This design comes from an exercise in tuning for small area, a short achievable clock period and few clock cycles per item on the open sky130 flow, not from production work. Where RTL was checked, it was by simulation tests only, not by an equivalence proof against the original. Not every run is shown, and edits may drop behaviour that the tests do not exercise. Only the layout flow was run in runs 2 to 6; the RTL was not checked for function there.

### Clock network drawn from the DEF, run 1

Bar = 200 microns.
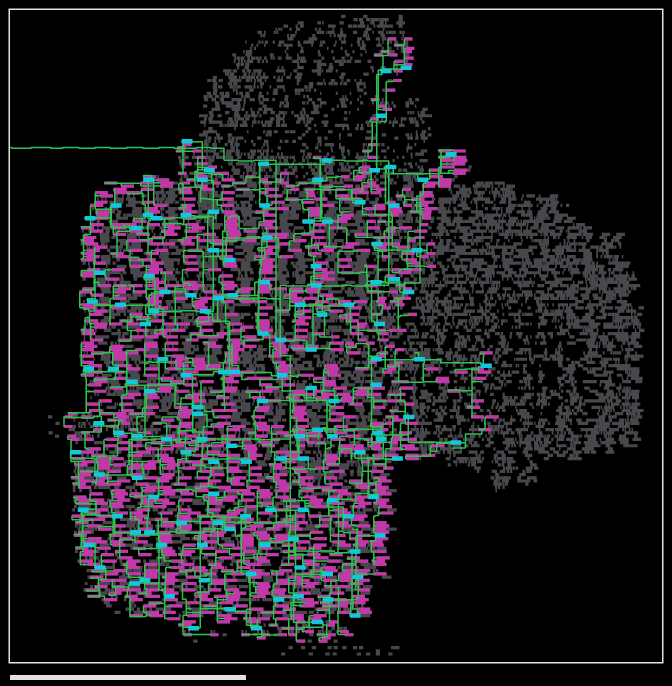
### Signal wires by layer, run 1

Bar = 200 microns. Two of the layers only.
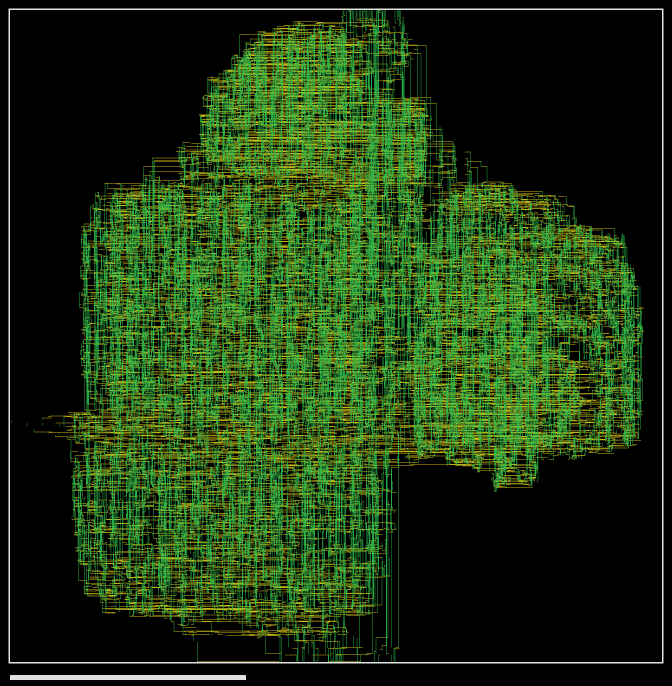
### Placement density heat map, run 1

28 x 28 tiles, from white (low) to dark blue (high), 0 to 100% covered.
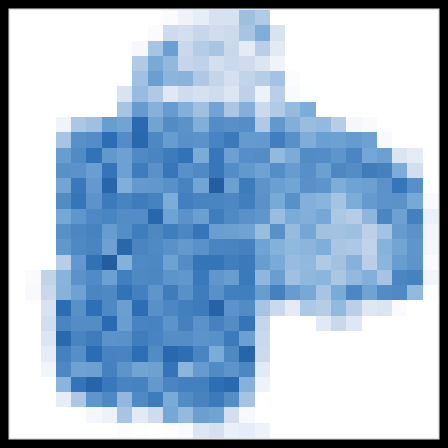
**flow/run.sh**
```bash
#!/bin/bash
# synth_recipe.tcl (not shown) runs the flow's synth.tcl, then flattens the netlist and writes it again
# the make line also repeats each setting of config.mk as NAME=value (left out here)
make -C /OpenROAD-flow-scripts/flow DESIGN_CONFIG=/design/flow/config.mk WORK_HOME=/design/flow/orfs CLKGATE_MAP_FILE= SYNTH_SCRIPT=/design/flow/synth_recipe.tcl finish
```
**flow/config.mk**
```make
export PLATFORM = sky130hd
export DESIGN_NAME = Processor
export DESIGN_NICKNAME = Processor
export VERILOG_FILES = /design/flow/design.v
export SDC_FILE = /design/flow/constraint.sdc
export NUM_CORES = 4
export LEC_CHECK = 0
export CAP_MARGIN = 20
export CORE_MARGIN = 2
export CORE_UTILIZATION = 30
export SLEW_MARGIN = 20
```
**flow/constraint.sdc**
```tcl
create_clock -name core_clock -period 11.0 [get_ports {CLOCK_50}]
set_input_delay 2.2000 -clock core_clock [delete_from_list [all_inputs] [get_ports {CLOCK_50}]]
set_output_delay 2.2000 -clock core_clock [all_outputs]
set_load 0.01 [all_outputs]
```
**flow/design.v**
```verilog
module PCinc(
	input 		      [3:0]  		PC_out,
	output		[3:0]					PC_next
);
assign PC_next = PC_out + 1;
endmodule
module mux_x(
	input 			[31:0]			in_1, 		 
	input 			[31:0]         in_2,			 
	input									select,
	output		[31:0]				Rd_data
);
assign Rd_data = select ? in_2 : in_1;  
endmodule
module mux_y(
	input 		      [3:0]   		in_1, 		 
	input 		      [3:0]    	in_2,			 
	input									select,
	output		[3:0]					out
);
assign out = select ? in_2 : in_1;  
endmodule
module mux_src1(
	input 		      [31:0]    	Rn, 				 
	input 		      [31:0]   	Rs, 				 
	input 		      [3:0]  		PC_out,			 
	input					[1:0]			select,
	output		reg	[31:0]		src1
);
always @(*)
begin
	case (select)
		2'b01 :  src1 = Rs;
		2'b10 :  src1 = {28'b0, PC_out};
		default: src1 = Rn;
	endcase
end
endmodule
module flags_register(
	input 		          			CLOCK_50,
	input									rst,
	input 		      [3:0]  		NZCV,
	input									CNTRL_update_en,
	output		reg	[3:0]			flags 		 
);
always @(posedge CLOCK_50)
	begin
		if (rst) flags <= 0;
		else if(CNTRL_update_en == 1) flags <= NZCV;
	end
endmodule
module data_memory(
	input 		          			CLOCK_50,
	input									rst,
	input 		      [3:0]    	Mem_addr,
	input 		      [31:0]   	RF_Rd_data,
	input 		        				CNTRL_write_en,
	output		[31:0]				Mem_data
);
logic [31:0] memory [15:0];
integer i;
always @(posedge CLOCK_50)
	begin
		if (rst) begin
			for (i=0; i<16; i=i+1) memory[i] <= 0;
		end
		else if(CNTRL_write_en == 1) memory[Mem_addr] <= RF_Rd_data;
	end
assign Mem_data = memory[Mem_addr];
endmodule
module reg_file(
	input 		          			CLOCK_50,
	input									rst,
	input					[2:0]			stage,
	input 		      [3:0]		   IR_ARn,
	input 		      [3:0]   		IR_ARs,
	input 		      [3:0]  		IR_ARm,
	input 		      [3:0]  		IR_ARd,				 
	input 		      [3:0]  		mux_ARd_or_15,
	input 		        				CNTRL_write_en_ARd,
	input 		      [3:0]  		PC_next,
	input 		      [31:0]  		mux_ALU_result_or_DMEM_data,
	output		reg	[31:0]		Rn,
	output		reg	[31:0]		Rs,
	output		reg	[31:0]		Rm,
	output		reg	[31:0]		Rd,
	output		reg	[3:0]			PC_out  
);
logic [31:0] memory [14:0];
integer i;
function [31:0] read_reg(input [3:0] a);
	read_reg = (a == 4'd15) ? {28'b0, PC_next} : memory[a];
endfunction
always @(posedge CLOCK_50)
	begin
		if (rst) begin
			for (i=0; i<15; i=i+1) memory[i] <= 0;
			PC_out <= 0;
			Rn <= 0;
			Rs <= 0;
			Rm <= 0;
			Rd <= 0;
		end
		else begin
			if (stage == 3'd1) begin
				Rn <= read_reg(IR_ARn);
				Rs <= read_reg(IR_ARs);
				Rm <= read_reg(IR_ARm);
				Rd <= read_reg(IR_ARd);
			end
			if (stage == 3'd4) begin
				if (CNTRL_write_en_ARd == 1 && mux_ARd_or_15 != 4'd15)
					memory[mux_ARd_or_15] <= mux_ALU_result_or_DMEM_data;
				if (CNTRL_write_en_ARd == 1 && mux_ARd_or_15 == 4'd15)
					PC_out <= mux_ALU_result_or_DMEM_data[3:0];
				else
					PC_out <= PC_next;
			end
		end
	end
endmodule
module src2shift(
	input 		          			CLOCK_50,
	input					[2:0]			stage,
	input					[2:0]			CTRL_select,  
	input 		      [4:0]  		IR_shamt5,			
	input					[1:0]			IR_sh,
	input									IR_4th,
	input					[23:0]		IR_imm,
	input					[31:0]		RF_Rm,
	input					[31:0]		RF_Rs,
	input									C_in,		 
	output 		reg   [31:0]  		src2,
	output 		reg			  		carryBit
);
logic [31:0] sh_out;
logic        sh_c;
logic [7:0]  amount;
logic [63:0] rot;
logic [32:0] wide;
always @(*)
	begin
		sh_out = RF_Rm;
		sh_c = C_in;
		rot = 64'b0;
		wide = 33'b0;
		if (amount != 0) begin
			case (IR_sh)
			2'b00: begin														 
				if (amount > 32) begin sh_out = 0; sh_c = 0; end
				else begin
					wide = {1'b0, RF_Rm} << amount;
					sh_out = wide[31:0];
					sh_c = wide[32];
				end
			end
			2'b01: begin														 
				if (amount > 32) begin sh_out = 0; sh_c = 0; end
				else begin
					wide = {RF_Rm, 1'b0} >> amount;
					sh_out = wide[32:1];
					sh_c = wide[0];
				end
			end
			2'b10: begin														 
				if (amount >= 32) begin sh_out = {32{RF_Rm[31]}}; sh_c = RF_Rm[31]; end
				else begin
					wide = $signed({RF_Rm, 1'b0}) >>> amount;
					sh_out = wide[32:1];
					sh_c = wide[0];
				end
			end
			2'b11: begin														 
				rot = {RF_Rm, RF_Rm} >> amount[4:0];
				sh_out = rot[31:0];
				sh_c = rot[31];
			end
			endcase
		end
	end
always @(*)
	begin
		if (CTRL_select == 3'b000 && IR_4th == 1)
			amount = RF_Rs[7:0];				 
		else
			amount = {3'b0, IR_shamt5};	 
	end
logic [63:0] imm_rot;
assign imm_rot = {24'b0, IR_imm[7:0], 24'b0, IR_imm[7:0]} >> {IR_imm[11:8], 1'b0};
always @(posedge CLOCK_50)
	begin
		if (stage == 3'd2) begin
			case (CTRL_select)
			3'b001 :								 
				begin
					src2 <= imm_rot[31:0];
					carryBit <= (IR_imm[11:8] != 0) ? imm_rot[31] : C_in;
				end
			3'b010 :								 
				begin
					src2 <= {20'b0, IR_imm[11:0]};
					carryBit <= C_in;
				end
			3'b100, 3'b101 :					 
				begin
					src2 <= {8'b0, IR_imm[23:0]};
					carryBit <= C_in;
				end
			default :							 
				begin
					src2 <= sh_out;
					carryBit <= sh_c;
				end
			endcase
		end
	end
endmodule
module ALU(
	input 		          			CLOCK_50,
	input					[2:0]			stage,
	input					[31:0]		src1,
	input 		      [31:0]  		src2,
	input									src2shift_carry,
	input					[3:0]			flags, 		 
	input					[4:0]			CTRL_cmd,
	output 		reg   [3:0]  		NZCV,
	output 		reg   [31:0]  		ALU_output
);
logic [31:0] a, b, out;
logic        cin, arith, logical_c;
logic [32:0] sum;
always @(*)
	begin
		a = src1;
		b = src2;
		cin = 0;
		arith = 1;
		case (CTRL_cmd[3:0])
		4'b0010, 4'b1010: begin b = ~src2; cin = 1; end				 
		4'b0011: begin a = src2; b = ~src1; cin = 1; end				 
		4'b0100, 4'b1011: ;														 
		4'b0101: cin = flags[1];												 
		4'b0110: begin b = ~src2; cin = flags[1]; end					 
		4'b0111: begin a = src2; b = ~src1; cin = flags[1]; end		 
		default: arith = 0;
		endcase
		if (CTRL_cmd[4]) arith = 0;
		sum = {1'b0, a} + {1'b0, b} + {32'b0, cin};
	end
always @(*)
	begin
		case(CTRL_cmd)
		5'b00000: out = src1 & src2; 						 
		5'b00001: out = src1 ^ src2; 						 
		5'b01000: out = src1 & src2;						 
		5'b01001: out = src1 ^ src2;						 
		5'b01100: out = src1 | src2;						 
		5'b01101: out = src2;								 
		5'b01110: out = src1 & ~src2;						 
		5'b01111: out = ~src2;								 
		5'b10000: out = src1 * src2;						 
		default:  out = sum[31:0];							 
		endcase
	end
always @(posedge CLOCK_50)
	begin
		if (stage == 3'd3) begin
			ALU_output <= out;
			NZCV[3] <= out[31];
			NZCV[2] <= (out == 0);
			if (arith) begin
				NZCV[1] <= sum[32];
				NZCV[0] <= (a[31] == b[31]) && (sum[31] != a[31]);
			end
			else begin
				NZCV[1] <= src2shift_carry;
				NZCV[0] <= flags[0];
			end
		end
	end
endmodule
module controller(
	input 		          			CLOCK_50,
	input									rst,
	input				[31:0]			IR_in,
	input				[3:0]				Flags_in,  
	output	reg	[31:0]			IR,
	output	reg	[2:0]				stage,
	output	reg						Wen_ARd,
	output	reg						Wen_Dmem,
	output	reg						Wen_Flags,
	output	reg	[4:0]				cmd,
	output	reg						select_X,
	output	reg						select_Y,
	output	reg	[1:0]				select_src1,
	output	reg	[2:0]				select_src2shift
);
logic [1:0] op;
logic [3:0] cond;
logic enable;
assign op = IR[27:26];
assign cond = IR[31:28];
always @(*)
	begin
		case(cond)
		4'b0000: enable = Flags_in[2];									 
		4'b0001: enable = !Flags_in[2];									 
		4'b0010: enable = Flags_in[1];									 
		4'b0011: enable = !Flags_in[1];									 
		4'b0100: enable = Flags_in[3];									 
		4'b0101: enable = !Flags_in[3];									 
		4'b0110: enable = Flags_in[0];									 
		4'b0111: enable = !Flags_in[0];									 
		4'b1000: enable = Flags_in[1] && !Flags_in[2];				 
		4'b1001: enable = !Flags_in[1] || Flags_in[2];				 
		4'b1010: enable = !(Flags_in[0] ^ Flags_in[1]);				 
		4'b1011: enable = Flags_in[0] ^ Flags_in[1];					 
		4'b1100: enable = !(Flags_in[0] ^ Flags_in[1]) && !Flags_in[2];	 
		4'b1101: enable = (Flags_in[0] ^ Flags_in[1]) || Flags_in[2];		 
		default: enable = 1;													 
		endcase
	end
always @(posedge CLOCK_50)
	begin
		if (rst) begin
			stage <= 0;
			IR <= 0;
			Wen_ARd <= 0;
			Wen_Dmem <= 0;
			Wen_Flags <= 0;
			cmd <= 0;
			select_X <= 0;
			select_Y <= 0;
			select_src1 <= 0;
			select_src2shift <= 0;
		end
		else begin
			stage <= (stage == 3'd4) ? 3'd0 : stage + 3'd1;
			if (stage == 3'd0) IR <= IR_in;	 
			if (stage == 3'd1) begin			 
				Wen_ARd <= 0;
				Wen_Dmem <= 0;
				Wen_Flags <= 0;
				select_X <= 0;
				select_Y <= 0;
				select_src1 <= 2'b00;
				cmd <= 5'b01101;
				select_src2shift <= IR[27:25];	 
				case (op)
				2'b00 :
					begin
						Wen_ARd <= enable && !(IR[24:23] == 2'b10);
						Wen_Flags <= enable && IR[20];
						if(IR[25:21] == 5'b00000 && IR[7:4] == 4'b1001)
							cmd <= 5'b10000;
						else
							cmd <= {1'b0, IR[24:21]};
					end
				2'b01 :
					begin
						Wen_ARd <= enable && IR[20];
						Wen_Dmem <= enable && !IR[20];
						select_X <= IR[20];		 
						cmd <= 5'b00100;			 
					end
				2'b10 :
					begin
						Wen_ARd <= enable;
						select_Y <= 1; 			 
						select_src1 <= 2'b10; 	 
						cmd <= 5'b00100;			 
					end
				default : ;
				endcase
			end
		end
	end
endmodule
module Processor(
	input 		          			CLOCK_50,
	input									rst,
	output		[3:0]					imem_addr,
	input			[31:0]				imem_data,
	output	reg						retire,
	output	reg	[3:0]				flags_out,
	output	reg	[31:0]			result_out
);
logic [3:0]  	PC_out;
logic [31:0] 	instruction;
logic [2:0]		stage;
logic [3:0] 	flags;
logic				Wen_ARd;
logic				Wen_Dmem;
logic				Wen_Flags;
logic	[4:0]		cmd;
logic				select_X;
logic				select_Y;
logic	[1:0]		select_src1;
logic	[2:0]		select_src2shift;
logic [3:0] 	mux_Y_out;
logic [3:0]  	PC_next;
logic	[31:0]	Rn;
logic	[31:0]	Rs;
logic	[31:0]	Rm;
logic	[31:0]	Rd;
logic [31:0]	mux_src1_out;
logic [31:0]  	src2shift_out;
logic		  		carryBit;
logic [3:0]		NZCV;
logic [31:0]  	ALU_output;
logic [31:0] 	DMEM_output;
logic [31:0] 	mux_X_out;
logic				wb;
logic [3:0]		ARd_decode;
logic				write_pc;
logic [31:0]	dest_after;
assign imem_addr = PC_out;
assign wb = (stage == 3'd4);
assign ARd_decode = (instruction[27:26] == 2'b10) ? 4'd15 : instruction[15:12];
controller inst1 (CLOCK_50, rst, imem_data, flags, instruction, stage, Wen_ARd, Wen_Dmem, Wen_Flags, cmd, select_X, select_Y, select_src1, select_src2shift);
mux_y inst2 (instruction[15:12], 4'b1111, select_Y, mux_Y_out);
PCinc inst3 (PC_out, PC_next);
reg_file inst4 (CLOCK_50, rst, stage, instruction[19:16], instruction[11:8], instruction[3:0], ARd_decode, mux_Y_out, Wen_ARd & wb, PC_next, mux_X_out, Rn, Rs, Rm, Rd, PC_out);
mux_src1 inst5 (Rn, Rs, PC_out, select_src1, mux_src1_out);
src2shift inst6 (CLOCK_50, stage, select_src2shift, instruction[11:7], instruction[6:5], instruction[4], instruction[23:0], Rm, Rs, flags[1], src2shift_out, carryBit);
ALU inst7 (CLOCK_50, stage, mux_src1_out, src2shift_out, carryBit, flags, cmd, NZCV, ALU_output);
flags_register inst8 (CLOCK_50, rst, NZCV, Wen_Flags & wb, flags);
data_memory inst9 (CLOCK_50, rst, ALU_output[3:0], Rd, Wen_Dmem & wb, DMEM_output);
mux_x inst10 (ALU_output, DMEM_output, select_X, mux_X_out);
assign write_pc = Wen_ARd && (mux_Y_out == 4'd15);
always @(*)
	begin
		if (mux_Y_out == 4'd15)
			dest_after = {28'b0, write_pc ? mux_X_out[3:0] : PC_next};
		else if (Wen_ARd)
			dest_after = mux_X_out;
		else
			dest_after = Rd;
	end
always @(posedge CLOCK_50)
	begin
		if (rst) begin
			retire <= 0;
			result_out <= 0;
			flags_out <= 0;
		end
		else begin
			retire <= wb;
			if (wb) begin
				result_out <= dest_after;
				flags_out <= Wen_Flags ? NZCV : flags;
			end
		end
	end
endmodule
```
==> notes.md, run 1 <==
critical path's slowest cell=clkinv_1; ys async rst share=0%; Synth Instances=8213; Synth Flop Type=edfxtp_1; Seq/Total Area, Yosys=between 40% and 50%; DP Worst Slack=approximately 1.4 ns; Syn Std Cell Area=90600 sq um; largest net degree at the start of global routing=about 150; Yosys cell types=83; Finished Layout Cells=12045; setup TNS=0 ns; Worst-Margin Slew=1.19 ns; Root Buffer=clkbuf_16; cell repeated most along the worst path=fa_1; WHS Path Cells=2; sequential cell count=between 1000 and 1500; most frequent cells in the layout=nor2_1 (1168), edfxtp_1 (1092), nand2_1 (625); multi-input combinational area share=roughly 49%; CP Launch Type=register; Mean Syn Cell Area=11.0 sq um; clk slew on worst S/H paths=0.07 ns; CTS Sinks=1305; htree depth=4; maximum clock path buffer count=3; DIE HEIGHT=554 microns; Synth-to-Final Area Change=11.2%; Post-CTS Setup Inserts=0; total length of routed met3 wires=about 42 mm; cell taking the most area after synthesis=edfxtp_1; # Taps=around 4000; status=complete, no violations; CTS buffer count=roughly 140; Iteration-0 DRC Markers=9769; CP startpoint=inst1.select_Y; met2 WL post-DR=approximately 160 mm; antenna-violating nets left=0; max_slew headroom=a little under a fifth; max cap viols=0; layout cells sized above 1=between 10% and 20%; first-pass GRT wire length=~510 mm; origin of the critical flop-to-flop path=inst1.select_Y; Row Count=about 200; met2 usage in global routing=a little over a third; GP Congestion=between 0.9 and 1; setup violators final=0; crit path to=inst7.NZCV[2]
Testbench counts for the RTL of run 1, summed over its fixed seeds: cycles 15,552, instrs 3,072.
About 'Clock network drawn from the DEF':
Key: cyan = cells driving clock nets [count 135]; green = clock wires [length 17000 microns]; magenta = flip-flops [count 1305]
There are 136 routed clock nets.
Worst Skew: 0.0588 ns

About 'Signal wires by layer':
Key: yellow = met1 [wire length 131 mm]; green = met2 [wire length 162 mm]
via count: 70104
drt total wl: 359 mm
WL/cell: 29.8 microns
Total GRT Usage: 22.9%

About 'Placement density heat map':
37% of the tiles are nearly empty. The fullest tile reaches 82%. The emptiest ninth of the die: bottom right. The mean over all tiles is 31%. 2.4% of the tiles are over 75% full.

==> run 1: per-stage QoR <==
stage / utilization [%] / hold WS (ns)
after floorplan: - / 0.445
after global placement: 32.0 / 0.444
after detailed placement: 32.0 / 0.446
after CTS: 33.5 / 0.461
after global routing: 33.6 / 0.484
final: 33.6 / 0.455
==> run 1: synthesized netlist by cell type, types with 17 or more instances <==
master and number:
nand2_1 642, xnor2_1 82, clkbuf_1 581, a21oi_1 314
inv_1 488, buf_2 28, buf_1 94, mux4_2 574
nand2b_1 45, a31oi_1 29, mux2i_1 310, a221oi_1 40
o21ai_0 397, a211oi_1 60, o22ai_1 35, nor3_1 94
or3_1 18, nor2_1 1186, mux2_2 35, and2_1 532
or2_2 23, ha_1 212, nor2b_1 50, a22oi_1 125
o221ai_1 33, o211ai_1 63, nand3b_1 17, o21a_1 17
dfxtp_1 213, nand3_1 77, fa_1 410, xor2_1 24
edfxtp_1 1092, nand4_1 18, a21o_1 23
### The clock network, run 1

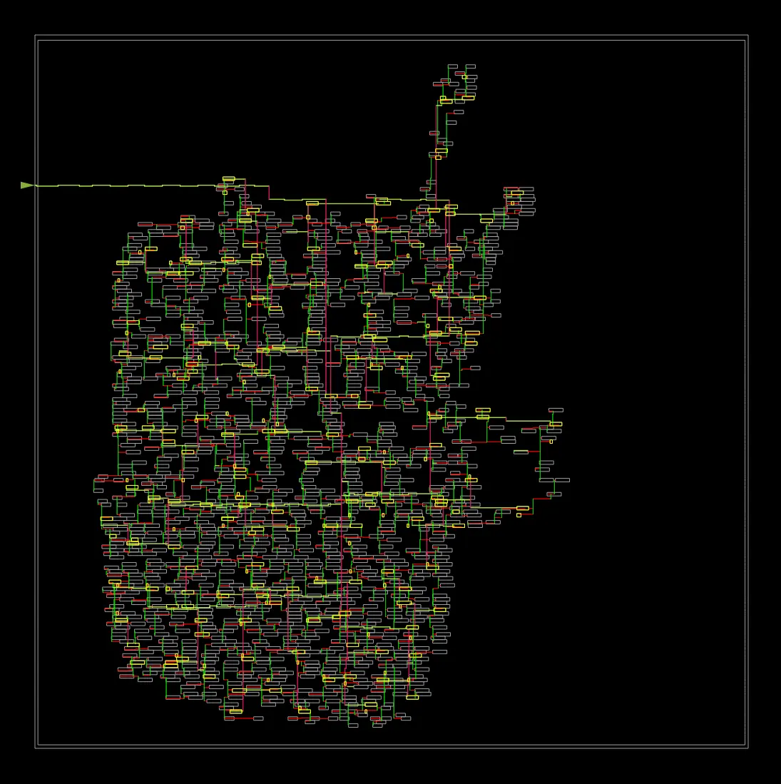

## Run 2: files that changed since run 1, shown whole
==> flow/design.v <==
module Processor(
	input					CLOCK_50,
	input					rst,
	output	[3:0]			imem_addr,
	input	[31:0]			imem_data,
	output	reg				retire,
	output	[3:0]			flags_out,
	output	reg	[31:0]		result_out
);
reg  [3:0]   pc;			 
reg  [31:0]  ir;			 
reg  [3:0]   ir_pc;			 
reg          ir_v;			 
reg          fN, fZ, fC, fV;
reg  [31:0]  rf [0:14];		 
reg  [14:0]  rf_v;			 
reg  [31:0]  dm [0:15];		 
reg  [15:0]  dm_v;			 
reg          mbusy;			 
reg  [30:0]  mplier;		 
reg  [5:0]   mamt;			 
reg          msc;			 
assign imem_addr = pc;
assign flags_out = {fN, fZ, fC, fV};
wire [3:0] cond = ir[31:28];
wire [1:0] op   = ir[27:26];
wire       I    = ir[25];
wire [3:0] cmd  = ir[24:21];
wire       S    = ir[20];
wire [3:0] a_n  = ir[19:16];
wire [3:0] a_d  = ir[15:12];
wire [3:0] a_s  = ir[11:8];
wire [3:0] a_m  = ir[3:0];
wire is_dp  = (op == 2'b00);
wire is_ls  = (op == 2'b01);
wire is_br  = (op == 2'b10);
wire is_mul = is_dp && ir[25:21] == 5'b00000 && ir[7:4] == 4'b1001;
reg pass;
always @(*) begin
	case (cond)
	4'h0: pass = fZ;
	4'h1: pass = !fZ;
	4'h2: pass = fC;
	4'h3: pass = !fC;
	4'h4: pass = fN;
	4'h5: pass = !fN;
	4'h6: pass = fV;
	4'h7: pass = !fV;
	4'h8: pass = fC && !fZ;
	4'h9: pass = !fC || fZ;
	4'ha: pass = fC == fV;
	4'hb: pass = fC != fV;
	4'hc: pass = (fC == fV) && !fZ;
	4'hd: pass = (fC != fV) || fZ;
	default: pass = 1'b1;
	endcase
end
wire [3:0] pc_inc = ir_pc + 4'd1;
reg [31:0] vn, vm, vs, vd;
always @(*) begin
	vn = (a_n == 4'd15) ? {28'b0, pc_inc} : (rf_v[a_n] ? rf[a_n] : 32'b0);
	vm = (a_m == 4'd15) ? {28'b0, pc_inc} : (rf_v[a_m] ? rf[a_m] : 32'b0);
	vs = (a_s == 4'd15) ? {28'b0, pc_inc} : (rf_v[a_s] ? rf[a_s] : 32'b0);
	vd = (a_d == 4'd15) ? {28'b0, pc_inc} : (rf_v[a_d] ? rf[a_d] : 32'b0);
end
wire       reg_amt = is_dp && !I && ir[4];
wire [7:0] amount  = mbusy ? {2'b0, mamt} : (reg_amt ? vs[7:0] : {3'b0, ir[11:7]});
wire [1:0] sh_type = ir[6:5];
reg [31:0] sh;
reg        shc;
always @(*) begin
	sh  = vm;
	shc = fC;
	if (amount != 8'd0) begin
		case (sh_type)
		2'b00: begin
			if (amount < 8'd32) begin sh = vm << amount[4:0]; shc = vm[6'd32 - {1'b0, amount[4:0]}]; end
			else if (amount == 8'd32) begin sh = 32'b0; shc = vm[0]; end
			else begin sh = 32'b0; shc = 1'b0; end
		end
		2'b01: begin
			if (amount < 8'd32) begin sh = vm >> amount[4:0]; shc = vm[amount[4:0] - 5'd1]; end
			else if (amount == 8'd32) begin sh = 32'b0; shc = vm[31]; end
			else begin sh = 32'b0; shc = 1'b0; end
		end
		2'b10: begin
			if (amount < 8'd32) begin sh = $signed(vm) >>> amount[4:0]; shc = vm[amount[4:0] - 5'd1]; end
			else begin sh = {32{vm[31]}}; shc = vm[31]; end
		end
		2'b11: begin
			sh  = (vm >> amount[4:0]) | (vm << (6'd32 - {1'b0, amount[4:0]}));
			shc = sh[31];
		end
		endcase
	end
end
wire [3:0]  rot     = ir[11:8];
wire [63:0] imm_dbl = {24'b0, ir[7:0], 24'b0, ir[7:0]} >> {rot, 1'b0};
wire [31:0] imm_rot = imm_dbl[31:0];
wire        imm_c   = (rot != 4'd0) ? imm_rot[31] : fC;
wire mul_term = mbusy ? mplier[0] : vn[0];	 
reg [31:0] op2;
reg        sc;
always @(*) begin
	if (is_dp && I) begin op2 = imm_rot; sc = imm_c; end
	else if (is_ls && !I) begin op2 = {20'b0, ir[11:0]}; sc = shc; end
	else if (is_mul) begin op2 = mul_term ? sh : 32'b0; sc = shc; end
	else begin op2 = sh; sc = shc; end
end
wire [31:0] src1 = is_mul ? (mbusy ? result_out : 32'b0) : vn;
reg  [31:0] x, y;
reg         cin, arith;
always @(*) begin
	x = src1;
	y = op2;
	cin = 1'b0;
	arith = 1'b1;
	if (is_mul) arith = 1'b0;
	else case (cmd)
	4'h2, 4'ha: begin y = ~op2; cin = 1'b1; end
	4'h3:       begin x = op2; y = ~src1; cin = 1'b1; end
	4'h4, 4'hb: ;
	4'h5:       cin = fC;
	4'h6:       begin y = ~op2; cin = fC; end
	4'h7:       begin x = op2; y = ~src1; cin = fC; end
	default:    arith = 1'b0;
	endcase
end
wire [32:0] sum = {1'b0, x} + {1'b0, y} + {32'b0, cin};
reg [31:0] res;
always @(*) begin
	if (is_mul) res = sum[31:0];
	else case (cmd)
	4'h0, 4'h8: res = src1 & op2;
	4'h1, 4'h9: res = src1 ^ op2;
	4'hc:       res = src1 | op2;
	4'hd:       res = op2;
	4'he:       res = src1 & ~op2;
	4'hf:       res = ~op2;
	default:    res = sum[31:0];
	endcase
end
wire newN = res[31];
wire newZ = (res == 32'b0);
wire newC = arith ? sum[32] : ((is_mul && mbusy) ? msc : sc);
wire newV = arith ? ((x[31] == y[31]) && (sum[31] != x[31])) : fV;
wire mul_last = mbusy ? ((mplier[30:1] == 30'b0) || (sh == 32'b0))
                      : ((vn[31:1] == 31'b0) || (sh == 32'b0));
wire mul_more = ir_v && is_mul && pass && !mul_last;	 
wire done     = ir_v && !mul_more;						 
wire [3:0]  maddr = vn[3:0] + op2[3:0];
wire [31:0] mdata = dm_v[maddr] ? dm[maddr] : 32'b0;
wire wr_rd   = pass && ((is_dp && cmd[3:2] != 2'b10) || is_mul || (is_ls && S));
wire wr_mem  = pass && is_ls && !S;
wire wr_flag = pass && is_dp && S;
wire [31:0] wdata = is_ls ? mdata : res;
wire [3:0]  br_tgt = ir_pc + ir[3:0];
reg  [3:0]  npc;
always @(*) begin
	if (is_br) npc = pass ? br_tgt : pc_inc;
	else if (wr_rd && a_d == 4'd15) npc = wdata[3:0];
	else npc = pc_inc;
end
wire [3:0] predicted = is_br ? br_tgt : pc_inc;
wire       redirect  = done && (npc != predicted);
wire        f_br   = (imem_data[27:26] == 2'b10);
wire [3:0]  f_next = f_br ? (pc + imem_data[3:0]) : (pc + 4'd1);
always @(posedge CLOCK_50) begin
	if (rst) begin
		pc     <= 4'd0;
		ir_v   <= 1'b0;
		retire <= 1'b0;
		mbusy  <= 1'b0;
		fN <= 1'b0; fZ <= 1'b0; fC <= 1'b0; fV <= 1'b0;
		rf_v   <= 15'b0;
		dm_v   <= 16'b0;
	end
	else begin
		retire <= done;
		if (!ir_v || done) begin
			if (redirect) begin
				pc   <= npc;
				ir_v <= 1'b0;
			end
			else begin
				pc    <= f_next;
				ir    <= imem_data;
				ir_pc <= pc;
				ir_v  <= 1'b1;
			end
		end
		if (done) begin
			if (wr_flag) begin fN <= newN; fZ <= newZ; fC <= newC; fV <= newV; end
			if (wr_rd && a_d != 4'd15) rf_v[a_d] <= 1'b1;
			if (wr_mem) dm_v[maddr] <= 1'b1;
			mbusy <= 1'b0;
		end
		else if (mul_more) begin
			mbusy <= 1'b1;
		end
	end
end
always @(posedge CLOCK_50) begin
	if (!rst && done) begin
		if (wr_rd && a_d != 4'd15) rf[a_d] <= wdata;
		if (wr_mem) dm[maddr] <= vd;
	end
end
always @(posedge CLOCK_50) begin
	if (done) begin
		if (is_br) result_out <= {28'b0, npc};
		else if (wr_rd) result_out <= (a_d == 4'd15) ? {28'b0, wdata[3:0]} : wdata;
		else result_out <= vd;
	end
	else if (mul_more) begin
		result_out <= sum[31:0];	 
	end
end
always @(posedge CLOCK_50) begin
	if (mul_more) begin
		mplier <= mbusy ? {1'b0, mplier[30:1]} : vn[31:1];
		mamt   <= amount[5:0] + 6'd1;
		if (!mbusy) msc <= shc;
	end
end
endmodule
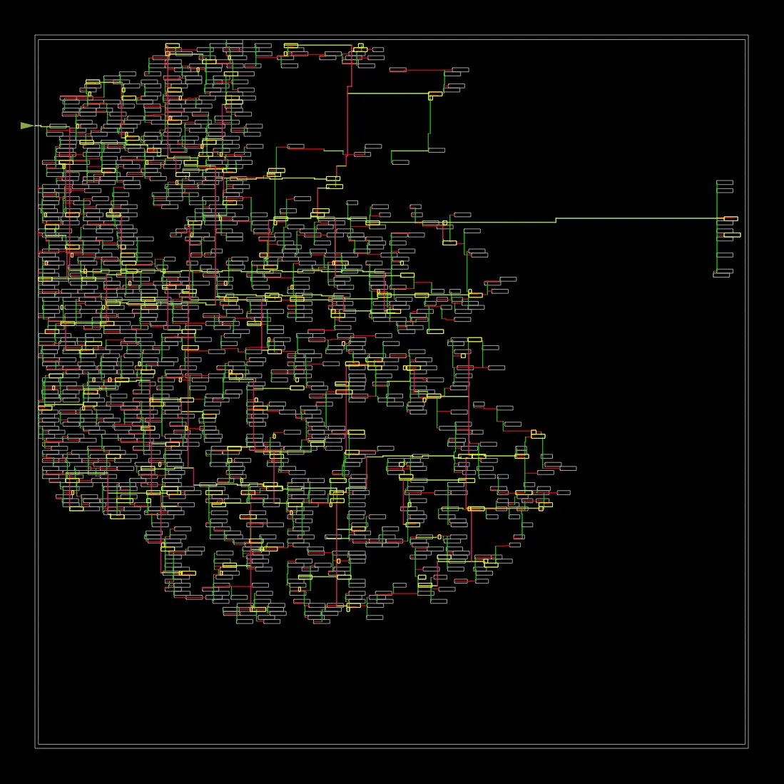
*The clock network, run 2*
CTS buffer count: 117
CTS Sinks: 1156

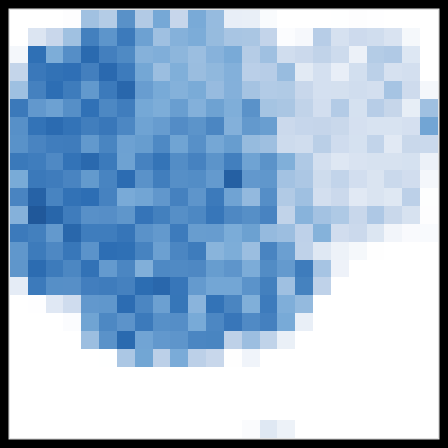
*Placement density heat map, run 2*
24 x 24 tiles, from white (low) to dark blue (high), 0 to 100% covered.
The mean over all tiles is 32%. The emptiest ninth of the die: bottom right. 3.1% of the tiles are over 75% full. 31% of the tiles are nearly empty.

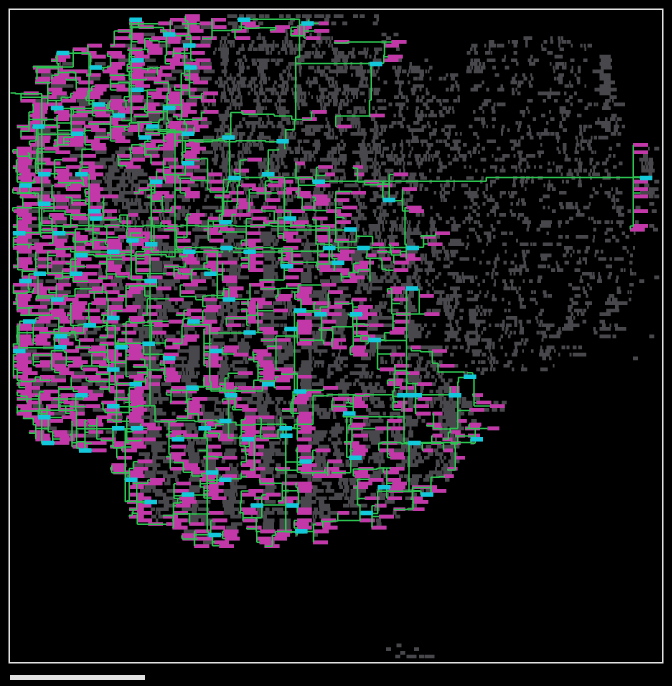
*Clock network drawn from the DEF, run 2*
Bar = 100 microns.
Key: cyan = cells driving clock nets [count 117]; green = clock wires [length 14400 microns]; magenta = flip-flops [count 1156]
There are 118 routed clock nets.
Skew-Pair Late Insertion Delay: 0.84 ns
Worst Skew: 0.134 ns

==> run 2 against run 1 <==
  * Die area decreased by 24%
  * Sequential cell count decreased by 149
  * Worst hold slack improved by 0.0070 ns
  * Maximum frequency decreased by 6.4%
  * Critical path depth increased by 8
  * Highest routed layer unchanged
==> notes.md, run 2 <==
status=complete, no violations (unchanged); first-pass GRT wire length=416 mm (was 511 mm); clk slew on worst S/H paths=0.07 ns (about the same); top-count cell post-synth=edfxtp_1 (was nor2_1); Yosys cell types=114 (was 83); ys async rst share=0% (unchanged); cell taking the most area after synthesis=edfxtp_1 (unchanged); setup violators final=0 (unchanged); multi-input combinational area share=41.5% (was 49.3%); critical path's slowest cell=or2_0 (was clkinv_1); Worst-Margin Slew=1.29 ns (was 1.19 ns); most frequent cells in the layout=edfxtp_1 (1098), mux4_2 (545), nand2_1 (412) (was nor2_1 (1168), edfxtp_1 (1092), nand2_1 (625)); GP Congestion=1.02 (was 0.982); Synth top cells by count=edfxtp_1 (1098), mux4_2 (545), nand2_1 (412), nor2_1 (338), o21ai_0 (320) (was nor2_1 (1186), edfxtp_1 (1092), nand2_1 (642), clkbuf_1 (581), mux4_2 (574)); Synth Flop Type=edfxtp_1 (unchanged); Min Hold Slack=0.462 ns (was 0.455 ns); drt total wl=303 mm (was 359 mm); Total GRT Usage=25.4% (was 22.9%); Mean Syn Cell Area=12.9 sq um (was 11.0 sq um); setup TNS=0 ns (unchanged); antenna-violating nets left=0 (unchanged); sequential cell count=1156 (was 1305); Synth-to-Final Area Change=15.3% (was 11.2%); max cap viols=0 (unchanged); Seq/Total Area, Yosys=49.8% (was 40.9%); maximum clock path buffer count=3 (unchanged); final core utilization=34.7% (was 33.6%); Root Buffer=clkbuf_16 (unchanged); htree depth=3 (was 4)
[run 2: cell types whose count changed after synthesis, sizes merged, moves of 52 or more]
| cell | delta |
|---|---|
| nor2 | -845 |
| and2 | -495 |
| inv | -412 |
| fa | -405 |
| clkbuf | -302 |
| nand2 | -229 |
| dfxtp | -155 |
| ha | -125 |
| mux2i | -89 |
| a211oi | +79 |
| o21ai | -68 |
| a21oi | -53 |
| nor3 | +52 |
[run 2: logic make-up after synthesis]
group / after synthesis / share of synthesized area (%)
XOR/XNOR: 63 / 0.816
flip-flops: 1156 / 49.8
buffers and inverters: 508 / 3.24
adder cells (fa/ha/maj): 92 / 1.74
AND/OR/NAND/NOR: 1344 / 9.27
AO/OA/AOI/OAI: 1337 / 12.9
multiplexers: 822 / 22.2
[run 2: per-stage QoR]
stage                     instances
final                          8580
after global routing           8575
after CTS                      8571
after detailed placement       8351
after global placement         8351
after floorplan                5322
[run 2: per-layer routing]
layer	vias up	track usage, %	part of all wire (%)
met5	-	0	0.019
met4	10	16.2	7.8
met3	822	5.46	10
met2	3556	39.1	45
met1	27513	32.5	38
li1	21796	-	-
### Signal wires by layer, run 2

Bar = 100 microns. Two of the layers only.
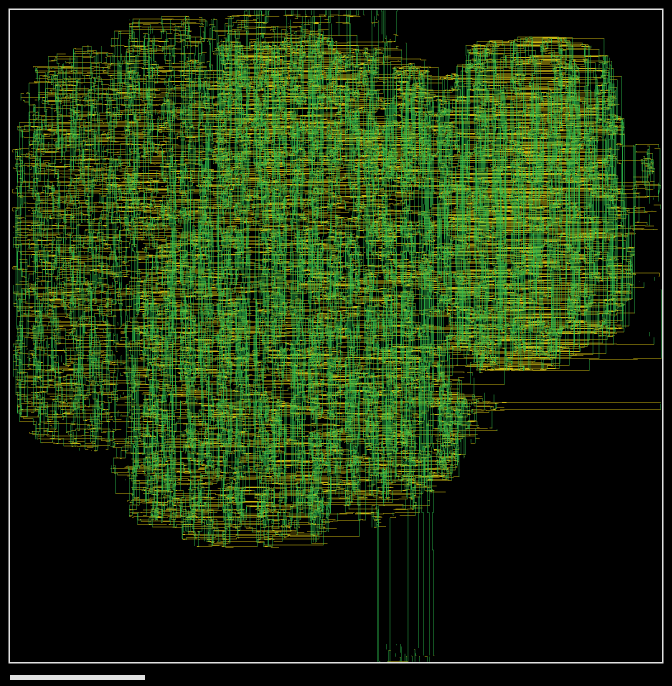

## Run 3: what changed since run 2
--- a/flow/design.v
+++ b/flow/design.v
@@ -13,2 +13,5 @@
 reg          ir_v;			 
+reg  [31:0]  opn, opm, opd;	 
+reg  [7:0]   ops;
+reg          fwn, fwm, fws, fwd;	 
 reg          fN, fZ, fC, fV;
@@ -58,9 +61,19 @@
 wire [3:0] pc_inc = ir_pc + 4'd1;
-reg [31:0] vn, vm, vs, vd;
-always @(*) begin
-	vn = (a_n == 4'd15) ? {28'b0, pc_inc} : (rf_v[a_n] ? rf[a_n] : 32'b0);
-	vm = (a_m == 4'd15) ? {28'b0, pc_inc} : (rf_v[a_m] ? rf[a_m] : 32'b0);
-	vs = (a_s == 4'd15) ? {28'b0, pc_inc} : (rf_v[a_s] ? rf[a_s] : 32'b0);
-	vd = (a_d == 4'd15) ? {28'b0, pc_inc} : (rf_v[a_d] ? rf[a_d] : 32'b0);
-end
+wire [3:0] f_n = imem_data[19:16];
+wire [3:0] f_m = imem_data[3:0];
+wire [3:0] f_s = imem_data[11:8];
+wire [3:0] f_d = imem_data[15:12];
+wire [3:0] f_pc_inc = pc + 4'd1;
+reg [31:0] rn_f, rm_f, rd_f;
+reg [7:0]  rs_f;
+always @(*) begin
+	rn_f = (f_n == 4'd15) ? {28'b0, f_pc_inc} : (rf_v[f_n] ? rf[f_n] : 32'b0);
+	rm_f = (f_m == 4'd15) ? {28'b0, f_pc_inc} : (rf_v[f_m] ? rf[f_m] : 32'b0);
+	rs_f = (f_s == 4'd15) ? {4'b0, f_pc_inc} : (rf_v[f_s] ? rf[f_s][7:0] : 8'b0);
+	rd_f = (f_d == 4'd15) ? {28'b0, f_pc_inc} : (rf_v[f_d] ? rf[f_d] : 32'b0);
+end
+wire [31:0] vn = fwn ? result_out : opn;
+wire [31:0] vm = fwm ? result_out : opm;
+wire [7:0]  vs = fws ? result_out[7:0] : ops;
+wire [31:0] vd = fwd ? result_out : opd;
 wire       reg_amt = is_dp && !I && ir[4];
@@ -156,2 +169,3 @@
 wire [31:0] wdata = is_ls ? mdata : res;
+wire        wr_reg = done && wr_rd && a_d != 4'd15;	 
 wire [3:0]  br_tgt = ir_pc + ir[3:0];
@@ -189,2 +203,10 @@
 				ir_v  <= 1'b1;
+				opn   <= rn_f;
+				opm   <= rm_f;
+				ops   <= rs_f;
+				opd   <= rd_f;
+				fwn   <= wr_reg && (f_n == a_d);
+				fwm   <= wr_reg && (f_m == a_d);
+				fws   <= wr_reg && (f_s == a_d);
+				fwd   <= wr_reg && (f_d == a_d);
 			end
@@ -199,2 +221,4 @@
 			mbusy <= 1'b1;
+			opm <= vm;
+			fwm <= 1'b0;
 		end
--- a/flow/config.mk
+++ b/flow/config.mk
@@ -9,3 +9,4 @@
 export CORE_MARGIN = 2
-export CORE_UTILIZATION = 30
+export CORE_UTILIZATION = 40
+export SETUP_SLACK_MARGIN = 3
 export SLEW_MARGIN = 20
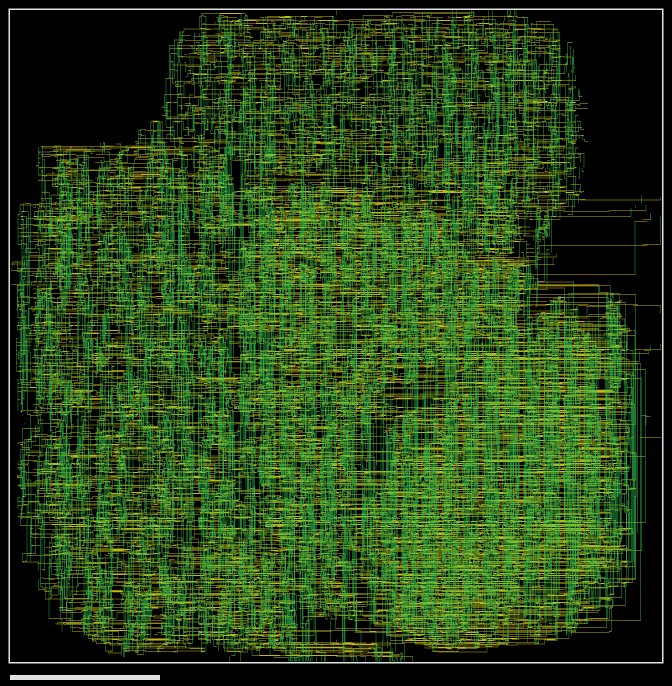
*Signal wires by layer, run 3*
Bar = 100 microns. Two of the layers only.
Key: green = met2 [wire length 148 mm]; yellow = met1 [wire length 127 mm]
WL/cell: 39.8 microns
Total GRT Usage: 34.9%
drt total wl: 342 mm
via count: 60881

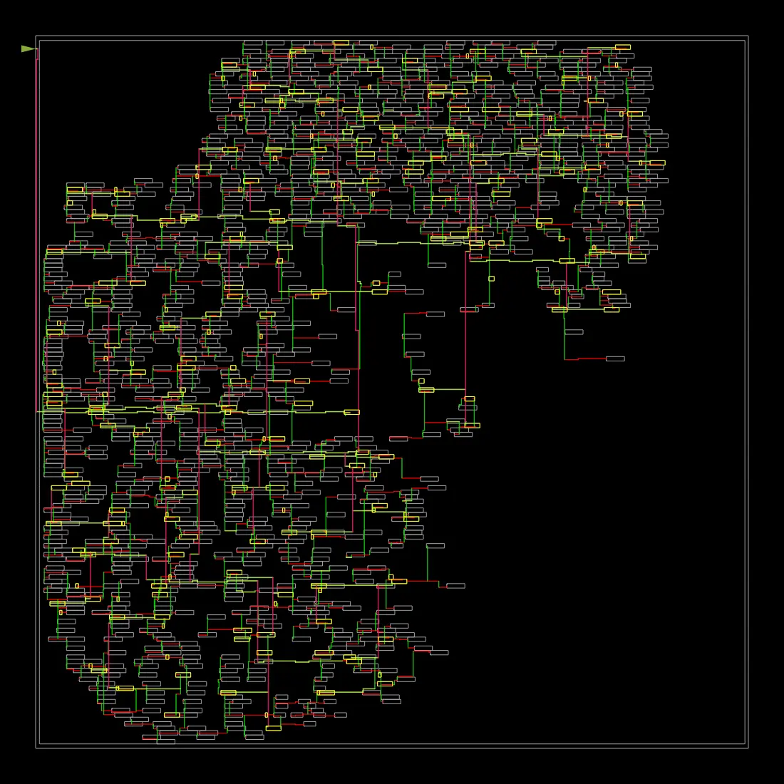
*The clock network, run 3*
Worst Skew: 0.0398 ns
CTS buffer count: 134

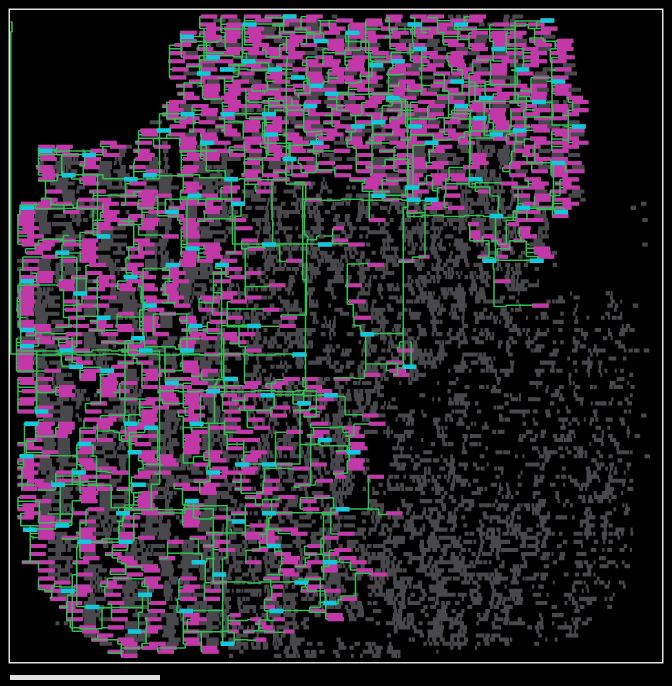
*Clock network drawn from the DEF, run 3*
Bar = 100 microns.
Key: green = clock wires [length 15700 microns]; magenta = flip-flops [count 1244]; cyan = cells driving clock nets [count 134]
Position of the flops: widely spread.

==> run 3 against run 2 <==
  * Global-route usage rose by 9.5 points
  * First-iteration DRC count increased by 14%
  * Worst hold slack improved by 0.0076 ns
==> notes.md, run 3 <==
status=complete, no violations (unchanged); max FFs per register=512 (unchanged); Synth Area in XOR/XNOR=0.906% (was 0.816%); Yosys cell types=103 (was 114); GP Congestion=1.08 (was 1.02); CP startpoint=ir[27]; setup violators final=0 (unchanged); Synth Instances=5834 (was 5322); max_slew headroom=7.06% (was 13.3%); Skew-Pair Late Insertion Delay=0.81 ns (was 0.84 ns); clk slew on worst S/H paths=0.06 ns (was 0.07 ns); Row Count=158 (was 175); Finished Layout Cells=8585 (was 8580); placed insts=8212 (was 8351); critical path's slowest cell=nor3_1 (was or2_0); WHS Path Cells=2 (unchanged); Synth Area in Adders=1.59% (was 1.74%); Synth Flop Type=edfxtp_1 (unchanged); Min Hold Slack=0.470 ns (was 0.462 ns); Syn Std Cell Area=74500 sq um (was 68500 sq um); DP Worst Slack=0.930 ns (was 0.915 ns); layout cells sized above 1=26.9% (was 23.5%); Synth-to-Final Area Change=16.9% (was 15.3%); most frequent cells in the layout=edfxtp_1 (1202), mux4_2 (559), nand2_1 (417) (was edfxtp_1 (1098), mux4_2 (545), nand2_1 (412)); cell taking the most area after synthesis=edfxtp_1 (unchanged); CTS Sinks=1244 (was 1156); Iteration-0 DRC Markers=9050 (was 7953); CP Launch Type=register (unchanged); Seq/Total Area, Yosys=49.6% (was 49.8%); maximum clock path buffer count=3 (unchanged); htree depth=4 (was 3); compound-cell area share of the yosys netlist=14.2% (was 12.9%); antenna-violating nets left=0 (unchanged); Synth top cells by count=edfxtp_1 (1202), mux4_2 (559), nand2_1 (426), nor2_1 (352), o21ai_0 (349) (was edfxtp_1 (1098), mux4_2 (545), nand2_1 (412), nor2_1 (338), o21ai_0 (320)); final core utilization=47.0% (was 34.7%); largest net degree at the start of global routing=123 (was 92); ys async rst share=0% (unchanged); setup TNS=0 ns (unchanged); Worst-Margin Slew=1.38 ns (was 1.29 ns); first-pass GRT wire length=466 mm (was 416 mm); largest family of logic cells by synthesized area=multiplexers (unchanged); max cap viols=0 (unchanged); DIE HEIGHT=435 microns (was 482 microns)
[run 3: cell count changes in the layout (fill, tap and decap cells not counted), sizes merged, moves of 39 or more]
cell	delta
edfxtp	+104
o22ai	+94
mux2i	+82
buf	+54
o211ai	+51
nand2b	-40
mux2	+39
[run 3: metal layers]
layer | vias to the layer above | part of all wire (%) | global-route usage [%]
li1 | 24132 | - | -
met1 | 31000 | 37 | 45.9
met2 | 4576 | 43 | 51.7
met3 | 1147 | 12 | 9.29
met4 | 26 | 7.6 | 21.4
met5 | - | 0.048 | 0
[run 3: worst max-delay path, delay by kind of cell, from the launching register on]
family / cells / cell delay [ns]
compound gates: 7 / 1.51
xor+xnor: 1 / 0.16
fa+ha+maj: 1 / 0.33
buf+inv: 6 / 1.09
flops: 1 / 0.44
mux: 2 / 0.60
simple gates: 11 / 3.51
[run 3: final cells by class]
cell class | count | area [sq um] | area share (%)
tap | 2480 | 3100 | 3.56
multi-input combinational | 4021 | 37200 | 42.8
clock inverter | 82 | 1080 | 1.24
antenna | 12 | 30.0 | 0.0345
sequential | 1244 | 36900 | 42.4
timing repair buffer | 500 | 4840 | 5.56
inverter | 82 | 310 | 0.356
clock buffer | 164 | 3530 | 4.05
### The metal 3 layer, run 3

Cells faint in the background.
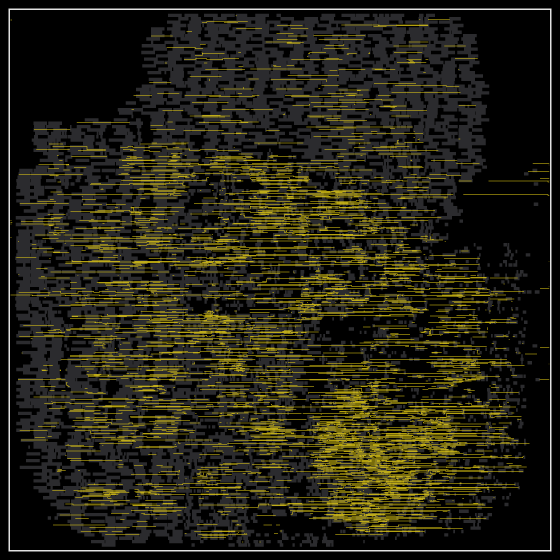

==> run 4: a larger rewrite; changed files in full <==
==> flow/design.v <==
module Processor(
	input					CLOCK_50,
	input					rst,
	output	[3:0]			imem_addr,
	input	[31:0]			imem_data,
	output	reg				retire,
	output	[3:0]			flags_out,
	output	reg	[31:0]		result_out
);
reg  [31:0]  rf [0:14];		 
reg  [14:0]  rf_v;			 
reg  [31:0]  dm [0:15];		 
reg  [15:0]  dm_v;			 
reg          fN, fZ, fC, fV;
assign flags_out = {fN, fZ, fC, fV};
reg          ir_v;			 
reg  [3:0]   ir_pc;			 
reg  [3:0]   ir_cond;
reg  [3:0]   ir_rd;			 
reg  [3:0]   ir_off;		 
reg          k_dp;			 
reg          k_mul;			 
reg          k_ld, k_st, k_br;
reg          k_wr;			 
reg          k_fl;			 
reg          k_arith;		 
reg          k_acv;			 
reg          k_inva, k_invb;	 
reg          k_cinc;		 
reg          k_cin1;		 
reg  [3:0]   k_tt;			 
reg          k_lsl, k_asr, k_ror;	 
reg          k_immc;		 
reg          imm_cv;
reg  [31:0]  opn, opm, opd;	 
reg  [7:0]   ops;			 
reg          fwn, fwm, fws, fwd;	 
reg          mbusy;			 
reg  [30:0]  mplier;		 
reg          msc;			 
reg  [3:0]   pc_r;			 
reg pass;
always @(*) begin
	case (ir_cond)
	4'h0: pass = fZ;
	4'h1: pass = !fZ;
	4'h2: pass = fC;
	4'h3: pass = !fC;
	4'h4: pass = fN;
	4'h5: pass = !fN;
	4'h6: pass = fV;
	4'h7: pass = !fV;
	4'h8: pass = fC && !fZ;
	4'h9: pass = !fC || fZ;
	4'ha: pass = fC == fV;
	4'hb: pass = fC != fV;
	4'hc: pass = (fC == fV) && !fZ;
	4'hd: pass = (fC != fV) || fZ;
	default: pass = 1'b1;
	endcase
end
wire [3:0]  pc_inc = ir_pc + 4'd1;
wire [31:0] vn = fwn ? result_out : opn;
wire [31:0] vm = fwm ? result_out : opm;
wire [7:0]  vs = fws ? result_out[7:0] : ops;
wire [31:0] vd = fwd ? result_out : opd;
wire [4:0]  n5  = vs[4:0];
wire        big = |vs[7:5];					 
wire        nz  = |vs;						 
wire [31:0] r0 = k_lsl ? {vm[0], vm[31:1]} : vm;
wire [4:0]  rs = n5 ^ {5{k_lsl}};
wire [31:0] r1 = rs[0] ? {r0[0],     r0[31:1]}  : r0;
wire [31:0] r2 = rs[1] ? {r1[1:0],   r1[31:2]}  : r1;
wire [31:0] r3 = rs[2] ? {r2[3:0],   r2[31:4]}  : r2;
wire [31:0] r4 = rs[3] ? {r3[7:0],   r3[31:8]}  : r3;
wire [31:0] rot = rs[4] ? {r4[15:0], r4[31:16]} : r4;
reg  [31:0] therm;
integer k;
always @(*) for (k = 0; k < 32; k = k + 1) therm[k] = (n5 > k);
reg  [31:0] sh;
reg         shc;
wire        fill = k_asr & vm[31];
always @(*) begin
	for (k = 0; k < 32; k = k + 1) begin
		if (k_ror) sh[k] = rot[k];
		else if (big || (k_lsl ? therm[k] : therm[31 - k])) sh[k] = fill;
		else sh[k] = rot[k];
	end
	if (!nz) shc = fC;
	else if (k_lsl) shc = big ? (vs == 8'd32 ? vm[0] : 1'b0) : rot[0];
	else if (k_asr) shc = big ? vm[31] : rot[31];
	else if (k_ror) shc = rot[31];
	else shc = big ? (vs == 8'd32 ? vm[31] : 1'b0) : rot[31];
end
wire        sc = k_immc ? imm_cv : shc;
wire        mterm = mbusy ? mplier[0] : vn[0];		 
wire        selr  = k_mul ? mbusy : fwn;			 
wire        seln  = !k_mul && !fwn;					 
wire [31:0] src1  = ({32{selr}} & result_out) | ({32{seln}} & opn);
wire        en_b  = !(k_mul && !mterm);
wire [31:0] ax = src1 ^ {32{k_inva}};
wire [31:0] ay = (sh & {32{en_b}}) ^ {32{k_invb}};
wire        cin = k_cinc ? fC : k_cin1;
wire [31:0] p0 = ax ^ ay;
wire [31:0] g0 = {ax[31:1] & ay[31:1], (ax[0] & ay[0]) | (p0[0] & cin)};
wire [31:0] g1, p1, g2, p2, g3, p3, g4, p4, g5, p5;
genvar gi;
generate
	for (gi = 0; gi < 32; gi = gi + 1) begin : pfx
		if (gi >= 1)  begin assign g1[gi] = g0[gi] | (p0[gi] & g0[gi-1]);  assign p1[gi] = p0[gi] & ((gi == 1) ? 1'b0 : p0[gi-1]); end
		else          begin assign g1[gi] = g0[gi];                         assign p1[gi] = 1'b0; end
		if (gi >= 2)  begin assign g2[gi] = g1[gi] | (p1[gi] & g1[gi-2]);  assign p2[gi] = p1[gi] & p1[gi-2];  end
		else          begin assign g2[gi] = g1[gi];                         assign p2[gi] = 1'b0; end
		if (gi >= 4)  begin assign g3[gi] = g2[gi] | (p2[gi] & g2[gi-4]);  assign p3[gi] = p2[gi] & p2[gi-4];  end
		else          begin assign g3[gi] = g2[gi];                         assign p3[gi] = 1'b0; end
		if (gi >= 8)  begin assign g4[gi] = g3[gi] | (p3[gi] & g3[gi-8]);  assign p4[gi] = p3[gi] & p3[gi-8];  end
		else          begin assign g4[gi] = g3[gi];                         assign p4[gi] = 1'b0; end
		if (gi >= 16) begin assign g5[gi] = g4[gi] | (p4[gi] & g4[gi-16]); assign p5[gi] = p4[gi] & p4[gi-16]; end
		else          begin assign g5[gi] = g4[gi];                         assign p5[gi] = 1'b0; end
	end
endgenerate
wire [31:0] carries = {g5[30:0], cin};
wire [31:0] sum  = p0 ^ carries;
wire        cout = g5[31];
reg  [31:0] logic_r;
always @(*) for (k = 0; k < 32; k = k + 1) logic_r[k] = k_tt[{src1[k], sh[k]}];
wire [31:0] res = k_arith ? sum : logic_r;
wire newN = res[31];
wire newZ = (res == 32'b0);
wire newC = k_acv ? cout : (mbusy ? msc : sc);
wire newV = k_acv ? ((ax[31] == ay[31]) && (sum[31] != ax[31])) : fV;
wire mul_last = mbusy ? ((mplier[30:1] == 30'b0) || (sh == 32'b0))
                      : ((vn[31:1] == 31'b0) || (sh == 32'b0));
wire mul_more = ir_v && k_mul && pass && !mul_last;	 
wire done     = ir_v && !mul_more;					 
wire [3:0]  maddr = src1[3:0] + sh[3:0];
reg  [31:0] mdata;
always @(*) begin
	mdata = 32'b0;
	for (k = 0; k < 16; k = k + 1)
		if (maddr == k && dm_v[k]) mdata = mdata | dm[k];
end
wire [31:0] wdata = k_ld ? mdata : res;
wire wr_rd   = pass && k_wr;
wire wr_reg  = done && wr_rd && ir_rd != 4'd15;		 
wire wr_pc   = done && wr_rd && ir_rd == 4'd15;		 
wire wr_mem  = done && pass && k_st;
wire wr_flag = done && pass && k_fl;
wire [3:0]  br_tgt = ir_pc + ir_off;
wire [3:0]  npc_fast = (k_br && pass) ? br_tgt : pc_inc;
assign imem_addr = rst ? 4'd0 : (ir_v ? npc_fast : pc_r);
wire [31:0] f   = imem_data;
wire [3:0]  f_n = f[19:16];
wire [3:0]  f_d = f[15:12];
wire [3:0]  f_s = f[11:8];
wire [3:0]  f_m = f[3:0];
wire [3:0]  f_pc_inc = imem_addr + 4'd1;
wire        f_dp  = f[27:26] == 2'b00;
wire        f_ls  = f[27:26] == 2'b01;
wire        f_br  = f[27:26] == 2'b10;
wire        f_I   = f[25];
wire [3:0]  f_cmd = f[24:21];
wire        f_mul = f_dp && f[25:21] == 5'b00000 && f[7:4] == 4'b1001;
wire        f_ramt = f_dp && !f_I && f[4];		 
wire        f_immop = (f_dp && f_I) || (f_ls && !f_I);
wire [14:0] rv = rst ? 15'b0 : rf_v;
reg  [31:0] rn_f, rm_f, rd_f;
reg  [7:0]  rs_f;
always @(*) begin
	rn_f = (f_n == 4'd15) ? {28'b0, f_pc_inc} : 32'b0;
	rm_f = (f_m == 4'd15) ? {28'b0, f_pc_inc} : 32'b0;
	rd_f = (f_d == 4'd15) ? {28'b0, f_pc_inc} : 32'b0;
	rs_f = (f_s == 4'd15) ? {4'b0, f_pc_inc} : 8'b0;
	for (k = 0; k < 15; k = k + 1) begin
		if (f_n == k && rv[k]) rn_f = rn_f | rf[k];
		if (f_m == k && rv[k]) rm_f = rm_f | rf[k];
		if (f_d == k && rv[k]) rd_f = rd_f | rf[k];
		if (f_s == k && rv[k]) rs_f = rs_f | rf[k][7:0];
	end
end
wire [63:0] imm_dbl = {24'b0, f[7:0], 24'b0, f[7:0]} >> {f[11:8], 1'b0};
wire [31:0] imm_rot = imm_dbl[31:0];
reg [3:0] f_tt;
always @(*) begin
	case (f_cmd)
	4'h0, 4'h8: f_tt = 4'b1000;		 
	4'h1, 4'h9: f_tt = 4'b0110;		 
	4'hc:       f_tt = 4'b1110;		 
	4'hd:       f_tt = 4'b1010;		 
	4'he:       f_tt = 4'b0100;		 
	default:    f_tt = 4'b0101;		 
	endcase
end
wire f_arith = f_mul || (f_dp && (f_cmd[3:1] == 3'b001 || f_cmd[3:1] == 3'b010 || f_cmd[3:1] == 3'b011 || f_cmd[3:1] == 3'b101));
wire fwd_ok = !rst && wr_reg;	 
always @(posedge CLOCK_50) begin
	if (rst || !mul_more) begin
		ir_v    <= rst || !wr_pc;
		ir_pc   <= imem_addr;
		ir_cond <= f[31:28];
		ir_rd   <= f_d;
		ir_off  <= f[3:0];
		k_dp    <= f_dp;
		k_mul   <= f_mul;
		k_ld    <= f_ls && f[20];
		k_st    <= f_ls && !f[20];
		k_br    <= f_br;
		k_wr    <= f_mul || (f_dp && f_cmd[3:2] != 2'b10) || (f_ls && f[20]);
		k_fl    <= f_dp && f[20];
		k_arith <= f_arith;
		k_acv   <= f_arith && !f_mul;
		k_inva  <= !f_mul && (f_cmd == 4'h3 || f_cmd == 4'h7);
		k_invb  <= !f_mul && (f_cmd == 4'h2 || f_cmd == 4'h6 || f_cmd == 4'ha);
		k_cinc  <= !f_mul && (f_cmd == 4'h5 || f_cmd == 4'h6 || f_cmd == 4'h7);
		k_cin1  <= !f_mul && (f_cmd == 4'h2 || f_cmd == 4'h3 || f_cmd == 4'ha);
		k_tt    <= f_tt;
		k_lsl   <= !f_immop && f[6:5] == 2'b00;
		k_asr   <= !f_immop && f[6:5] == 2'b10;
		k_ror   <= !f_immop && f[6:5] == 2'b11;
		k_immc  <= f_dp && f_I && f[11:8] != 4'd0;
		imm_cv  <= imm_rot[31];
		opn     <= rn_f;
		opm     <= (f_dp && f_I) ? imm_rot : ((f_ls && !f_I) ? {20'b0, f[11:0]} : rm_f);
		ops     <= f_ramt ? rs_f : (f_immop ? 8'd0 : {3'b0, f[11:7]});
		opd     <= rd_f;
		fwn     <= fwd_ok && f_n == ir_rd;
		fwm     <= fwd_ok && !f_immop && f_m == ir_rd;
		fws     <= fwd_ok && f_ramt && f_s == ir_rd;
		fwd     <= fwd_ok && f_d == ir_rd;
	end
	else if (mul_more) begin
		opm <= vm;
		fwm <= 1'b0;
		ops <= vs + 8'd1;
		fws <= 1'b0;
	end
end
always @(posedge CLOCK_50) begin
	if (rst) begin
		retire <= 1'b0;
		mbusy  <= 1'b0;
		fN <= 1'b0; fZ <= 1'b0; fC <= 1'b0; fV <= 1'b0;
		rf_v   <= 15'b0;
		dm_v   <= 16'b0;
	end
	else begin
		retire <= done;
		mbusy  <= mul_more;
		if (wr_flag) begin fN <= newN; fZ <= newZ; fC <= newC; fV <= newV; end
		if (wr_reg) rf_v[ir_rd] <= 1'b1;
		if (wr_mem) dm_v[maddr] <= 1'b1;
	end
end
always @(posedge CLOCK_50) begin
	if (!rst && wr_reg) rf[ir_rd] <= wdata;
	if (!rst && wr_mem) dm[maddr] <= vd;
	if (wr_pc) pc_r <= wdata[3:0];
end
always @(posedge CLOCK_50) begin
	if (done) begin
		if (k_br) result_out <= {28'b0, npc_fast};
		else if (wr_rd) result_out <= (ir_rd == 4'd15) ? {28'b0, wdata[3:0]} : wdata;
		else result_out <= vd;
	end
	else if (mul_more) begin
		result_out <= sum;			 
	end
end
always @(posedge CLOCK_50) begin
	if (mul_more) begin
		mplier <= mbusy ? {1'b0, mplier[30:1]} : vn[31:1];
		if (!mbusy) msc <= shc;
	end
end
endmodule
==> flow/config.mk <==
export PLATFORM = sky130hd
export DESIGN_NAME = Processor
export DESIGN_NICKNAME = Processor
export VERILOG_FILES = /design/flow/design.v
export SDC_FILE = /design/flow/constraint.sdc
export NUM_CORES = 4
export LEC_CHECK = 0
export CAP_MARGIN = 20
export CORE_MARGIN = 2
export CORE_UTILIZATION = 40
export SETUP_SLACK_MARGIN = 4
export SLEW_MARGIN = 20
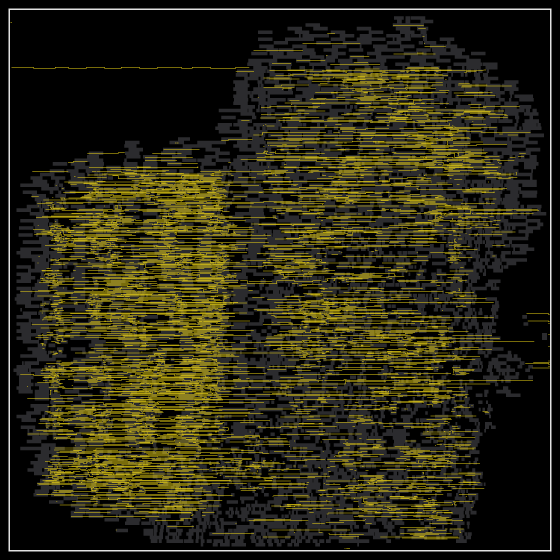
*The metal 3 layer, run 4*
Cells faint in the background.
1340 nets have wire on it. The longest straight run is 192 microns. The wires run mostly horizontal. The layer carries 52.8 mm of wire.

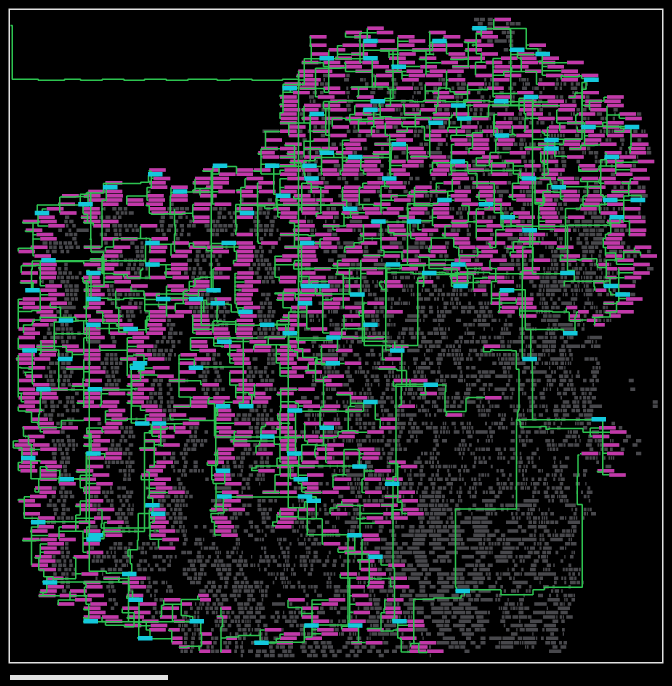
*Clock network drawn from the DEF, run 4*
Bar = 100 microns.
Key: cyan = cells driving clock nets [count 135]; magenta = flip-flops [count 1243]; green = clock wires [length 16100 microns]
Position of the flops: widely spread.
Skew-Pair Late Insertion Delay: 0.83 ns
Worst Skew: 0.0471 ns

==> run 4 against run 3 <==
  * Sequential cell count is 1 lower
  * Final cell count is 7.4% lower
  * Sequential share of layout area is 5.2 points higher
  * Critical path type unchanged
==> notes.md, run 4 <==
clk slew on worst S/H paths=0.06 ns (about the same); first-pass GRT wire length=436 mm (was 466 mm); max cap viols=0 (unchanged); top-count cell post-synth=edfxtp_1 (unchanged); Finished Layout Cells=7953 (was 8585); GP Congestion=1.01 (was 1.08); Seq/Total Area, Yosys=55.3% (was 49.6%); status=complete, no violations (unchanged); Yosys cell types=101 (was 103); WP depth=22 (was 28); Synth-to-Final Area Change=16.2% (was 16.9%); origin of the critical flop-to-flop path=result_out[27] (was ir[27]); crit path to=rf[11][28] (was ops[6]); Synth Instances=5511 (was 5834); Root Buffer=clkbuf_16 (unchanged); WHS Path Cells=2 (unchanged); met1 Use GR=47.5% (was 45.9%); Syn Std Cell Area=66800 sq um (was 74500 sq um); cell repeated most along the worst path=a21o_1 (was buf_4); grt peak-use layer=met2 (unchanged); most frequent cells in the layout=edfxtp_1 (1206), a22oi_1 (552), nand2_1 (312) (was edfxtp_1 (1202), mux4_2 (559), nand2_1 (417)); cell taking the most area after synthesis=edfxtp_1 (unchanged); area of the multi-input gates=29700 sq um (was 37200 sq um); routed length on met1=114 mm (was 127 mm); Mean Syn Cell Area=12.1 sq um (was 12.8 sq um); ys async rst share=0% (unchanged); CP top delay family=compound AO/OA/AOI/OAI gates (was simple AND/OR/NAND/NOR gates); CP startpoint=result_out[27] (was ir[27]); Iteration-0 DRC Markers=13888 (was 9050); CP bufs+invs=1 (was 6); maximum clock path buffer count=3 (unchanged); Total GRT Usage=36.5% (was 34.9%); max FFs per register=512 (unchanged); CP Launch Type=register (unchanged); Top Layer Used=met5 (unchanged); layout cells sized above 1=18.2% (was 26.9%); met3 global-route usage=14.3% (was 9.29%); met2 WL post-DR=130 mm (was 148 mm); max_slew headroom=10.6% (was 7.06%); register area=37000 sq um (was 36900 sq um)
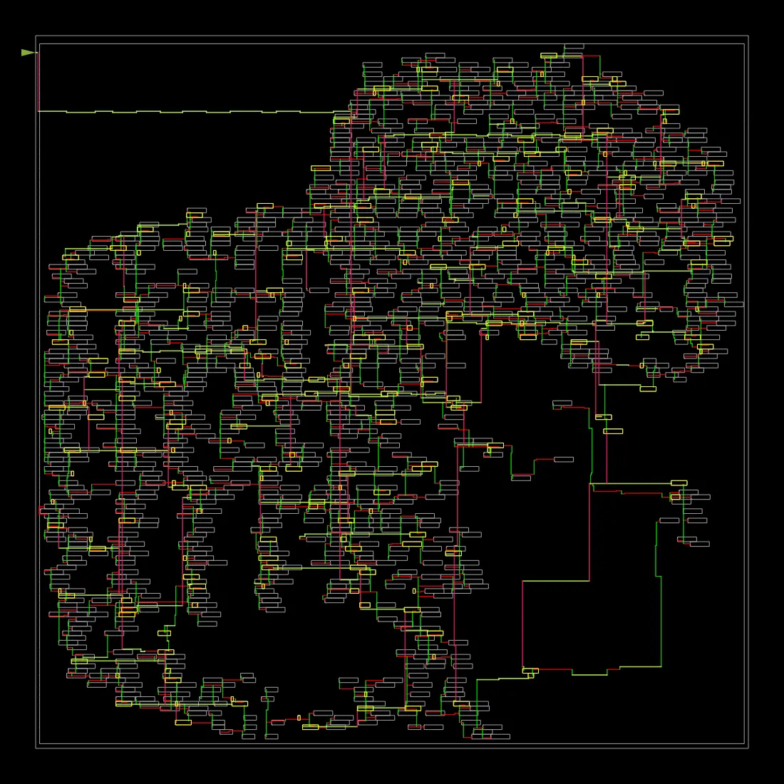
*The clock network, run 4*
clk_buf instances: 164
CTS Sinks: 1243

-- run 4: cell count changes in the layout (fill, tap and decap cells not counted), moves of 102 or more --
cell      before  now
o21ai_0      313  179
a22oi_1       58  552
o22ai_1      155   32
mux4_2       559   91
nand2_1      417  312
mux2i_1      287  185
a221oi_1      15  159
nand4_1       30  136
-- run 4: kinds of logic (layout without fill, tap and decap cells) --
logic type,after synthesis,in the layout,share of synthesized area [%]
AND/OR/NAND/NOR,1368,1373,10.4
multiplexers,435,435,8.45
other,1,59,0.00561
flip-flops,1243,1243,55.3
buffers and inverters,513,699,3.19
XOR/XNOR,140,142,1.90
adder cells (fa/ha/maj),59,59,1.13
AO/OA/AOI/OAI,1752,1754,19.6
-- run 4: final cells by class --
type                       count  area share, %
tap                         2189           3.53
clock inverter                72          0.878
timing repair inverter         1         0.0113
antenna                       17         0.0548
sequential                  1243           47.6
clock buffer                 164           4.58
inverter                      57          0.326
timing repair buffer         405           4.76
multi-input combinational   3805           38.2
-- run 4: what timing repair did --
item                                    4_1_cts  5_1_grt
gates cloned                                 11        6
gates resized for setup                     181       89
pin swaps                                    33       25
hold buffers                                  0        0
endpoints found under the setup margin     1564      654
setup buffers                                65       46
### Congestion heat map, run 4

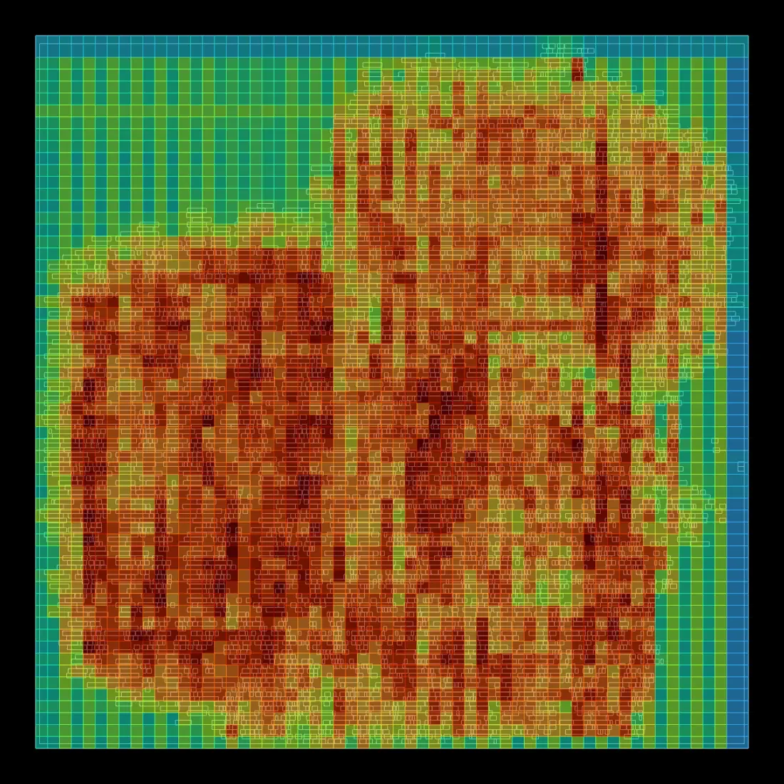

## Run 5: files that changed since run 4, shown whole
==> flow/design.v <==
module Processor(
	input					CLOCK_50,
	input					rst,
	output	[3:0]			imem_addr,
	input	[31:0]			imem_data,
	output	reg				retire,
	output	[3:0]			flags_out,
	output	reg	[31:0]		result_out
);
integer k;
reg  [31:0]  rf [0:14];		 
reg  [14:0]  rf_v;			 
reg  [31:0]  dm [0:15];		 
reg  [15:0]  dm_v;			 
reg          fN, fZ, fC, fV;
assign flags_out = {fN, fZ, fC, fV};
reg          ir_v;			 
reg  [3:0]   ir_pc;			 
reg  [3:0]   ir_cond;
reg  [3:0]   ir_rd;			 
reg  [3:0]   ir_off;		 
reg          k_mul;			 
reg          k_ld, k_st, k_br;
reg          k_wr;			 
reg          k_fl;			 
reg          k_arith;		 
reg          k_acv;			 
reg          k_inva, k_invb;	 
reg          k_cinc;		 
reg          k_cin1;		 
reg  [3:0]   k_tt;			 
reg  [31:0]  opn;			 
reg  [31:0]  op2;			 
reg  [31:0]  opd;			 
reg          sc_c;			 
reg          sc_v;			 
reg          mbusy;			 
reg  [30:0]  mplier;		 
reg  [3:0]   pc_r;			 
reg pass;
always @(*) begin
	case (ir_cond)
	4'h0: pass = fZ;
	4'h1: pass = !fZ;
	4'h2: pass = fC;
	4'h3: pass = !fC;
	4'h4: pass = fN;
	4'h5: pass = !fN;
	4'h6: pass = fV;
	4'h7: pass = !fV;
	4'h8: pass = fC && !fZ;
	4'h9: pass = !fC || fZ;
	4'ha: pass = fC == fV;
	4'hb: pass = fC != fV;
	4'hc: pass = (fC == fV) && !fZ;
	4'hd: pass = (fC != fV) || fZ;
	default: pass = 1'b1;
	endcase
end
wire [3:0]  pc_inc = ir_pc + 4'd1;
wire        sc = sc_c ? fC : sc_v;
wire        mterm = mbusy ? mplier[0] : opn[0];		 
wire        selr  = k_mul && mbusy;					 
wire        seln  = !k_mul;							 
wire [31:0] src1  = ({32{selr}} & result_out) | ({32{seln}} & opn);
wire        en_b  = !(k_mul && !mterm);
wire [31:0] ax = src1 ^ {32{k_inva}};
wire [31:0] ay = (op2 & {32{en_b}}) ^ {32{k_invb}};
wire        cin = k_cinc ? fC : k_cin1;
wire [31:0] p0 = ax ^ ay;
wire [31:0] g0 = {ax[31:1] & ay[31:1], (ax[0] & ay[0]) | (p0[0] & cin)};
wire [31:0] g1, p1, g2, p2, g3, p3, g4, p4, g5;
genvar gi;
generate
	for (gi = 0; gi < 32; gi = gi + 1) begin : pfx
		if (gi >= 1)  begin assign g1[gi] = g0[gi] | (p0[gi] & g0[gi-1]);  assign p1[gi] = p0[gi] & ((gi == 1) ? 1'b0 : p0[gi-1]); end
		else          begin assign g1[gi] = g0[gi];                         assign p1[gi] = 1'b0; end
		if (gi >= 2)  begin assign g2[gi] = g1[gi] | (p1[gi] & g1[gi-2]);  assign p2[gi] = p1[gi] & p1[gi-2];  end
		else          begin assign g2[gi] = g1[gi];                         assign p2[gi] = 1'b0; end
		if (gi >= 4)  begin assign g3[gi] = g2[gi] | (p2[gi] & g2[gi-4]);  assign p3[gi] = p2[gi] & p2[gi-4];  end
		else          begin assign g3[gi] = g2[gi];                         assign p3[gi] = 1'b0; end
		if (gi >= 8)  begin assign g4[gi] = g3[gi] | (p3[gi] & g3[gi-8]);  assign p4[gi] = p3[gi] & p3[gi-8];  end
		else          begin assign g4[gi] = g3[gi];                         assign p4[gi] = 1'b0; end
		if (gi >= 16) begin assign g5[gi] = g4[gi] | (p4[gi] & g4[gi-16]); end
		else          begin assign g5[gi] = g4[gi];                         end
	end
endgenerate
wire [31:0] carries = {g5[30:0], cin};
wire [31:0] sum  = p0 ^ carries;
wire        cout = g5[31];
reg  [31:0] logic_r;
always @(*) for (k = 0; k < 32; k = k + 1) logic_r[k] = k_tt[{src1[k], op2[k]}];
wire [31:0] res = k_arith ? sum : logic_r;
wire newN = res[31];
wire newZ = (res == 32'b0);
wire newC = k_acv ? cout : sc;
wire newV = k_acv ? ((ax[31] == ay[31]) && (sum[31] != ax[31])) : fV;
wire mul_last = ((mbusy ? mplier[30:1] : opn[31:1]) == 31'b0) || (op2[30:0] == 31'b0);
wire mul_more = ir_v && k_mul && pass && !mul_last;	 
wire done     = ir_v && !mul_more;					 
wire [3:0]  maddr = opn[3:0] + op2[3:0];
reg  [31:0] mdata;
always @(*) begin
	mdata = 32'b0;
	for (k = 0; k < 16; k = k + 1)
		if (maddr == k && dm_v[k]) mdata = mdata | dm[k];
end
wire [31:0] wdata = k_ld ? mdata : res;
wire wr_rd   = pass && k_wr;
wire wr_reg  = done && wr_rd && ir_rd != 4'd15;		 
wire wr_pc   = done && wr_rd && ir_rd == 4'd15;		 
wire wr_mem  = done && pass && k_st;
wire wr_flag = done && pass && k_fl;
wire [3:0]  br_tgt = ir_pc + ir_off;
wire [3:0]  npc_fast = (k_br && pass) ? br_tgt : pc_inc;
assign imem_addr = rst ? 4'd0 : (ir_v ? npc_fast : pc_r);
wire [31:0] f   = imem_data;
wire [3:0]  f_n = f[19:16];
wire [3:0]  f_d = f[15:12];
wire [3:0]  f_s = f[11:8];
wire [3:0]  f_m = f[3:0];
wire [3:0]  f_pc_inc = imem_addr + 4'd1;
wire        f_dp  = f[27:26] == 2'b00;
wire        f_ls  = f[27:26] == 2'b01;
wire        f_br  = f[27:26] == 2'b10;
wire        f_I   = f[25];
wire [3:0]  f_cmd = f[24:21];
wire        f_mul = f_dp && f[25:21] == 5'b00000 && f[7:4] == 4'b1001;
wire        f_ramt = f_dp && !f_I && f[4];		 
wire        f_dpi  = f_dp && f_I;				 
wire        f_lsi  = f_ls && !f_I;				 
wire        fwd_ok = !rst && wr_reg;
wire [14:0] rv = rst ? 15'b0 : rf_v;
reg  [31:0] rn_f, rm_f, rd_f;
reg  [7:0]  rs_f;
always @(*) begin
	rn_f = (f_n == 4'd15) ? {28'b0, f_pc_inc} : 32'b0;
	rm_f = (f_m == 4'd15) ? {28'b0, f_pc_inc} : 32'b0;
	rd_f = (f_d == 4'd15) ? {28'b0, f_pc_inc} : 32'b0;
	rs_f = (f_s == 4'd15) ? {4'b0, f_pc_inc} : 8'b0;
	for (k = 0; k < 15; k = k + 1) begin
		if (f_n == k && rv[k]) rn_f = rn_f | rf[k];
		if (f_m == k && rv[k]) rm_f = rm_f | rf[k];
		if (f_d == k && rv[k]) rd_f = rd_f | rf[k];
		if (f_s == k && rv[k]) rs_f = rs_f | rf[k][7:0];
	end
end
wire        fw_n = fwd_ok && f_n == ir_rd;
wire        fw_m = fwd_ok && f_m == ir_rd;
wire        fw_s = fwd_ok && f_s == ir_rd;
wire        fw_d = fwd_ok && f_d == ir_rd;
wire [31:0] vn_f = fw_n ? wdata : rn_f;
wire [31:0] vd_f = fw_d ? wdata : rd_f;
wire [7:0]  vs_f = fw_s ? wdata[7:0] : rs_f;
wire [63:0] imm_dbl = {24'b0, f[7:0], 24'b0, f[7:0]} >> {f[11:8], 1'b0};
wire [31:0] imm_rot = imm_dbl[31:0];
wire        sel_imm = f_dpi;
wire        sel_off = f_lsi;
wire        sel_fw  = !f_dpi && !f_lsi && fw_m;
wire        sel_rm  = !f_dpi && !f_lsi && !fw_m;
wire [31:0] vm = ({32{sel_imm}} & imm_rot) | ({32{sel_off}} & {20'b0, f[11:0]}) |
                 ({32{sel_fw}} & wdata) | ({32{sel_rm}} & rm_f);
wire [7:0]  vs = f_ramt ? vs_f : ((f_dpi || f_lsi) ? 8'd0 : {3'b0, f[11:7]});
wire        t_lsl = f[6:5] == 2'b00;
wire        t_asr = f[6:5] == 2'b10;
wire        t_ror = f[6:5] == 2'b11;
wire [4:0]  n5  = vs[4:0];
wire        big = |vs[7:5];					 
wire        nz  = |vs;						 
wire [31:0] r0 = t_lsl ? {vm[0], vm[31:1]} : vm;
wire [4:0]  rsel = n5 ^ {5{t_lsl}};
wire [31:0] r1 = rsel[0] ? {r0[0],     r0[31:1]}  : r0;
wire [31:0] r2 = rsel[1] ? {r1[1:0],   r1[31:2]}  : r1;
wire [31:0] r3 = rsel[2] ? {r2[3:0],   r2[31:4]}  : r2;
wire [31:0] r4 = rsel[3] ? {r3[7:0],   r3[31:8]}  : r3;
wire [31:0] rot = rsel[4] ? {r4[15:0], r4[31:16]} : r4;
reg  [31:0] therm;
always @(*) for (k = 0; k < 32; k = k + 1) therm[k] = (n5 > k);
reg  [31:0] sh;
reg         shc;
wire        fill = t_asr & vm[31];
always @(*) begin
	for (k = 0; k < 32; k = k + 1) begin
		if (t_ror) sh[k] = rot[k];
		else if (big || (t_lsl ? therm[k] : therm[31 - k])) sh[k] = fill;
		else sh[k] = rot[k];
	end
	if (t_lsl) shc = big ? (vs == 8'd32 ? vm[0] : 1'b0) : rot[0];
	else if (t_asr) shc = big ? vm[31] : rot[31];
	else if (t_ror) shc = rot[31];
	else shc = big ? (vs == 8'd32 ? vm[31] : 1'b0) : rot[31];
end
reg [3:0] f_tt;
always @(*) begin
	case (f_cmd)
	4'h0, 4'h8: f_tt = 4'b1000;		 
	4'h1, 4'h9: f_tt = 4'b0110;		 
	4'hc:       f_tt = 4'b1110;		 
	4'hd:       f_tt = 4'b1010;		 
	4'he:       f_tt = 4'b0100;		 
	default:    f_tt = 4'b0101;		 
	endcase
end
wire f_arith = f_mul || (f_dp && (f_cmd[3:1] == 3'b001 || f_cmd[3:1] == 3'b010 || f_cmd[3:1] == 3'b011 || f_cmd[3:1] == 3'b101));
wire f_immc  = f_dpi && f[11:8] != 4'd0;	 
always @(posedge CLOCK_50) begin
	if (rst || !mul_more) begin
		ir_v    <= rst || !wr_pc;
		ir_pc   <= imem_addr;
		ir_cond <= f[31:28];
		ir_rd   <= f_d;
		ir_off  <= f[3:0];
		k_mul   <= f_mul;
		k_ld    <= f_ls && f[20];
		k_st    <= f_ls && !f[20];
		k_br    <= f_br;
		k_wr    <= f_mul || (f_dp && f_cmd[3:2] != 2'b10) || (f_ls && f[20]);
		k_fl    <= f_dp && f[20];
		k_arith <= f_arith;
		k_acv   <= f_arith && !f_mul;
		k_inva  <= !f_mul && (f_cmd == 4'h3 || f_cmd == 4'h7);
		k_invb  <= !f_mul && (f_cmd == 4'h2 || f_cmd == 4'h6 || f_cmd == 4'ha);
		k_cinc  <= !f_mul && (f_cmd == 4'h5 || f_cmd == 4'h6 || f_cmd == 4'h7);
		k_cin1  <= !f_mul && (f_cmd == 4'h2 || f_cmd == 4'h3 || f_cmd == 4'ha);
		k_tt    <= f_tt;
		opn     <= vn_f;
		opd     <= vd_f;
		op2     <= sh;
		sc_c    <= !f_immc && !nz;
		sc_v    <= f_immc ? imm_rot[31] : shc;
	end
	else begin
		op2     <= {op2[30:0], 1'b0};
	end
end
always @(posedge CLOCK_50) begin
	if (rst) begin
		retire <= 1'b0;
		mbusy  <= 1'b0;
		fN <= 1'b0; fZ <= 1'b0; fC <= 1'b0; fV <= 1'b0;
		rf_v   <= 15'b0;
		dm_v   <= 16'b0;
	end
	else begin
		retire <= done;
		mbusy  <= mul_more;
		if (wr_flag) begin fN <= newN; fZ <= newZ; fC <= newC; fV <= newV; end
		if (wr_reg) rf_v[ir_rd] <= 1'b1;
		if (wr_mem) dm_v[maddr] <= 1'b1;
	end
end
always @(posedge CLOCK_50) begin
	if (!rst && wr_reg) rf[ir_rd] <= wdata;
	if (!rst && wr_mem) dm[maddr] <= opd;
	if (wr_pc) pc_r <= wdata[3:0];
end
always @(posedge CLOCK_50) begin
	if (done) begin
		if (k_br) result_out <= {28'b0, npc_fast};
		else if (wr_rd) result_out <= (ir_rd == 4'd15) ? {28'b0, wdata[3:0]} : wdata;
		else result_out <= opd;
	end
	else if (mul_more) begin
		result_out <= sum;			 
	end
end
always @(posedge CLOCK_50) begin
	if (mul_more) mplier <= mbusy ? {1'b0, mplier[30:1]} : opn[31:1];
end
endmodule
==> flow/config.mk <==
export PLATFORM = sky130hd
export DESIGN_NAME = Processor
export DESIGN_NICKNAME = Processor
export VERILOG_FILES = /design/flow/design.v
export SDC_FILE = /design/flow/constraint.sdc
export NUM_CORES = 4
export LEC_CHECK = 0
export CAP_MARGIN = 20
export CORE_MARGIN = 2
export CORE_UTILIZATION = 30
export SETUP_SLACK_MARGIN = 5
export SLEW_MARGIN = 20
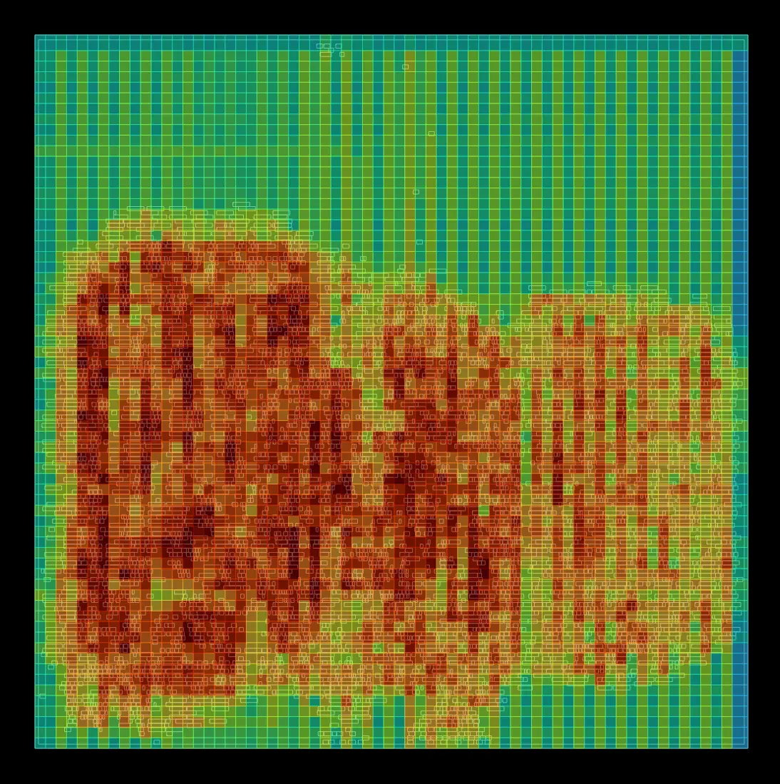
*Congestion heat map, run 5*
met3 global-route usage: 9.10%
met2 usage in global routing: 39.6%
met1 Use GR: 34.6%
WL/cell: 36.9 microns

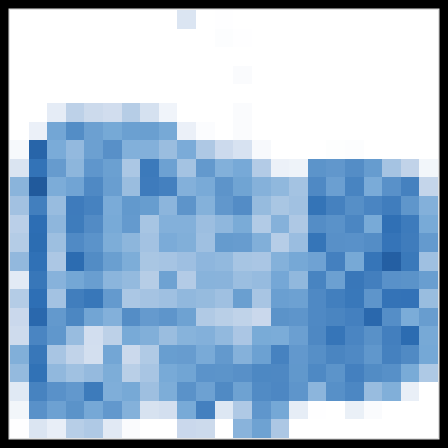
*Placement density heat map, run 5*
23 x 23 tiles, from white (low) to dark blue (high), 0 to 100% covered.
1.5% of the tiles are over 75% full. The emptiest ninth of the die: top right. The mean over all tiles is 33%. The fullest tile reaches 83%. 32% of the tiles are nearly empty.

==> run 5 against run 4 <==
  * Critical path type is now input port to register
  * Still clean
  * Synthesized area down 4.3%
  * Routed wire length down 4.0%
  * Maximum frequency up 15%
  * Critical endpoint is now sc_v
  * Core utilization down 12 points
  * Register-to-register slack better by 1.0 ns
  * Cell area down 3.5%
  * First-iteration DRC count down 20%
  * Via count down 4.2%
  * Final cell count up 5.6%
==> notes.md, run 5 <==
status=complete, no violations (unchanged); worst setup margin=4.76 ns (was 3.82 ns); placed insts=8072 (was 7572); GP Congestion=1.03 (was 1.01); CTS buffer count=131 (was 135); via count=56992 (was 59471); Seq/Total Area, Yosys=56.6% (was 55.3%); routed length on met1=112 mm (was 114 mm); drt total wl=310 mm (was 322 mm); final core utilization=35.3% (was 47.0%); critical path's slowest cell=clkdlybuf4s50_1 (was edfxtp_1); Synth Flop Type=edfxtp_1 (unchanged); cell taking the most area after synthesis=edfxtp_1 (unchanged); CP startpoint=imem_data[0] (was result_out[27]); CP top delay family=compound AO/OA/AOI/OAI gates (unchanged); Top Layer Used=met5 (unchanged); first-pass GRT wire length=422 mm (was 436 mm); register area=36200 sq um (was 37000 sq um); WP depth=18 (was 22); met2 WL post-DR=129 mm (was 130 mm); WHS Path Cells=1 (was 2); clk slew on worst S/H paths=0.06 ns (about the same); Row Count=169 (was 149); Post-CTS Setup Inserts=35 (was 65); maximum clock path buffer count=3 (unchanged); max_slew headroom=10.0% (was 10.6%); layout cells sized above 1=16.6% (was 18.2%); htree depth=4 (unchanged); ys async rst share=0% (unchanged); Root Buffer=clkbuf_16 (unchanged); hold_buf cts=0 (unchanged); Min Hold Slack=0.514 ns (was 0.471 ns); Finished Layout Cells=8397 (was 7953); Synth-to-Final Area Change=17.2% (was 16.2%); antenna-violating nets left=0 (unchanged); Yosys cell types=117 (was 101); most frequent cells in the layout=edfxtp_1 (1158), a22oi_1 (591), nand2_1 (305) (was edfxtp_1 (1206), a22oi_1 (552), nand2_1 (312)); DIE HEIGHT=466 microns (was 413 microns); origin of the critical flop-to-flop path=op2[2] (was result_out[27]); total length of routed met3 wires=44.0 mm (was 52.8 mm); CP Launch Type=input port (was register); Total GRT Usage=27.2% (was 36.5%); Worst-Margin Slew=1.34 ns (was 1.33 ns); max cap viols=0 (unchanged); DP Worst Slack=2.88 ns (was 1.85 ns); Synth top cells by count=edfxtp_1 (1158), a22oi_1 (595), nand2_1 (313), clkbuf_1 (290), a21oi_1 (253) (was edfxtp_1 (1206), a22oi_1 (554), clkbuf_1 (323), nand2_1 (317), nor2_1 (240)); setup violators final=0 (unchanged); area of the multi-input gates=27600 sq um (was 29700 sq um); Synth Instances=5452 (was 5511); Mean Syn Cell Area=11.7 sq um (was 12.1 sq um); largest net degree at the start of global routing=88 (was 89); CP bufs+invs=4 (was 1)
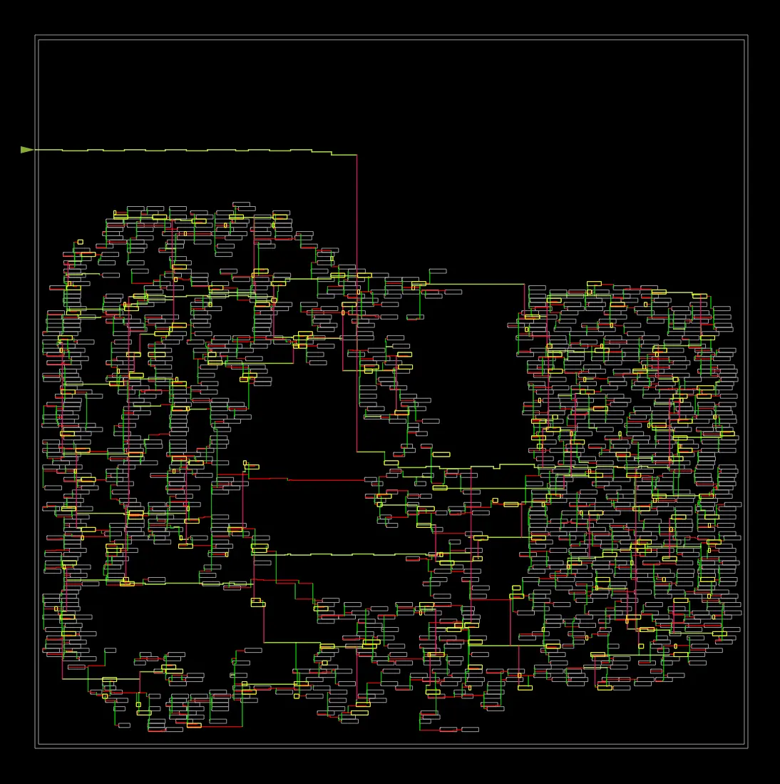
*The clock network, run 5*
Worst Skew: 0.0466 ns
CTS Sinks: 1227
clk_buf instances: 165

## run 5: cell types whose count changed in the layout (fill, tap and decap cells not counted), moves of 48 or more
cell,previous run,this run
mux2_2,110,58
buf_4,287,211
a21oi_1,175,226
mux2i_1,185,61
mux4_2,91,29
edfxtp_1,1206,1158
## run 5: area by class of cell
cell class,count,area share [%]
Tap cell,2821,4.71
Timing Repair Buffer,342,4.21
Sequential cell,1227,48.3
Clock inverter,69,0.870
Inverter,47,0.252
Antenna cell,8,0.0267
Clock buffer,165,4.77
Multi-Input combinational cell,3718,36.9
## run 5: logic make-up after synthesis
family,after synthesis,synth area share (%)
XOR/XNOR,123,1.70
flip-flops,1227,56.6
AND/OR/NAND/NOR,1480,12.0
AO/OA/AOI/OAI,1895,22.1
multiplexers,162,3.25
buffers and inverters,513,3.37
adder cells (fa/ha/maj),52,1.06
## run 5: final timing paths
kind,end
worst max-delay path,sc_v
worst min-delay path,dm_v[3]
worst max register to register,sc_v
worst min register to register,dm_v[3]
### The metal 3 layer, run 5

Cells faint in the background.
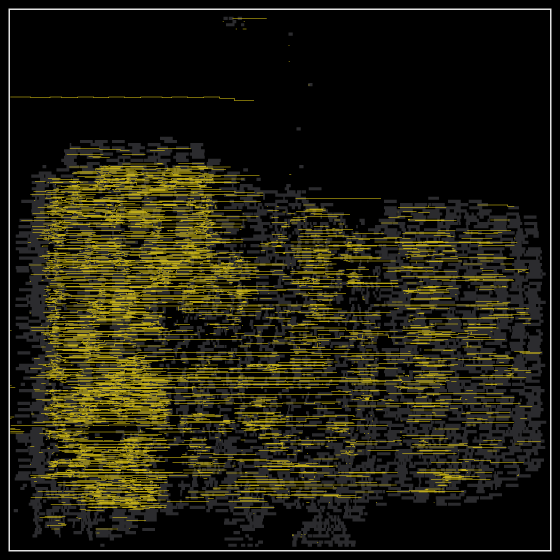

## Run 6: what changed since run 5
--- a/flow/config.mk
+++ b/flow/config.mk
@@ -9,4 +9,5 @@
 export CORE_MARGIN = 2
-export CORE_UTILIZATION = 30
+export CORE_UTILIZATION = 25
 export SETUP_SLACK_MARGIN = 5
 export SLEW_MARGIN = 20
+export TNS_END_PERCENT = 100
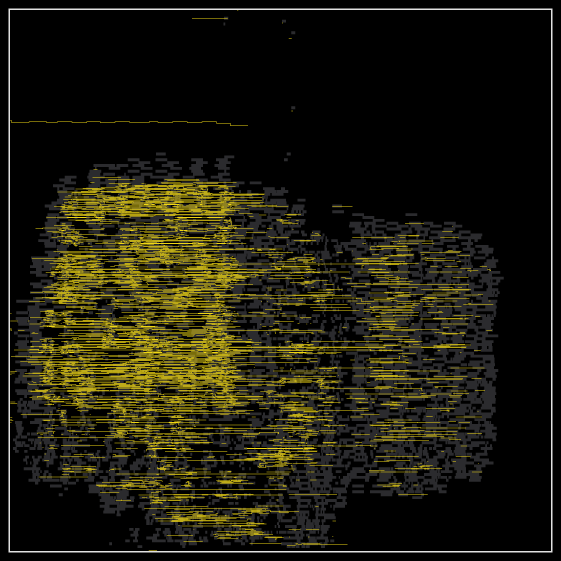
*The metal 3 layer, run 6*
Cells faint in the background.
1144 nets have wire on it. The longest straight run is 200 microns. The wires run mostly horizontal. The layer holds 14% of the routed length. The layer carries 45.2 mm of wire.
drt total wl: 319 mm
via count: 57518

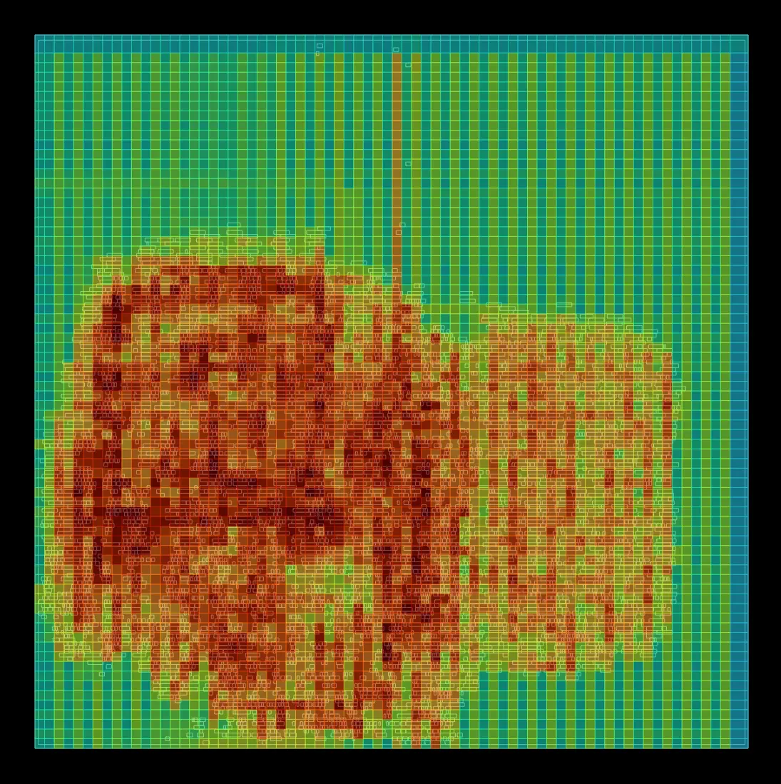
*Congestion heat map, run 6*
met3 global-route usage: 8.80%
met1 Use GR: 28.8%

==> run 6 against run 5 <==
  * Clock skew up 0.0069 ns
  * Largest cell class unchanged
  * Sequential share of layout area down 1.2 points
  * Synthesized cell count unchanged
  * Sequential cell count unchanged
  * Final cell count up 7.4%
  * Non-clock buffer count up 85
  * Critical path depth down 4
==> notes.md, run 6 <==
status=complete, no violations (unchanged); Worst R2R End=sc_v (unchanged); CP top delay family=compound AO/OA/AOI/OAI gates (unchanged); antenna-violating nets left=0 (unchanged); max FFs per register=512 (unchanged); layout cells sized above 1=19.0% (was 16.6%); Synth Area in XOR/XNOR=1.70% (unchanged); Min Hold Slack=0.500 ns (was 0.514 ns); origin of the critical flop-to-flop path=opn[0] (was op2[2]); top-count cell post-synth=edfxtp_1 (unchanged); Synth top cells by count=edfxtp_1 (1158), a22oi_1 (595), nand2_1 (313), clkbuf_1 (290), a21oi_1 (253) (unchanged); Synth Flop Type=edfxtp_1 (unchanged); max_slew headroom=7.82% (was 10.0%); Total GRT Usage=23.2% (was 27.2%); GP Congestion=1.00 (was 1.03); placed insts=8643 (was 8072); Yosys cell types=117 (unchanged); crit path to=imem_addr[3] (was sc_v); Post-CTS Setup Inserts=64 (was 35); CTS Sinks=1227 (unchanged); Iteration-0 DRC Markers=12277 (was 11164); Mean Syn Cell Area=11.7 sq um (unchanged); Skew-Pair Late Insertion Delay=0.83 ns (was 0.81 ns); hold_buf cts=0 (unchanged); worst hold endpoint=dm_v[3] (unchanged); CP bufs+invs=2 (was 4); Synth Area in Adders=1.06% (unchanged); first-pass GRT wire length=429 mm (was 422 mm); Root Buffer=clkbuf_16 (unchanged); maximum clock path buffer count=3 (unchanged)
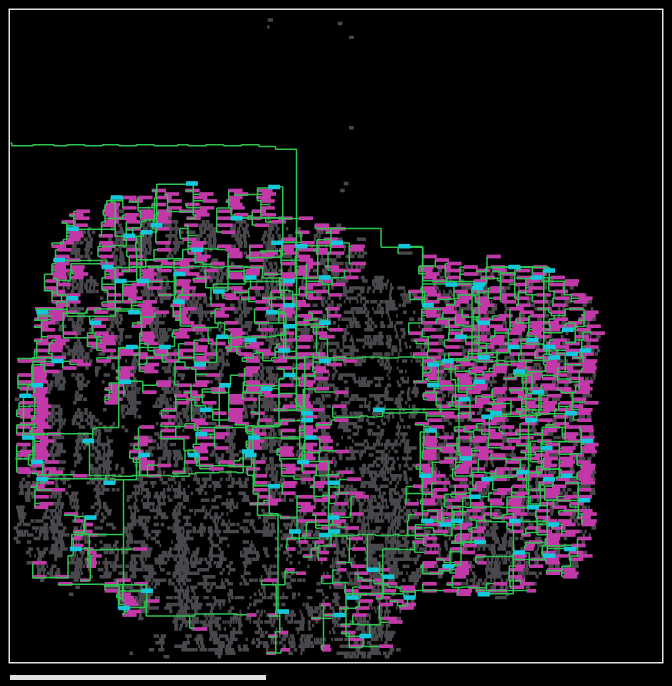
*Clock network drawn from the DEF, run 6*
Bar = 200 microns.
Key: magenta = flip-flops [count 1227]; green = clock wires [length 16300 microns]; cyan = cells driving clock nets [count 130]
There are 131 routed clock nets.
Worst Skew: 0.0535 ns

run 6: per-stage QoR:
stage / worst slack, ns / cell area, sq um / utilization (%)
global route: 4.74 / 76800 / 30.2
CTS: 4.83 / 75100 / 29.5
global placement: 2.64 / 69200 / 27.2
floorplan: 4.99 / 63900 / -
finish: 4.85 / 76900 / 30.2
detailed placement: 2.65 / 69200 / 27.2
run 6: per-layer routing:
layer	vias up	track usage (%)	share of wire [%]
met3	1445	8.80	14
met2	5276	33.9	42
met5	-	0.914	0.14
met4	20	13.7	7.9
met1	28226	28.8	36
li1	22551	-	-
run 6: layout make-up:
type                       instances  area [sq um]  share of cell area, %
inverter                          47           189                  0.246
multi-input combinational       3717         28000                   36.5
sequential                      1227         36200                   47.1
tap                             3366          4210                   5.48
timing repair buffer             427          3950                   5.14
antenna                            8          20.0                 0.0260
clock buffer                     159          3430                   4.46
clock inverter                    70           870                   1.13
### The clock network, run 6

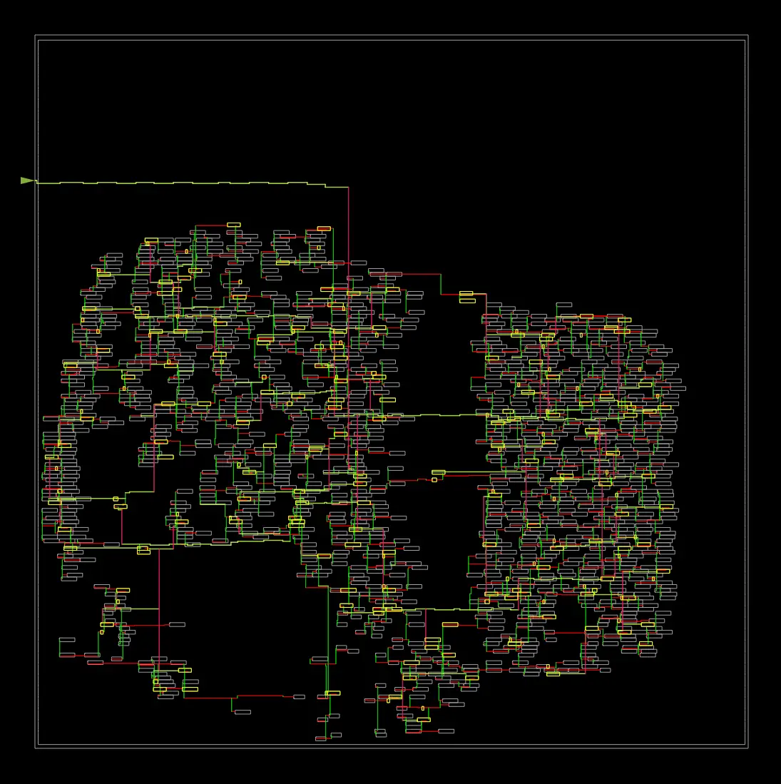

## Run 7: what changed since run 6
--- a/flow/design.v
+++ b/flow/design.v
@@ -16,3 +16,2 @@
 assign flags_out = {fN, fZ, fC, fV};
-reg          ir_v;			 
 reg  [3:0]   ir_pc;			 
@@ -37,4 +36,4 @@
 reg          mbusy;			 
-reg  [30:0]  mplier;		 
-reg  [3:0]   pc_r;			 
+reg  [31:0]  mplier;		 
+reg          mprev;			 
 reg pass;
@@ -61,3 +60,5 @@
 wire        sc = sc_c ? fC : sc_v;
-wire        mterm = mbusy ? mplier[0] : opn[0];		 
+wire        mcur  = mbusy ? mplier[0] : opn[0];		 
+wire        mlow  = mbusy ? mprev : 1'b0;			 
+wire        mneg  = k_mul && !mlow && mcur;			 
 wire        selr  = k_mul && mbusy;					 
@@ -65,6 +66,7 @@
 wire [31:0] src1  = ({32{selr}} & result_out) | ({32{seln}} & opn);
-wire        en_b  = !(k_mul && !mterm);
+wire        en_b  = !(k_mul && (mlow == mcur));		 
+wire        invb  = k_invb || mneg;
 wire [31:0] ax = src1 ^ {32{k_inva}};
-wire [31:0] ay = (op2 & {32{en_b}}) ^ {32{k_invb}};
-wire        cin = k_cinc ? fC : k_cin1;
+wire [31:0] ay = (op2 & {32{en_b}}) ^ {32{invb}};
+wire        cin = k_cinc ? fC : (k_cin1 || mneg);
 wire [31:0] p0 = ax ^ ay;
@@ -97,5 +99,6 @@
 wire newV = k_acv ? ((ax[31] == ay[31]) && (sum[31] != ax[31])) : fV;
-wire mul_last = ((mbusy ? mplier[30:1] : opn[31:1]) == 31'b0) || (op2[30:0] == 31'b0);
-wire mul_more = ir_v && k_mul && pass && !mul_last;	 
-wire done     = ir_v && !mul_more;					 
+wire [31:0] mrest = mbusy ? mplier : opn;
+wire mul_last = (mrest == 32'b0) || (mrest == 32'hffffffff) || (op2[30:0] == 31'b0);
+wire mul_more = k_mul && pass && !mul_last;	 
+wire done     = !mul_more;					 
 wire [3:0]  maddr = opn[3:0] + op2[3:0];
@@ -110,3 +113,2 @@
 wire wr_reg  = done && wr_rd && ir_rd != 4'd15;		 
-wire wr_pc   = done && wr_rd && ir_rd == 4'd15;		 
 wire wr_mem  = done && pass && k_st;
@@ -114,4 +116,9 @@
 wire [3:0]  br_tgt = ir_pc + ir_off;
-wire [3:0]  npc_fast = (k_br && pass) ? br_tgt : pc_inc;
-assign imem_addr = rst ? 4'd0 : (ir_v ? npc_fast : pc_r);
+reg  [3:0]  npc;
+always @(*) begin
+	if (k_br) npc = pass ? br_tgt : pc_inc;
+	else if (wr_rd && ir_rd == 4'd15) npc = wdata[3:0];
+	else npc = pc_inc;
+end
+assign imem_addr = rst ? 4'd0 : npc;
 wire [31:0] f   = imem_data;
@@ -207,3 +214,2 @@
 	if (rst || !mul_more) begin
-		ir_v    <= rst || !wr_pc;
 		ir_pc   <= imem_addr;
@@ -254,3 +260,2 @@
 	if (!rst && wr_mem) dm[maddr] <= opd;
-	if (wr_pc) pc_r <= wdata[3:0];
 end
@@ -258,3 +263,3 @@
 	if (done) begin
-		if (k_br) result_out <= {28'b0, npc_fast};
+		if (k_br) result_out <= {28'b0, npc};
 		else if (wr_rd) result_out <= (ir_rd == 4'd15) ? {28'b0, wdata[3:0]} : wdata;
@@ -267,3 +272,6 @@
 always @(posedge CLOCK_50) begin
-	if (mul_more) mplier <= mbusy ? {1'b0, mplier[30:1]} : opn[31:1];
+	if (mul_more) begin
+		mplier <= {mrest[31], mrest[31:1]};
+		mprev  <= mrest[0];
+	end
 end
==> flow/flow/run.sh (new file) <==
#!/bin/bash
set -euo pipefail
bash standard.sh SETUP_SLACK_MARGIN=6.5 finish > make_finish.log 2>&1
==> flow/standard.sh (new file) <==
#!/bin/bash
# synth_recipe.tcl (not shown) runs the flow's synth.tcl, then flattens the netlist and writes it again
# the make line also repeats each setting of config.mk as NAME=value (left out here)
make -C /OpenROAD-flow-scripts/flow DESIGN_CONFIG=/design/flow/config.mk WORK_HOME=/design/flow/orfs CLKGATE_MAP_FILE= SYNTH_SCRIPT=/design/flow/synth_recipe.tcl "${@:-finish}"
--- a/flow/config.mk
+++ b/flow/config.mk
@@ -9,5 +9,3 @@
 export CORE_MARGIN = 2
-export CORE_UTILIZATION = 25
-export SETUP_SLACK_MARGIN = 5
+export CORE_UTILIZATION = 30
 export SLEW_MARGIN = 20
-export TNS_END_PERCENT = 100
removed: flow/run.sh
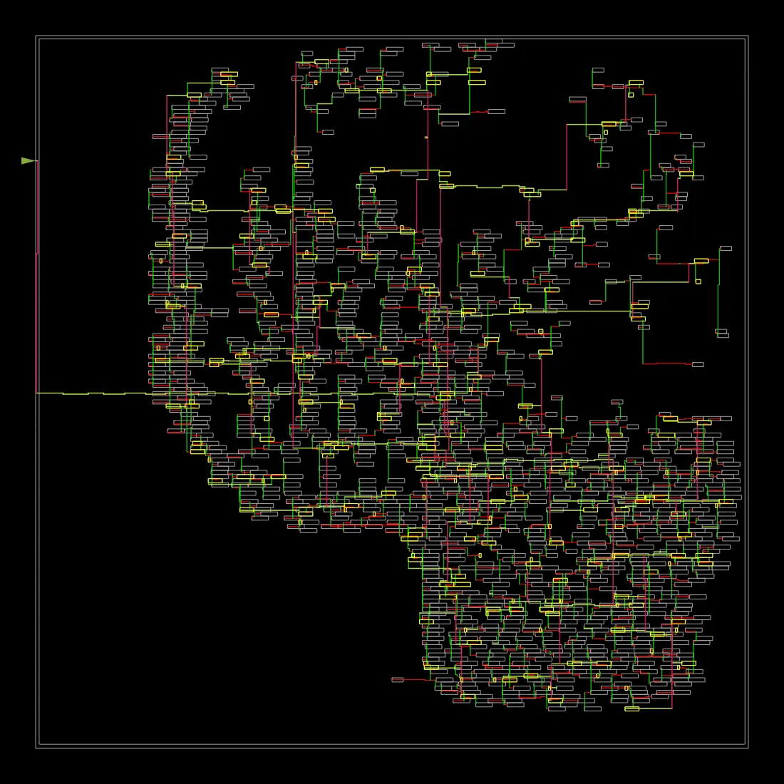
*The clock network, run 7*
sequential cell count: 1223
CTS Sinks: 1223
clk_buf instances: 167

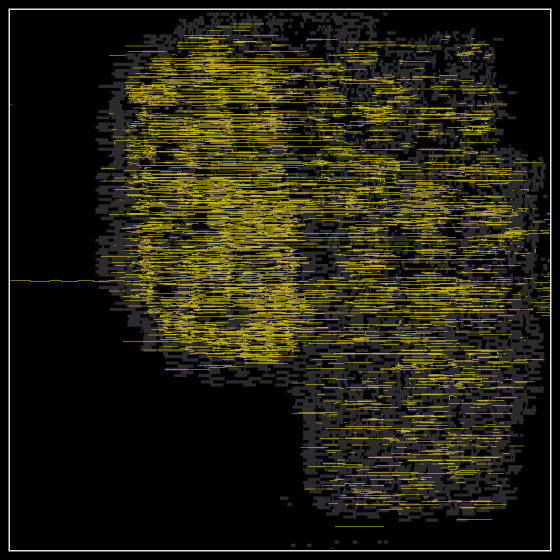
*The metal 3 layer, run 7*
Cells faint in the background.
1330 nets have wire on it. The wires run mostly horizontal. The layer carries 48.5 mm of wire. The layer holds 15% of the routed length. The longest straight run is 227 microns.
drt total wl: 328 mm
via count: 60071

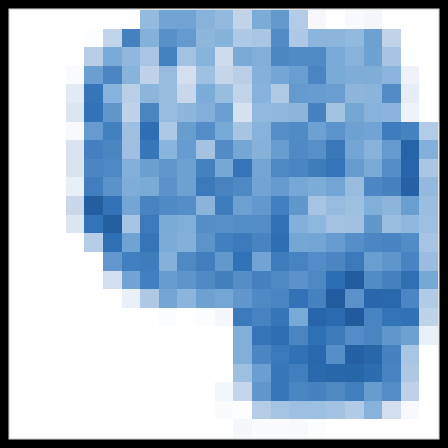
*Placement density heat map, run 7*
23 x 23 tiles, from white (low) to dark blue (high), 0 to 100% covered.
The mean over all tiles is 35%. 32% of the tiles are nearly empty. 4.2% of the tiles are over 75% full. The emptiest ninth of the die: bottom left. The fullest tile reaches 83%.
final core utilization: 37.7%
Initial Utilization: 30.1%
core area: 214000 sq um

==> run 7 against run 6 <==
  * First-iteration DRC count is 0.80% lower
  * Maximum frequency shrank 11%
  * Still clean
  * Routed wire length rose by 2.9%
  * Critical endpoint unchanged
  * Setup slack worse by 0.74 ns
  * Worst hold slack got worse by 0.0072 ns
==> notes.md, run 7 <==
CP bufs+invs=4 (was 2); DIE HEIGHT=467 microns (was 510 microns); status=complete, no violations (unchanged); compound-cell area share of the yosys netlist=22.8% (was 22.1%); Total GRT Usage=28.7% (was 23.2%); cell taking the most area after synthesis=edfxtp_1 (unchanged); hold_buf cts=0 (unchanged); largest family of logic cells by synthesized area=compound AO/OA/AOI/OAI gates (unchanged); setup violators final=0 (unchanged); Syn Std Cell Area=64400 sq um (was 63900 sq um); CTS buffer count=134 (was 130); WL/cell=37.5 microns (was 35.3 microns); htree depth=4 (unchanged); critical path's slowest cell=fa_2 (was edfxtp_1); CP Launch Type=register (unchanged); WHS Path Cells=1 (unchanged); worst hold endpoint=dm_v[6] (was dm_v[3]); Seq/Total Area, Yosys=55.5% (was 56.6%); Yosys cell types=116 (was 117); Synth Instances=5559 (was 5452); most frequent cells in the layout=edfxtp_1 (1122), a22oi_1 (490), buf_4 (351) (was edfxtp_1 (1158), a22oi_1 (589), nand2_1 (299)); setup TNS=0 ns (unchanged); Worst Skew=0.0388 ns (was 0.0535 ns); layout cells sized above 1=23.6% (was 19.0%); Root Buffer=clkbuf_16 (unchanged); DP Worst Slack=2.34 ns (was 2.65 ns)
Testbench counts for the RTL of run 7, summed over its fixed seeds: cycles 3,358, instrs 3,072.
==> run 7: cell count changes in the layout (fill, tap and decap cells not counted), sizes merged, moves of 36 or more <==
cell,delta
mux2i,+39
a21oi,-42
a22oi,-88
a221oi,+53
nor2,+101
buf,+148
edfxtp,-36
nand2,-38
xor2,+36
==> run 7: layout make-up <==
class / count / area [sq um] / area share, %
Timing Repair Buffer: 581 / 5840 / 7.24
Clock buffer: 167 / 3540 / 4.39
Timing Repair inverter: 1 / 6.26 / 0.00776
Antenna cell: 13 / 32.5 / 0.0403
Multi-Input combinational cell: 3806 / 30800 / 38.2
Tap cell: 2838 / 3550 / 4.40
Inverter: 52 / 235 / 0.292
Clock inverter: 77 / 942 / 1.17
Sequential cell: 1223 / 35700 / 44.3
==> run 7: layer usage <==
metal  wire length (microns)  vias to the layer above
met1                  118000                    29410
met4                   26600                       20
met3                   48500                     1516
li1                        -                    23351
met5                     454                        -
met2                  135000                     5774
### Congestion heat map, run 7

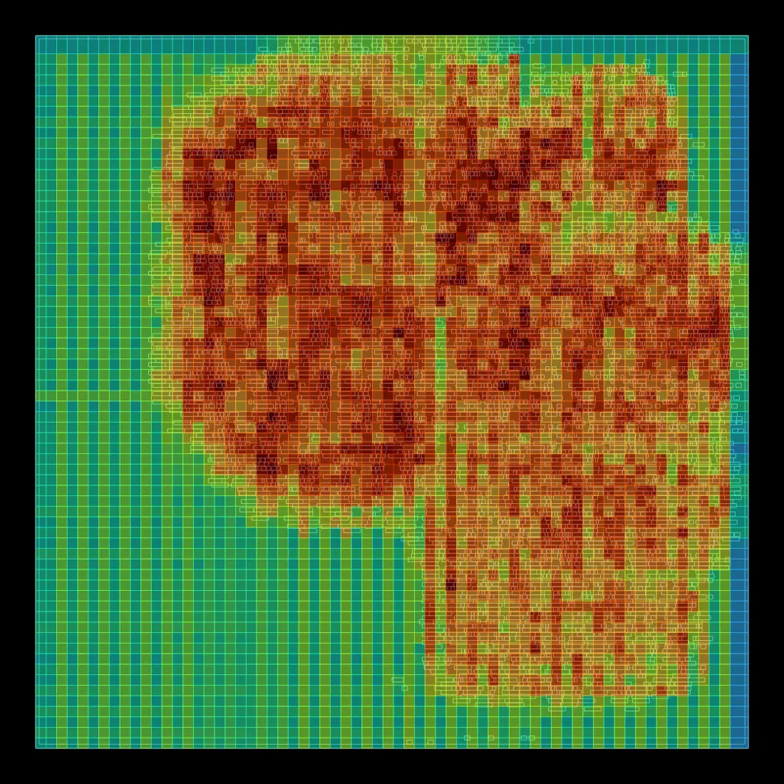

## Run 8: what changed since run 7
==> flow/run.sh (new file) <==
#!/bin/bash
# synth_recipe.tcl (not shown) runs the flow's synth.tcl, then flattens the netlist and writes it again
# the make line also repeats each setting of config.mk as NAME=value (left out here)
make -C /OpenROAD-flow-scripts/flow DESIGN_CONFIG=/design/flow/config.mk WORK_HOME=/design/flow/orfs CLKGATE_MAP_FILE= SYNTH_SCRIPT=/design/flow/synth_recipe.tcl finish
--- a/flow/config.mk
+++ b/flow/config.mk
@@ -10,2 +10,3 @@
 export CORE_UTILIZATION = 30
+export SETUP_SLACK_MARGIN = 5
 export SLEW_MARGIN = 20
removed: flow/flow/run.sh
removed: flow/standard.sh
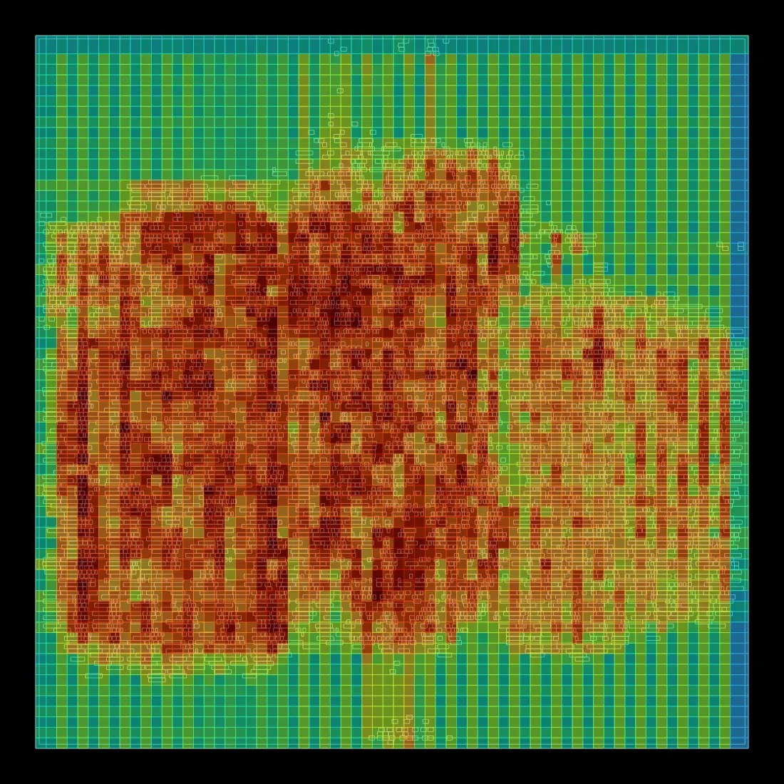
*Congestion heat map, run 8*
met3 global-route usage: 9.48%
met1 Use GR: 36.1%

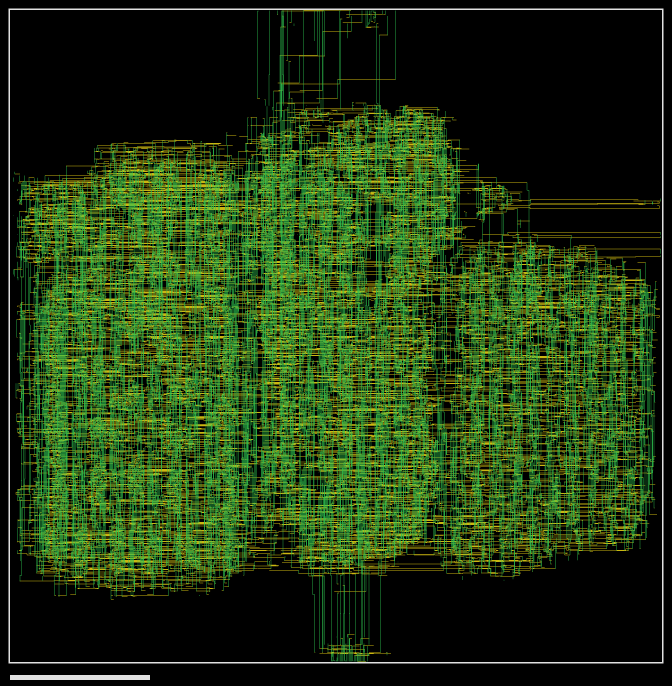
*Signal wires by layer, run 8*
Bar = 100 microns. Two of the layers only.
Key: green = met2 [wire length 135 mm]; yellow = met1 [wire length 115 mm]
WL/cell: 37.5 microns
via count: 58602
Total GRT Usage: 28.5%
drt total wl: 324 mm

==> run 8 against run 7 <==
  * Synthesized cell count did not move
  * Die area is the same
  * Sequential cell count unchanged
  * Clock-buffer cell count decreased by 12
  * Register-to-register slack better by 0.06 ns
  * Highest routed layer unchanged
==> notes.md, run 8 <==
Synth Instances=5559 (unchanged); Synth Area in XOR/XNOR=1.77% (unchanged); DIE HEIGHT=467 microns (unchanged); largest family of logic cells by synthesized area=compound AO/OA/AOI/OAI gates (unchanged); first-pass GRT wire length=443 mm (was 447 mm); setup violators final=0 (unchanged); ys async rst share=0% (unchanged); Mean Syn Cell Area=11.6 sq um (unchanged); clk slew on worst S/H paths=0.06 ns (about the same); Synth top cells by count=edfxtp_1 (1122), a22oi_1 (507), clkbuf_1 (351), nor2_1 (336), nand2_1 (277) (unchanged); Finished Cell Area=77100 sq um (was 80600 sq um); Synth Area in Adders=1.09% (unchanged); GP Congestion=1.01 (was 1.02); placed insts=8231 (was 8215); Worst-Margin Slew=1.19 ns (was 1.21 ns); core area=214000 sq um (unchanged); Syn Std Cell Area=64400 sq um (unchanged); maximum clock path buffer count=3 (unchanged); final core utilization=36.0% (was 37.7%); setup TNS=0 ns (unchanged); mux cell area share after synthesis=3.40% (unchanged); Seq/Total Area, Yosys=55.5% (unchanged); layout cells sized above 1=18.4% (was 23.6%); largest net degree at the start of global routing=89 (was 71); hold_buf cts=0 (unchanged); Finished Layout Cells=8635 (was 8758); Min Hold Slack=0.503 ns (was 0.493 ns); Iteration-0 DRC Markers=12610 (was 12179); max_slew headroom=20.1% (was 19.0%); Worst Skew=0.0458 ns (was 0.0388 ns); Root Buffer=clkbuf_16 (unchanged); DP Worst Slack=1.89 ns (was 2.34 ns); max FFs per register=512 (unchanged); register area=35700 sq um (about the same); antenna-violating nets left=0 (unchanged); Synth Flop Type=edfxtp_1 (unchanged); status=complete, no violations (unchanged)
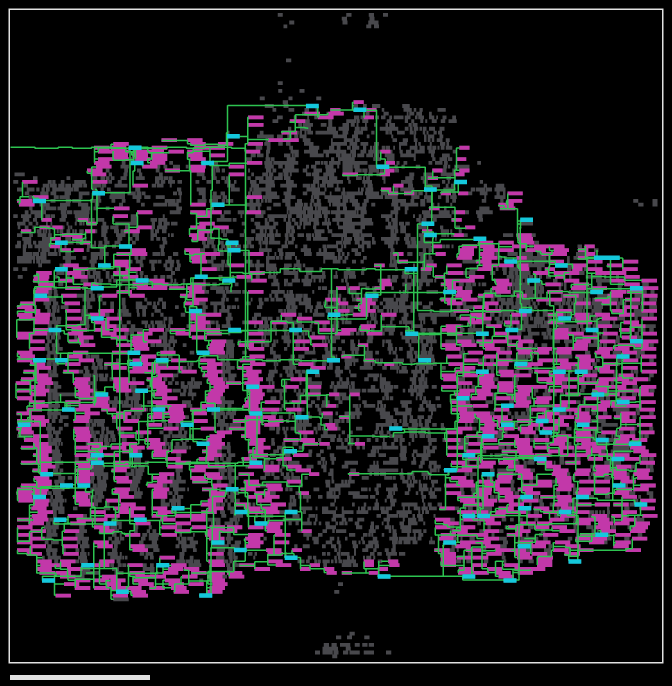
*Clock network drawn from the DEF, run 8*
Bar = 100 microns.
Key: green = clock wires [length 16000 microns]; cyan = cells driving clock nets [count 133]; magenta = flip-flops [count 1223]
There are 134 routed clock nets.

[run 8: cell counts after synthesis]
Identical to the previous run, type by type.
[run 8: worst paths after layout]
check	start	endpoint	slack [ns]	depth (start not counted)
max	opn[0]	imem_addr[3]	4.16	15
max reg2reg	opn[0]	op2[14]	4.21	33
min reg2reg	dm_v[6]	dm_v[6]	0.50	1
min	dm_v[6]	dm_v[6]	0.50	1
[run 8: cell type report]
type                       instances  area share, %
sequential                      1223           46.3
inverter                          52          0.273
clock buffer                     155           4.55
clock inverter                    86           1.32
tap                             2838           4.61
timing repair inverter             1        0.00649
timing repair buffer             471           5.77
antenna                            3        0.00974
multi-input combinational       3806           37.1
[run 8: layer usage]
metal / global-route usage (%) / wire, microns / vias up
met3: 9.48 / 46300 / 1460
met4: 17.9 / 27200 / 6
met1: 36.1 / 115000 / 28608
met5: 0.110 / 55 / -
li1: - / - / 23126
met2: 41.7 / 135000 / 5402
[run 8: repair_timing]
action / 4_1_cts / 5_1_grt
gates resized for setup: 349 / 80
endpoints found under the setup margin: 95 / 38
cloned: 17 / 2
setup buffers: 95 / 45
pin swaps: 92 / 61

[afterwards: timing with drivers on the ports]
Ports are ideal in the flow. The routed layouts listed here were re-timed in OpenROAD.
Step 1 (the two cells are an assumption about what drives the block):
set clk [get_ports {CLOCK_50}]
set_driving_cell -lib_cell sky130_fd_sc_hd__clkbuf_16 $clk
set_driving_cell -lib_cell sky130_fd_sc_hd__buf_2 [delete_from_list [all_inputs] $clk]
Step 2, shift: input delay + t, output delay - t, t = (earliest + latest rising clock arrival at the registers) / 2. This alone moves slack from input paths to output paths.
a / b / c = ideal / step 1 / step 2; a / b = the first two.
run	shift t [ns]	setup WS [ns]	worst setup path at the end	slew at the worst register clock pin (ns)
run 1	0.891	1.202 / 1.202 / 1.202	register to register	0.07 / 0.07
run 2	0.861	0.534 / 0.534 / 0.534	register to register	0.07 / 0.07
run 3	0.876	2.994 / 2.994 / 2.994	register to register	0.08 / 0.08
run 4	0.883	3.816 / 3.816 / 3.816	register to register	0.08 / 0.08
run 5	0.873	4.760 / 4.823 / 3.949	input to register	0.07 / 0.07
run 6	0.895	4.847 / 4.760 / 4.026	input to register	0.08 / 0.08
run 7	0.895	4.104 / 4.019 / 3.315	input to register	0.07 / 0.07
run 8	0.895	4.157 / 4.067 / 3.338	input to register	0.07 / 0.07
After both steps setup and hold are still met in every run listed. For run 6, which loses most, drivers alone change the setup slack by -0.087 ns; drivers and shift together by -0.821 ns.
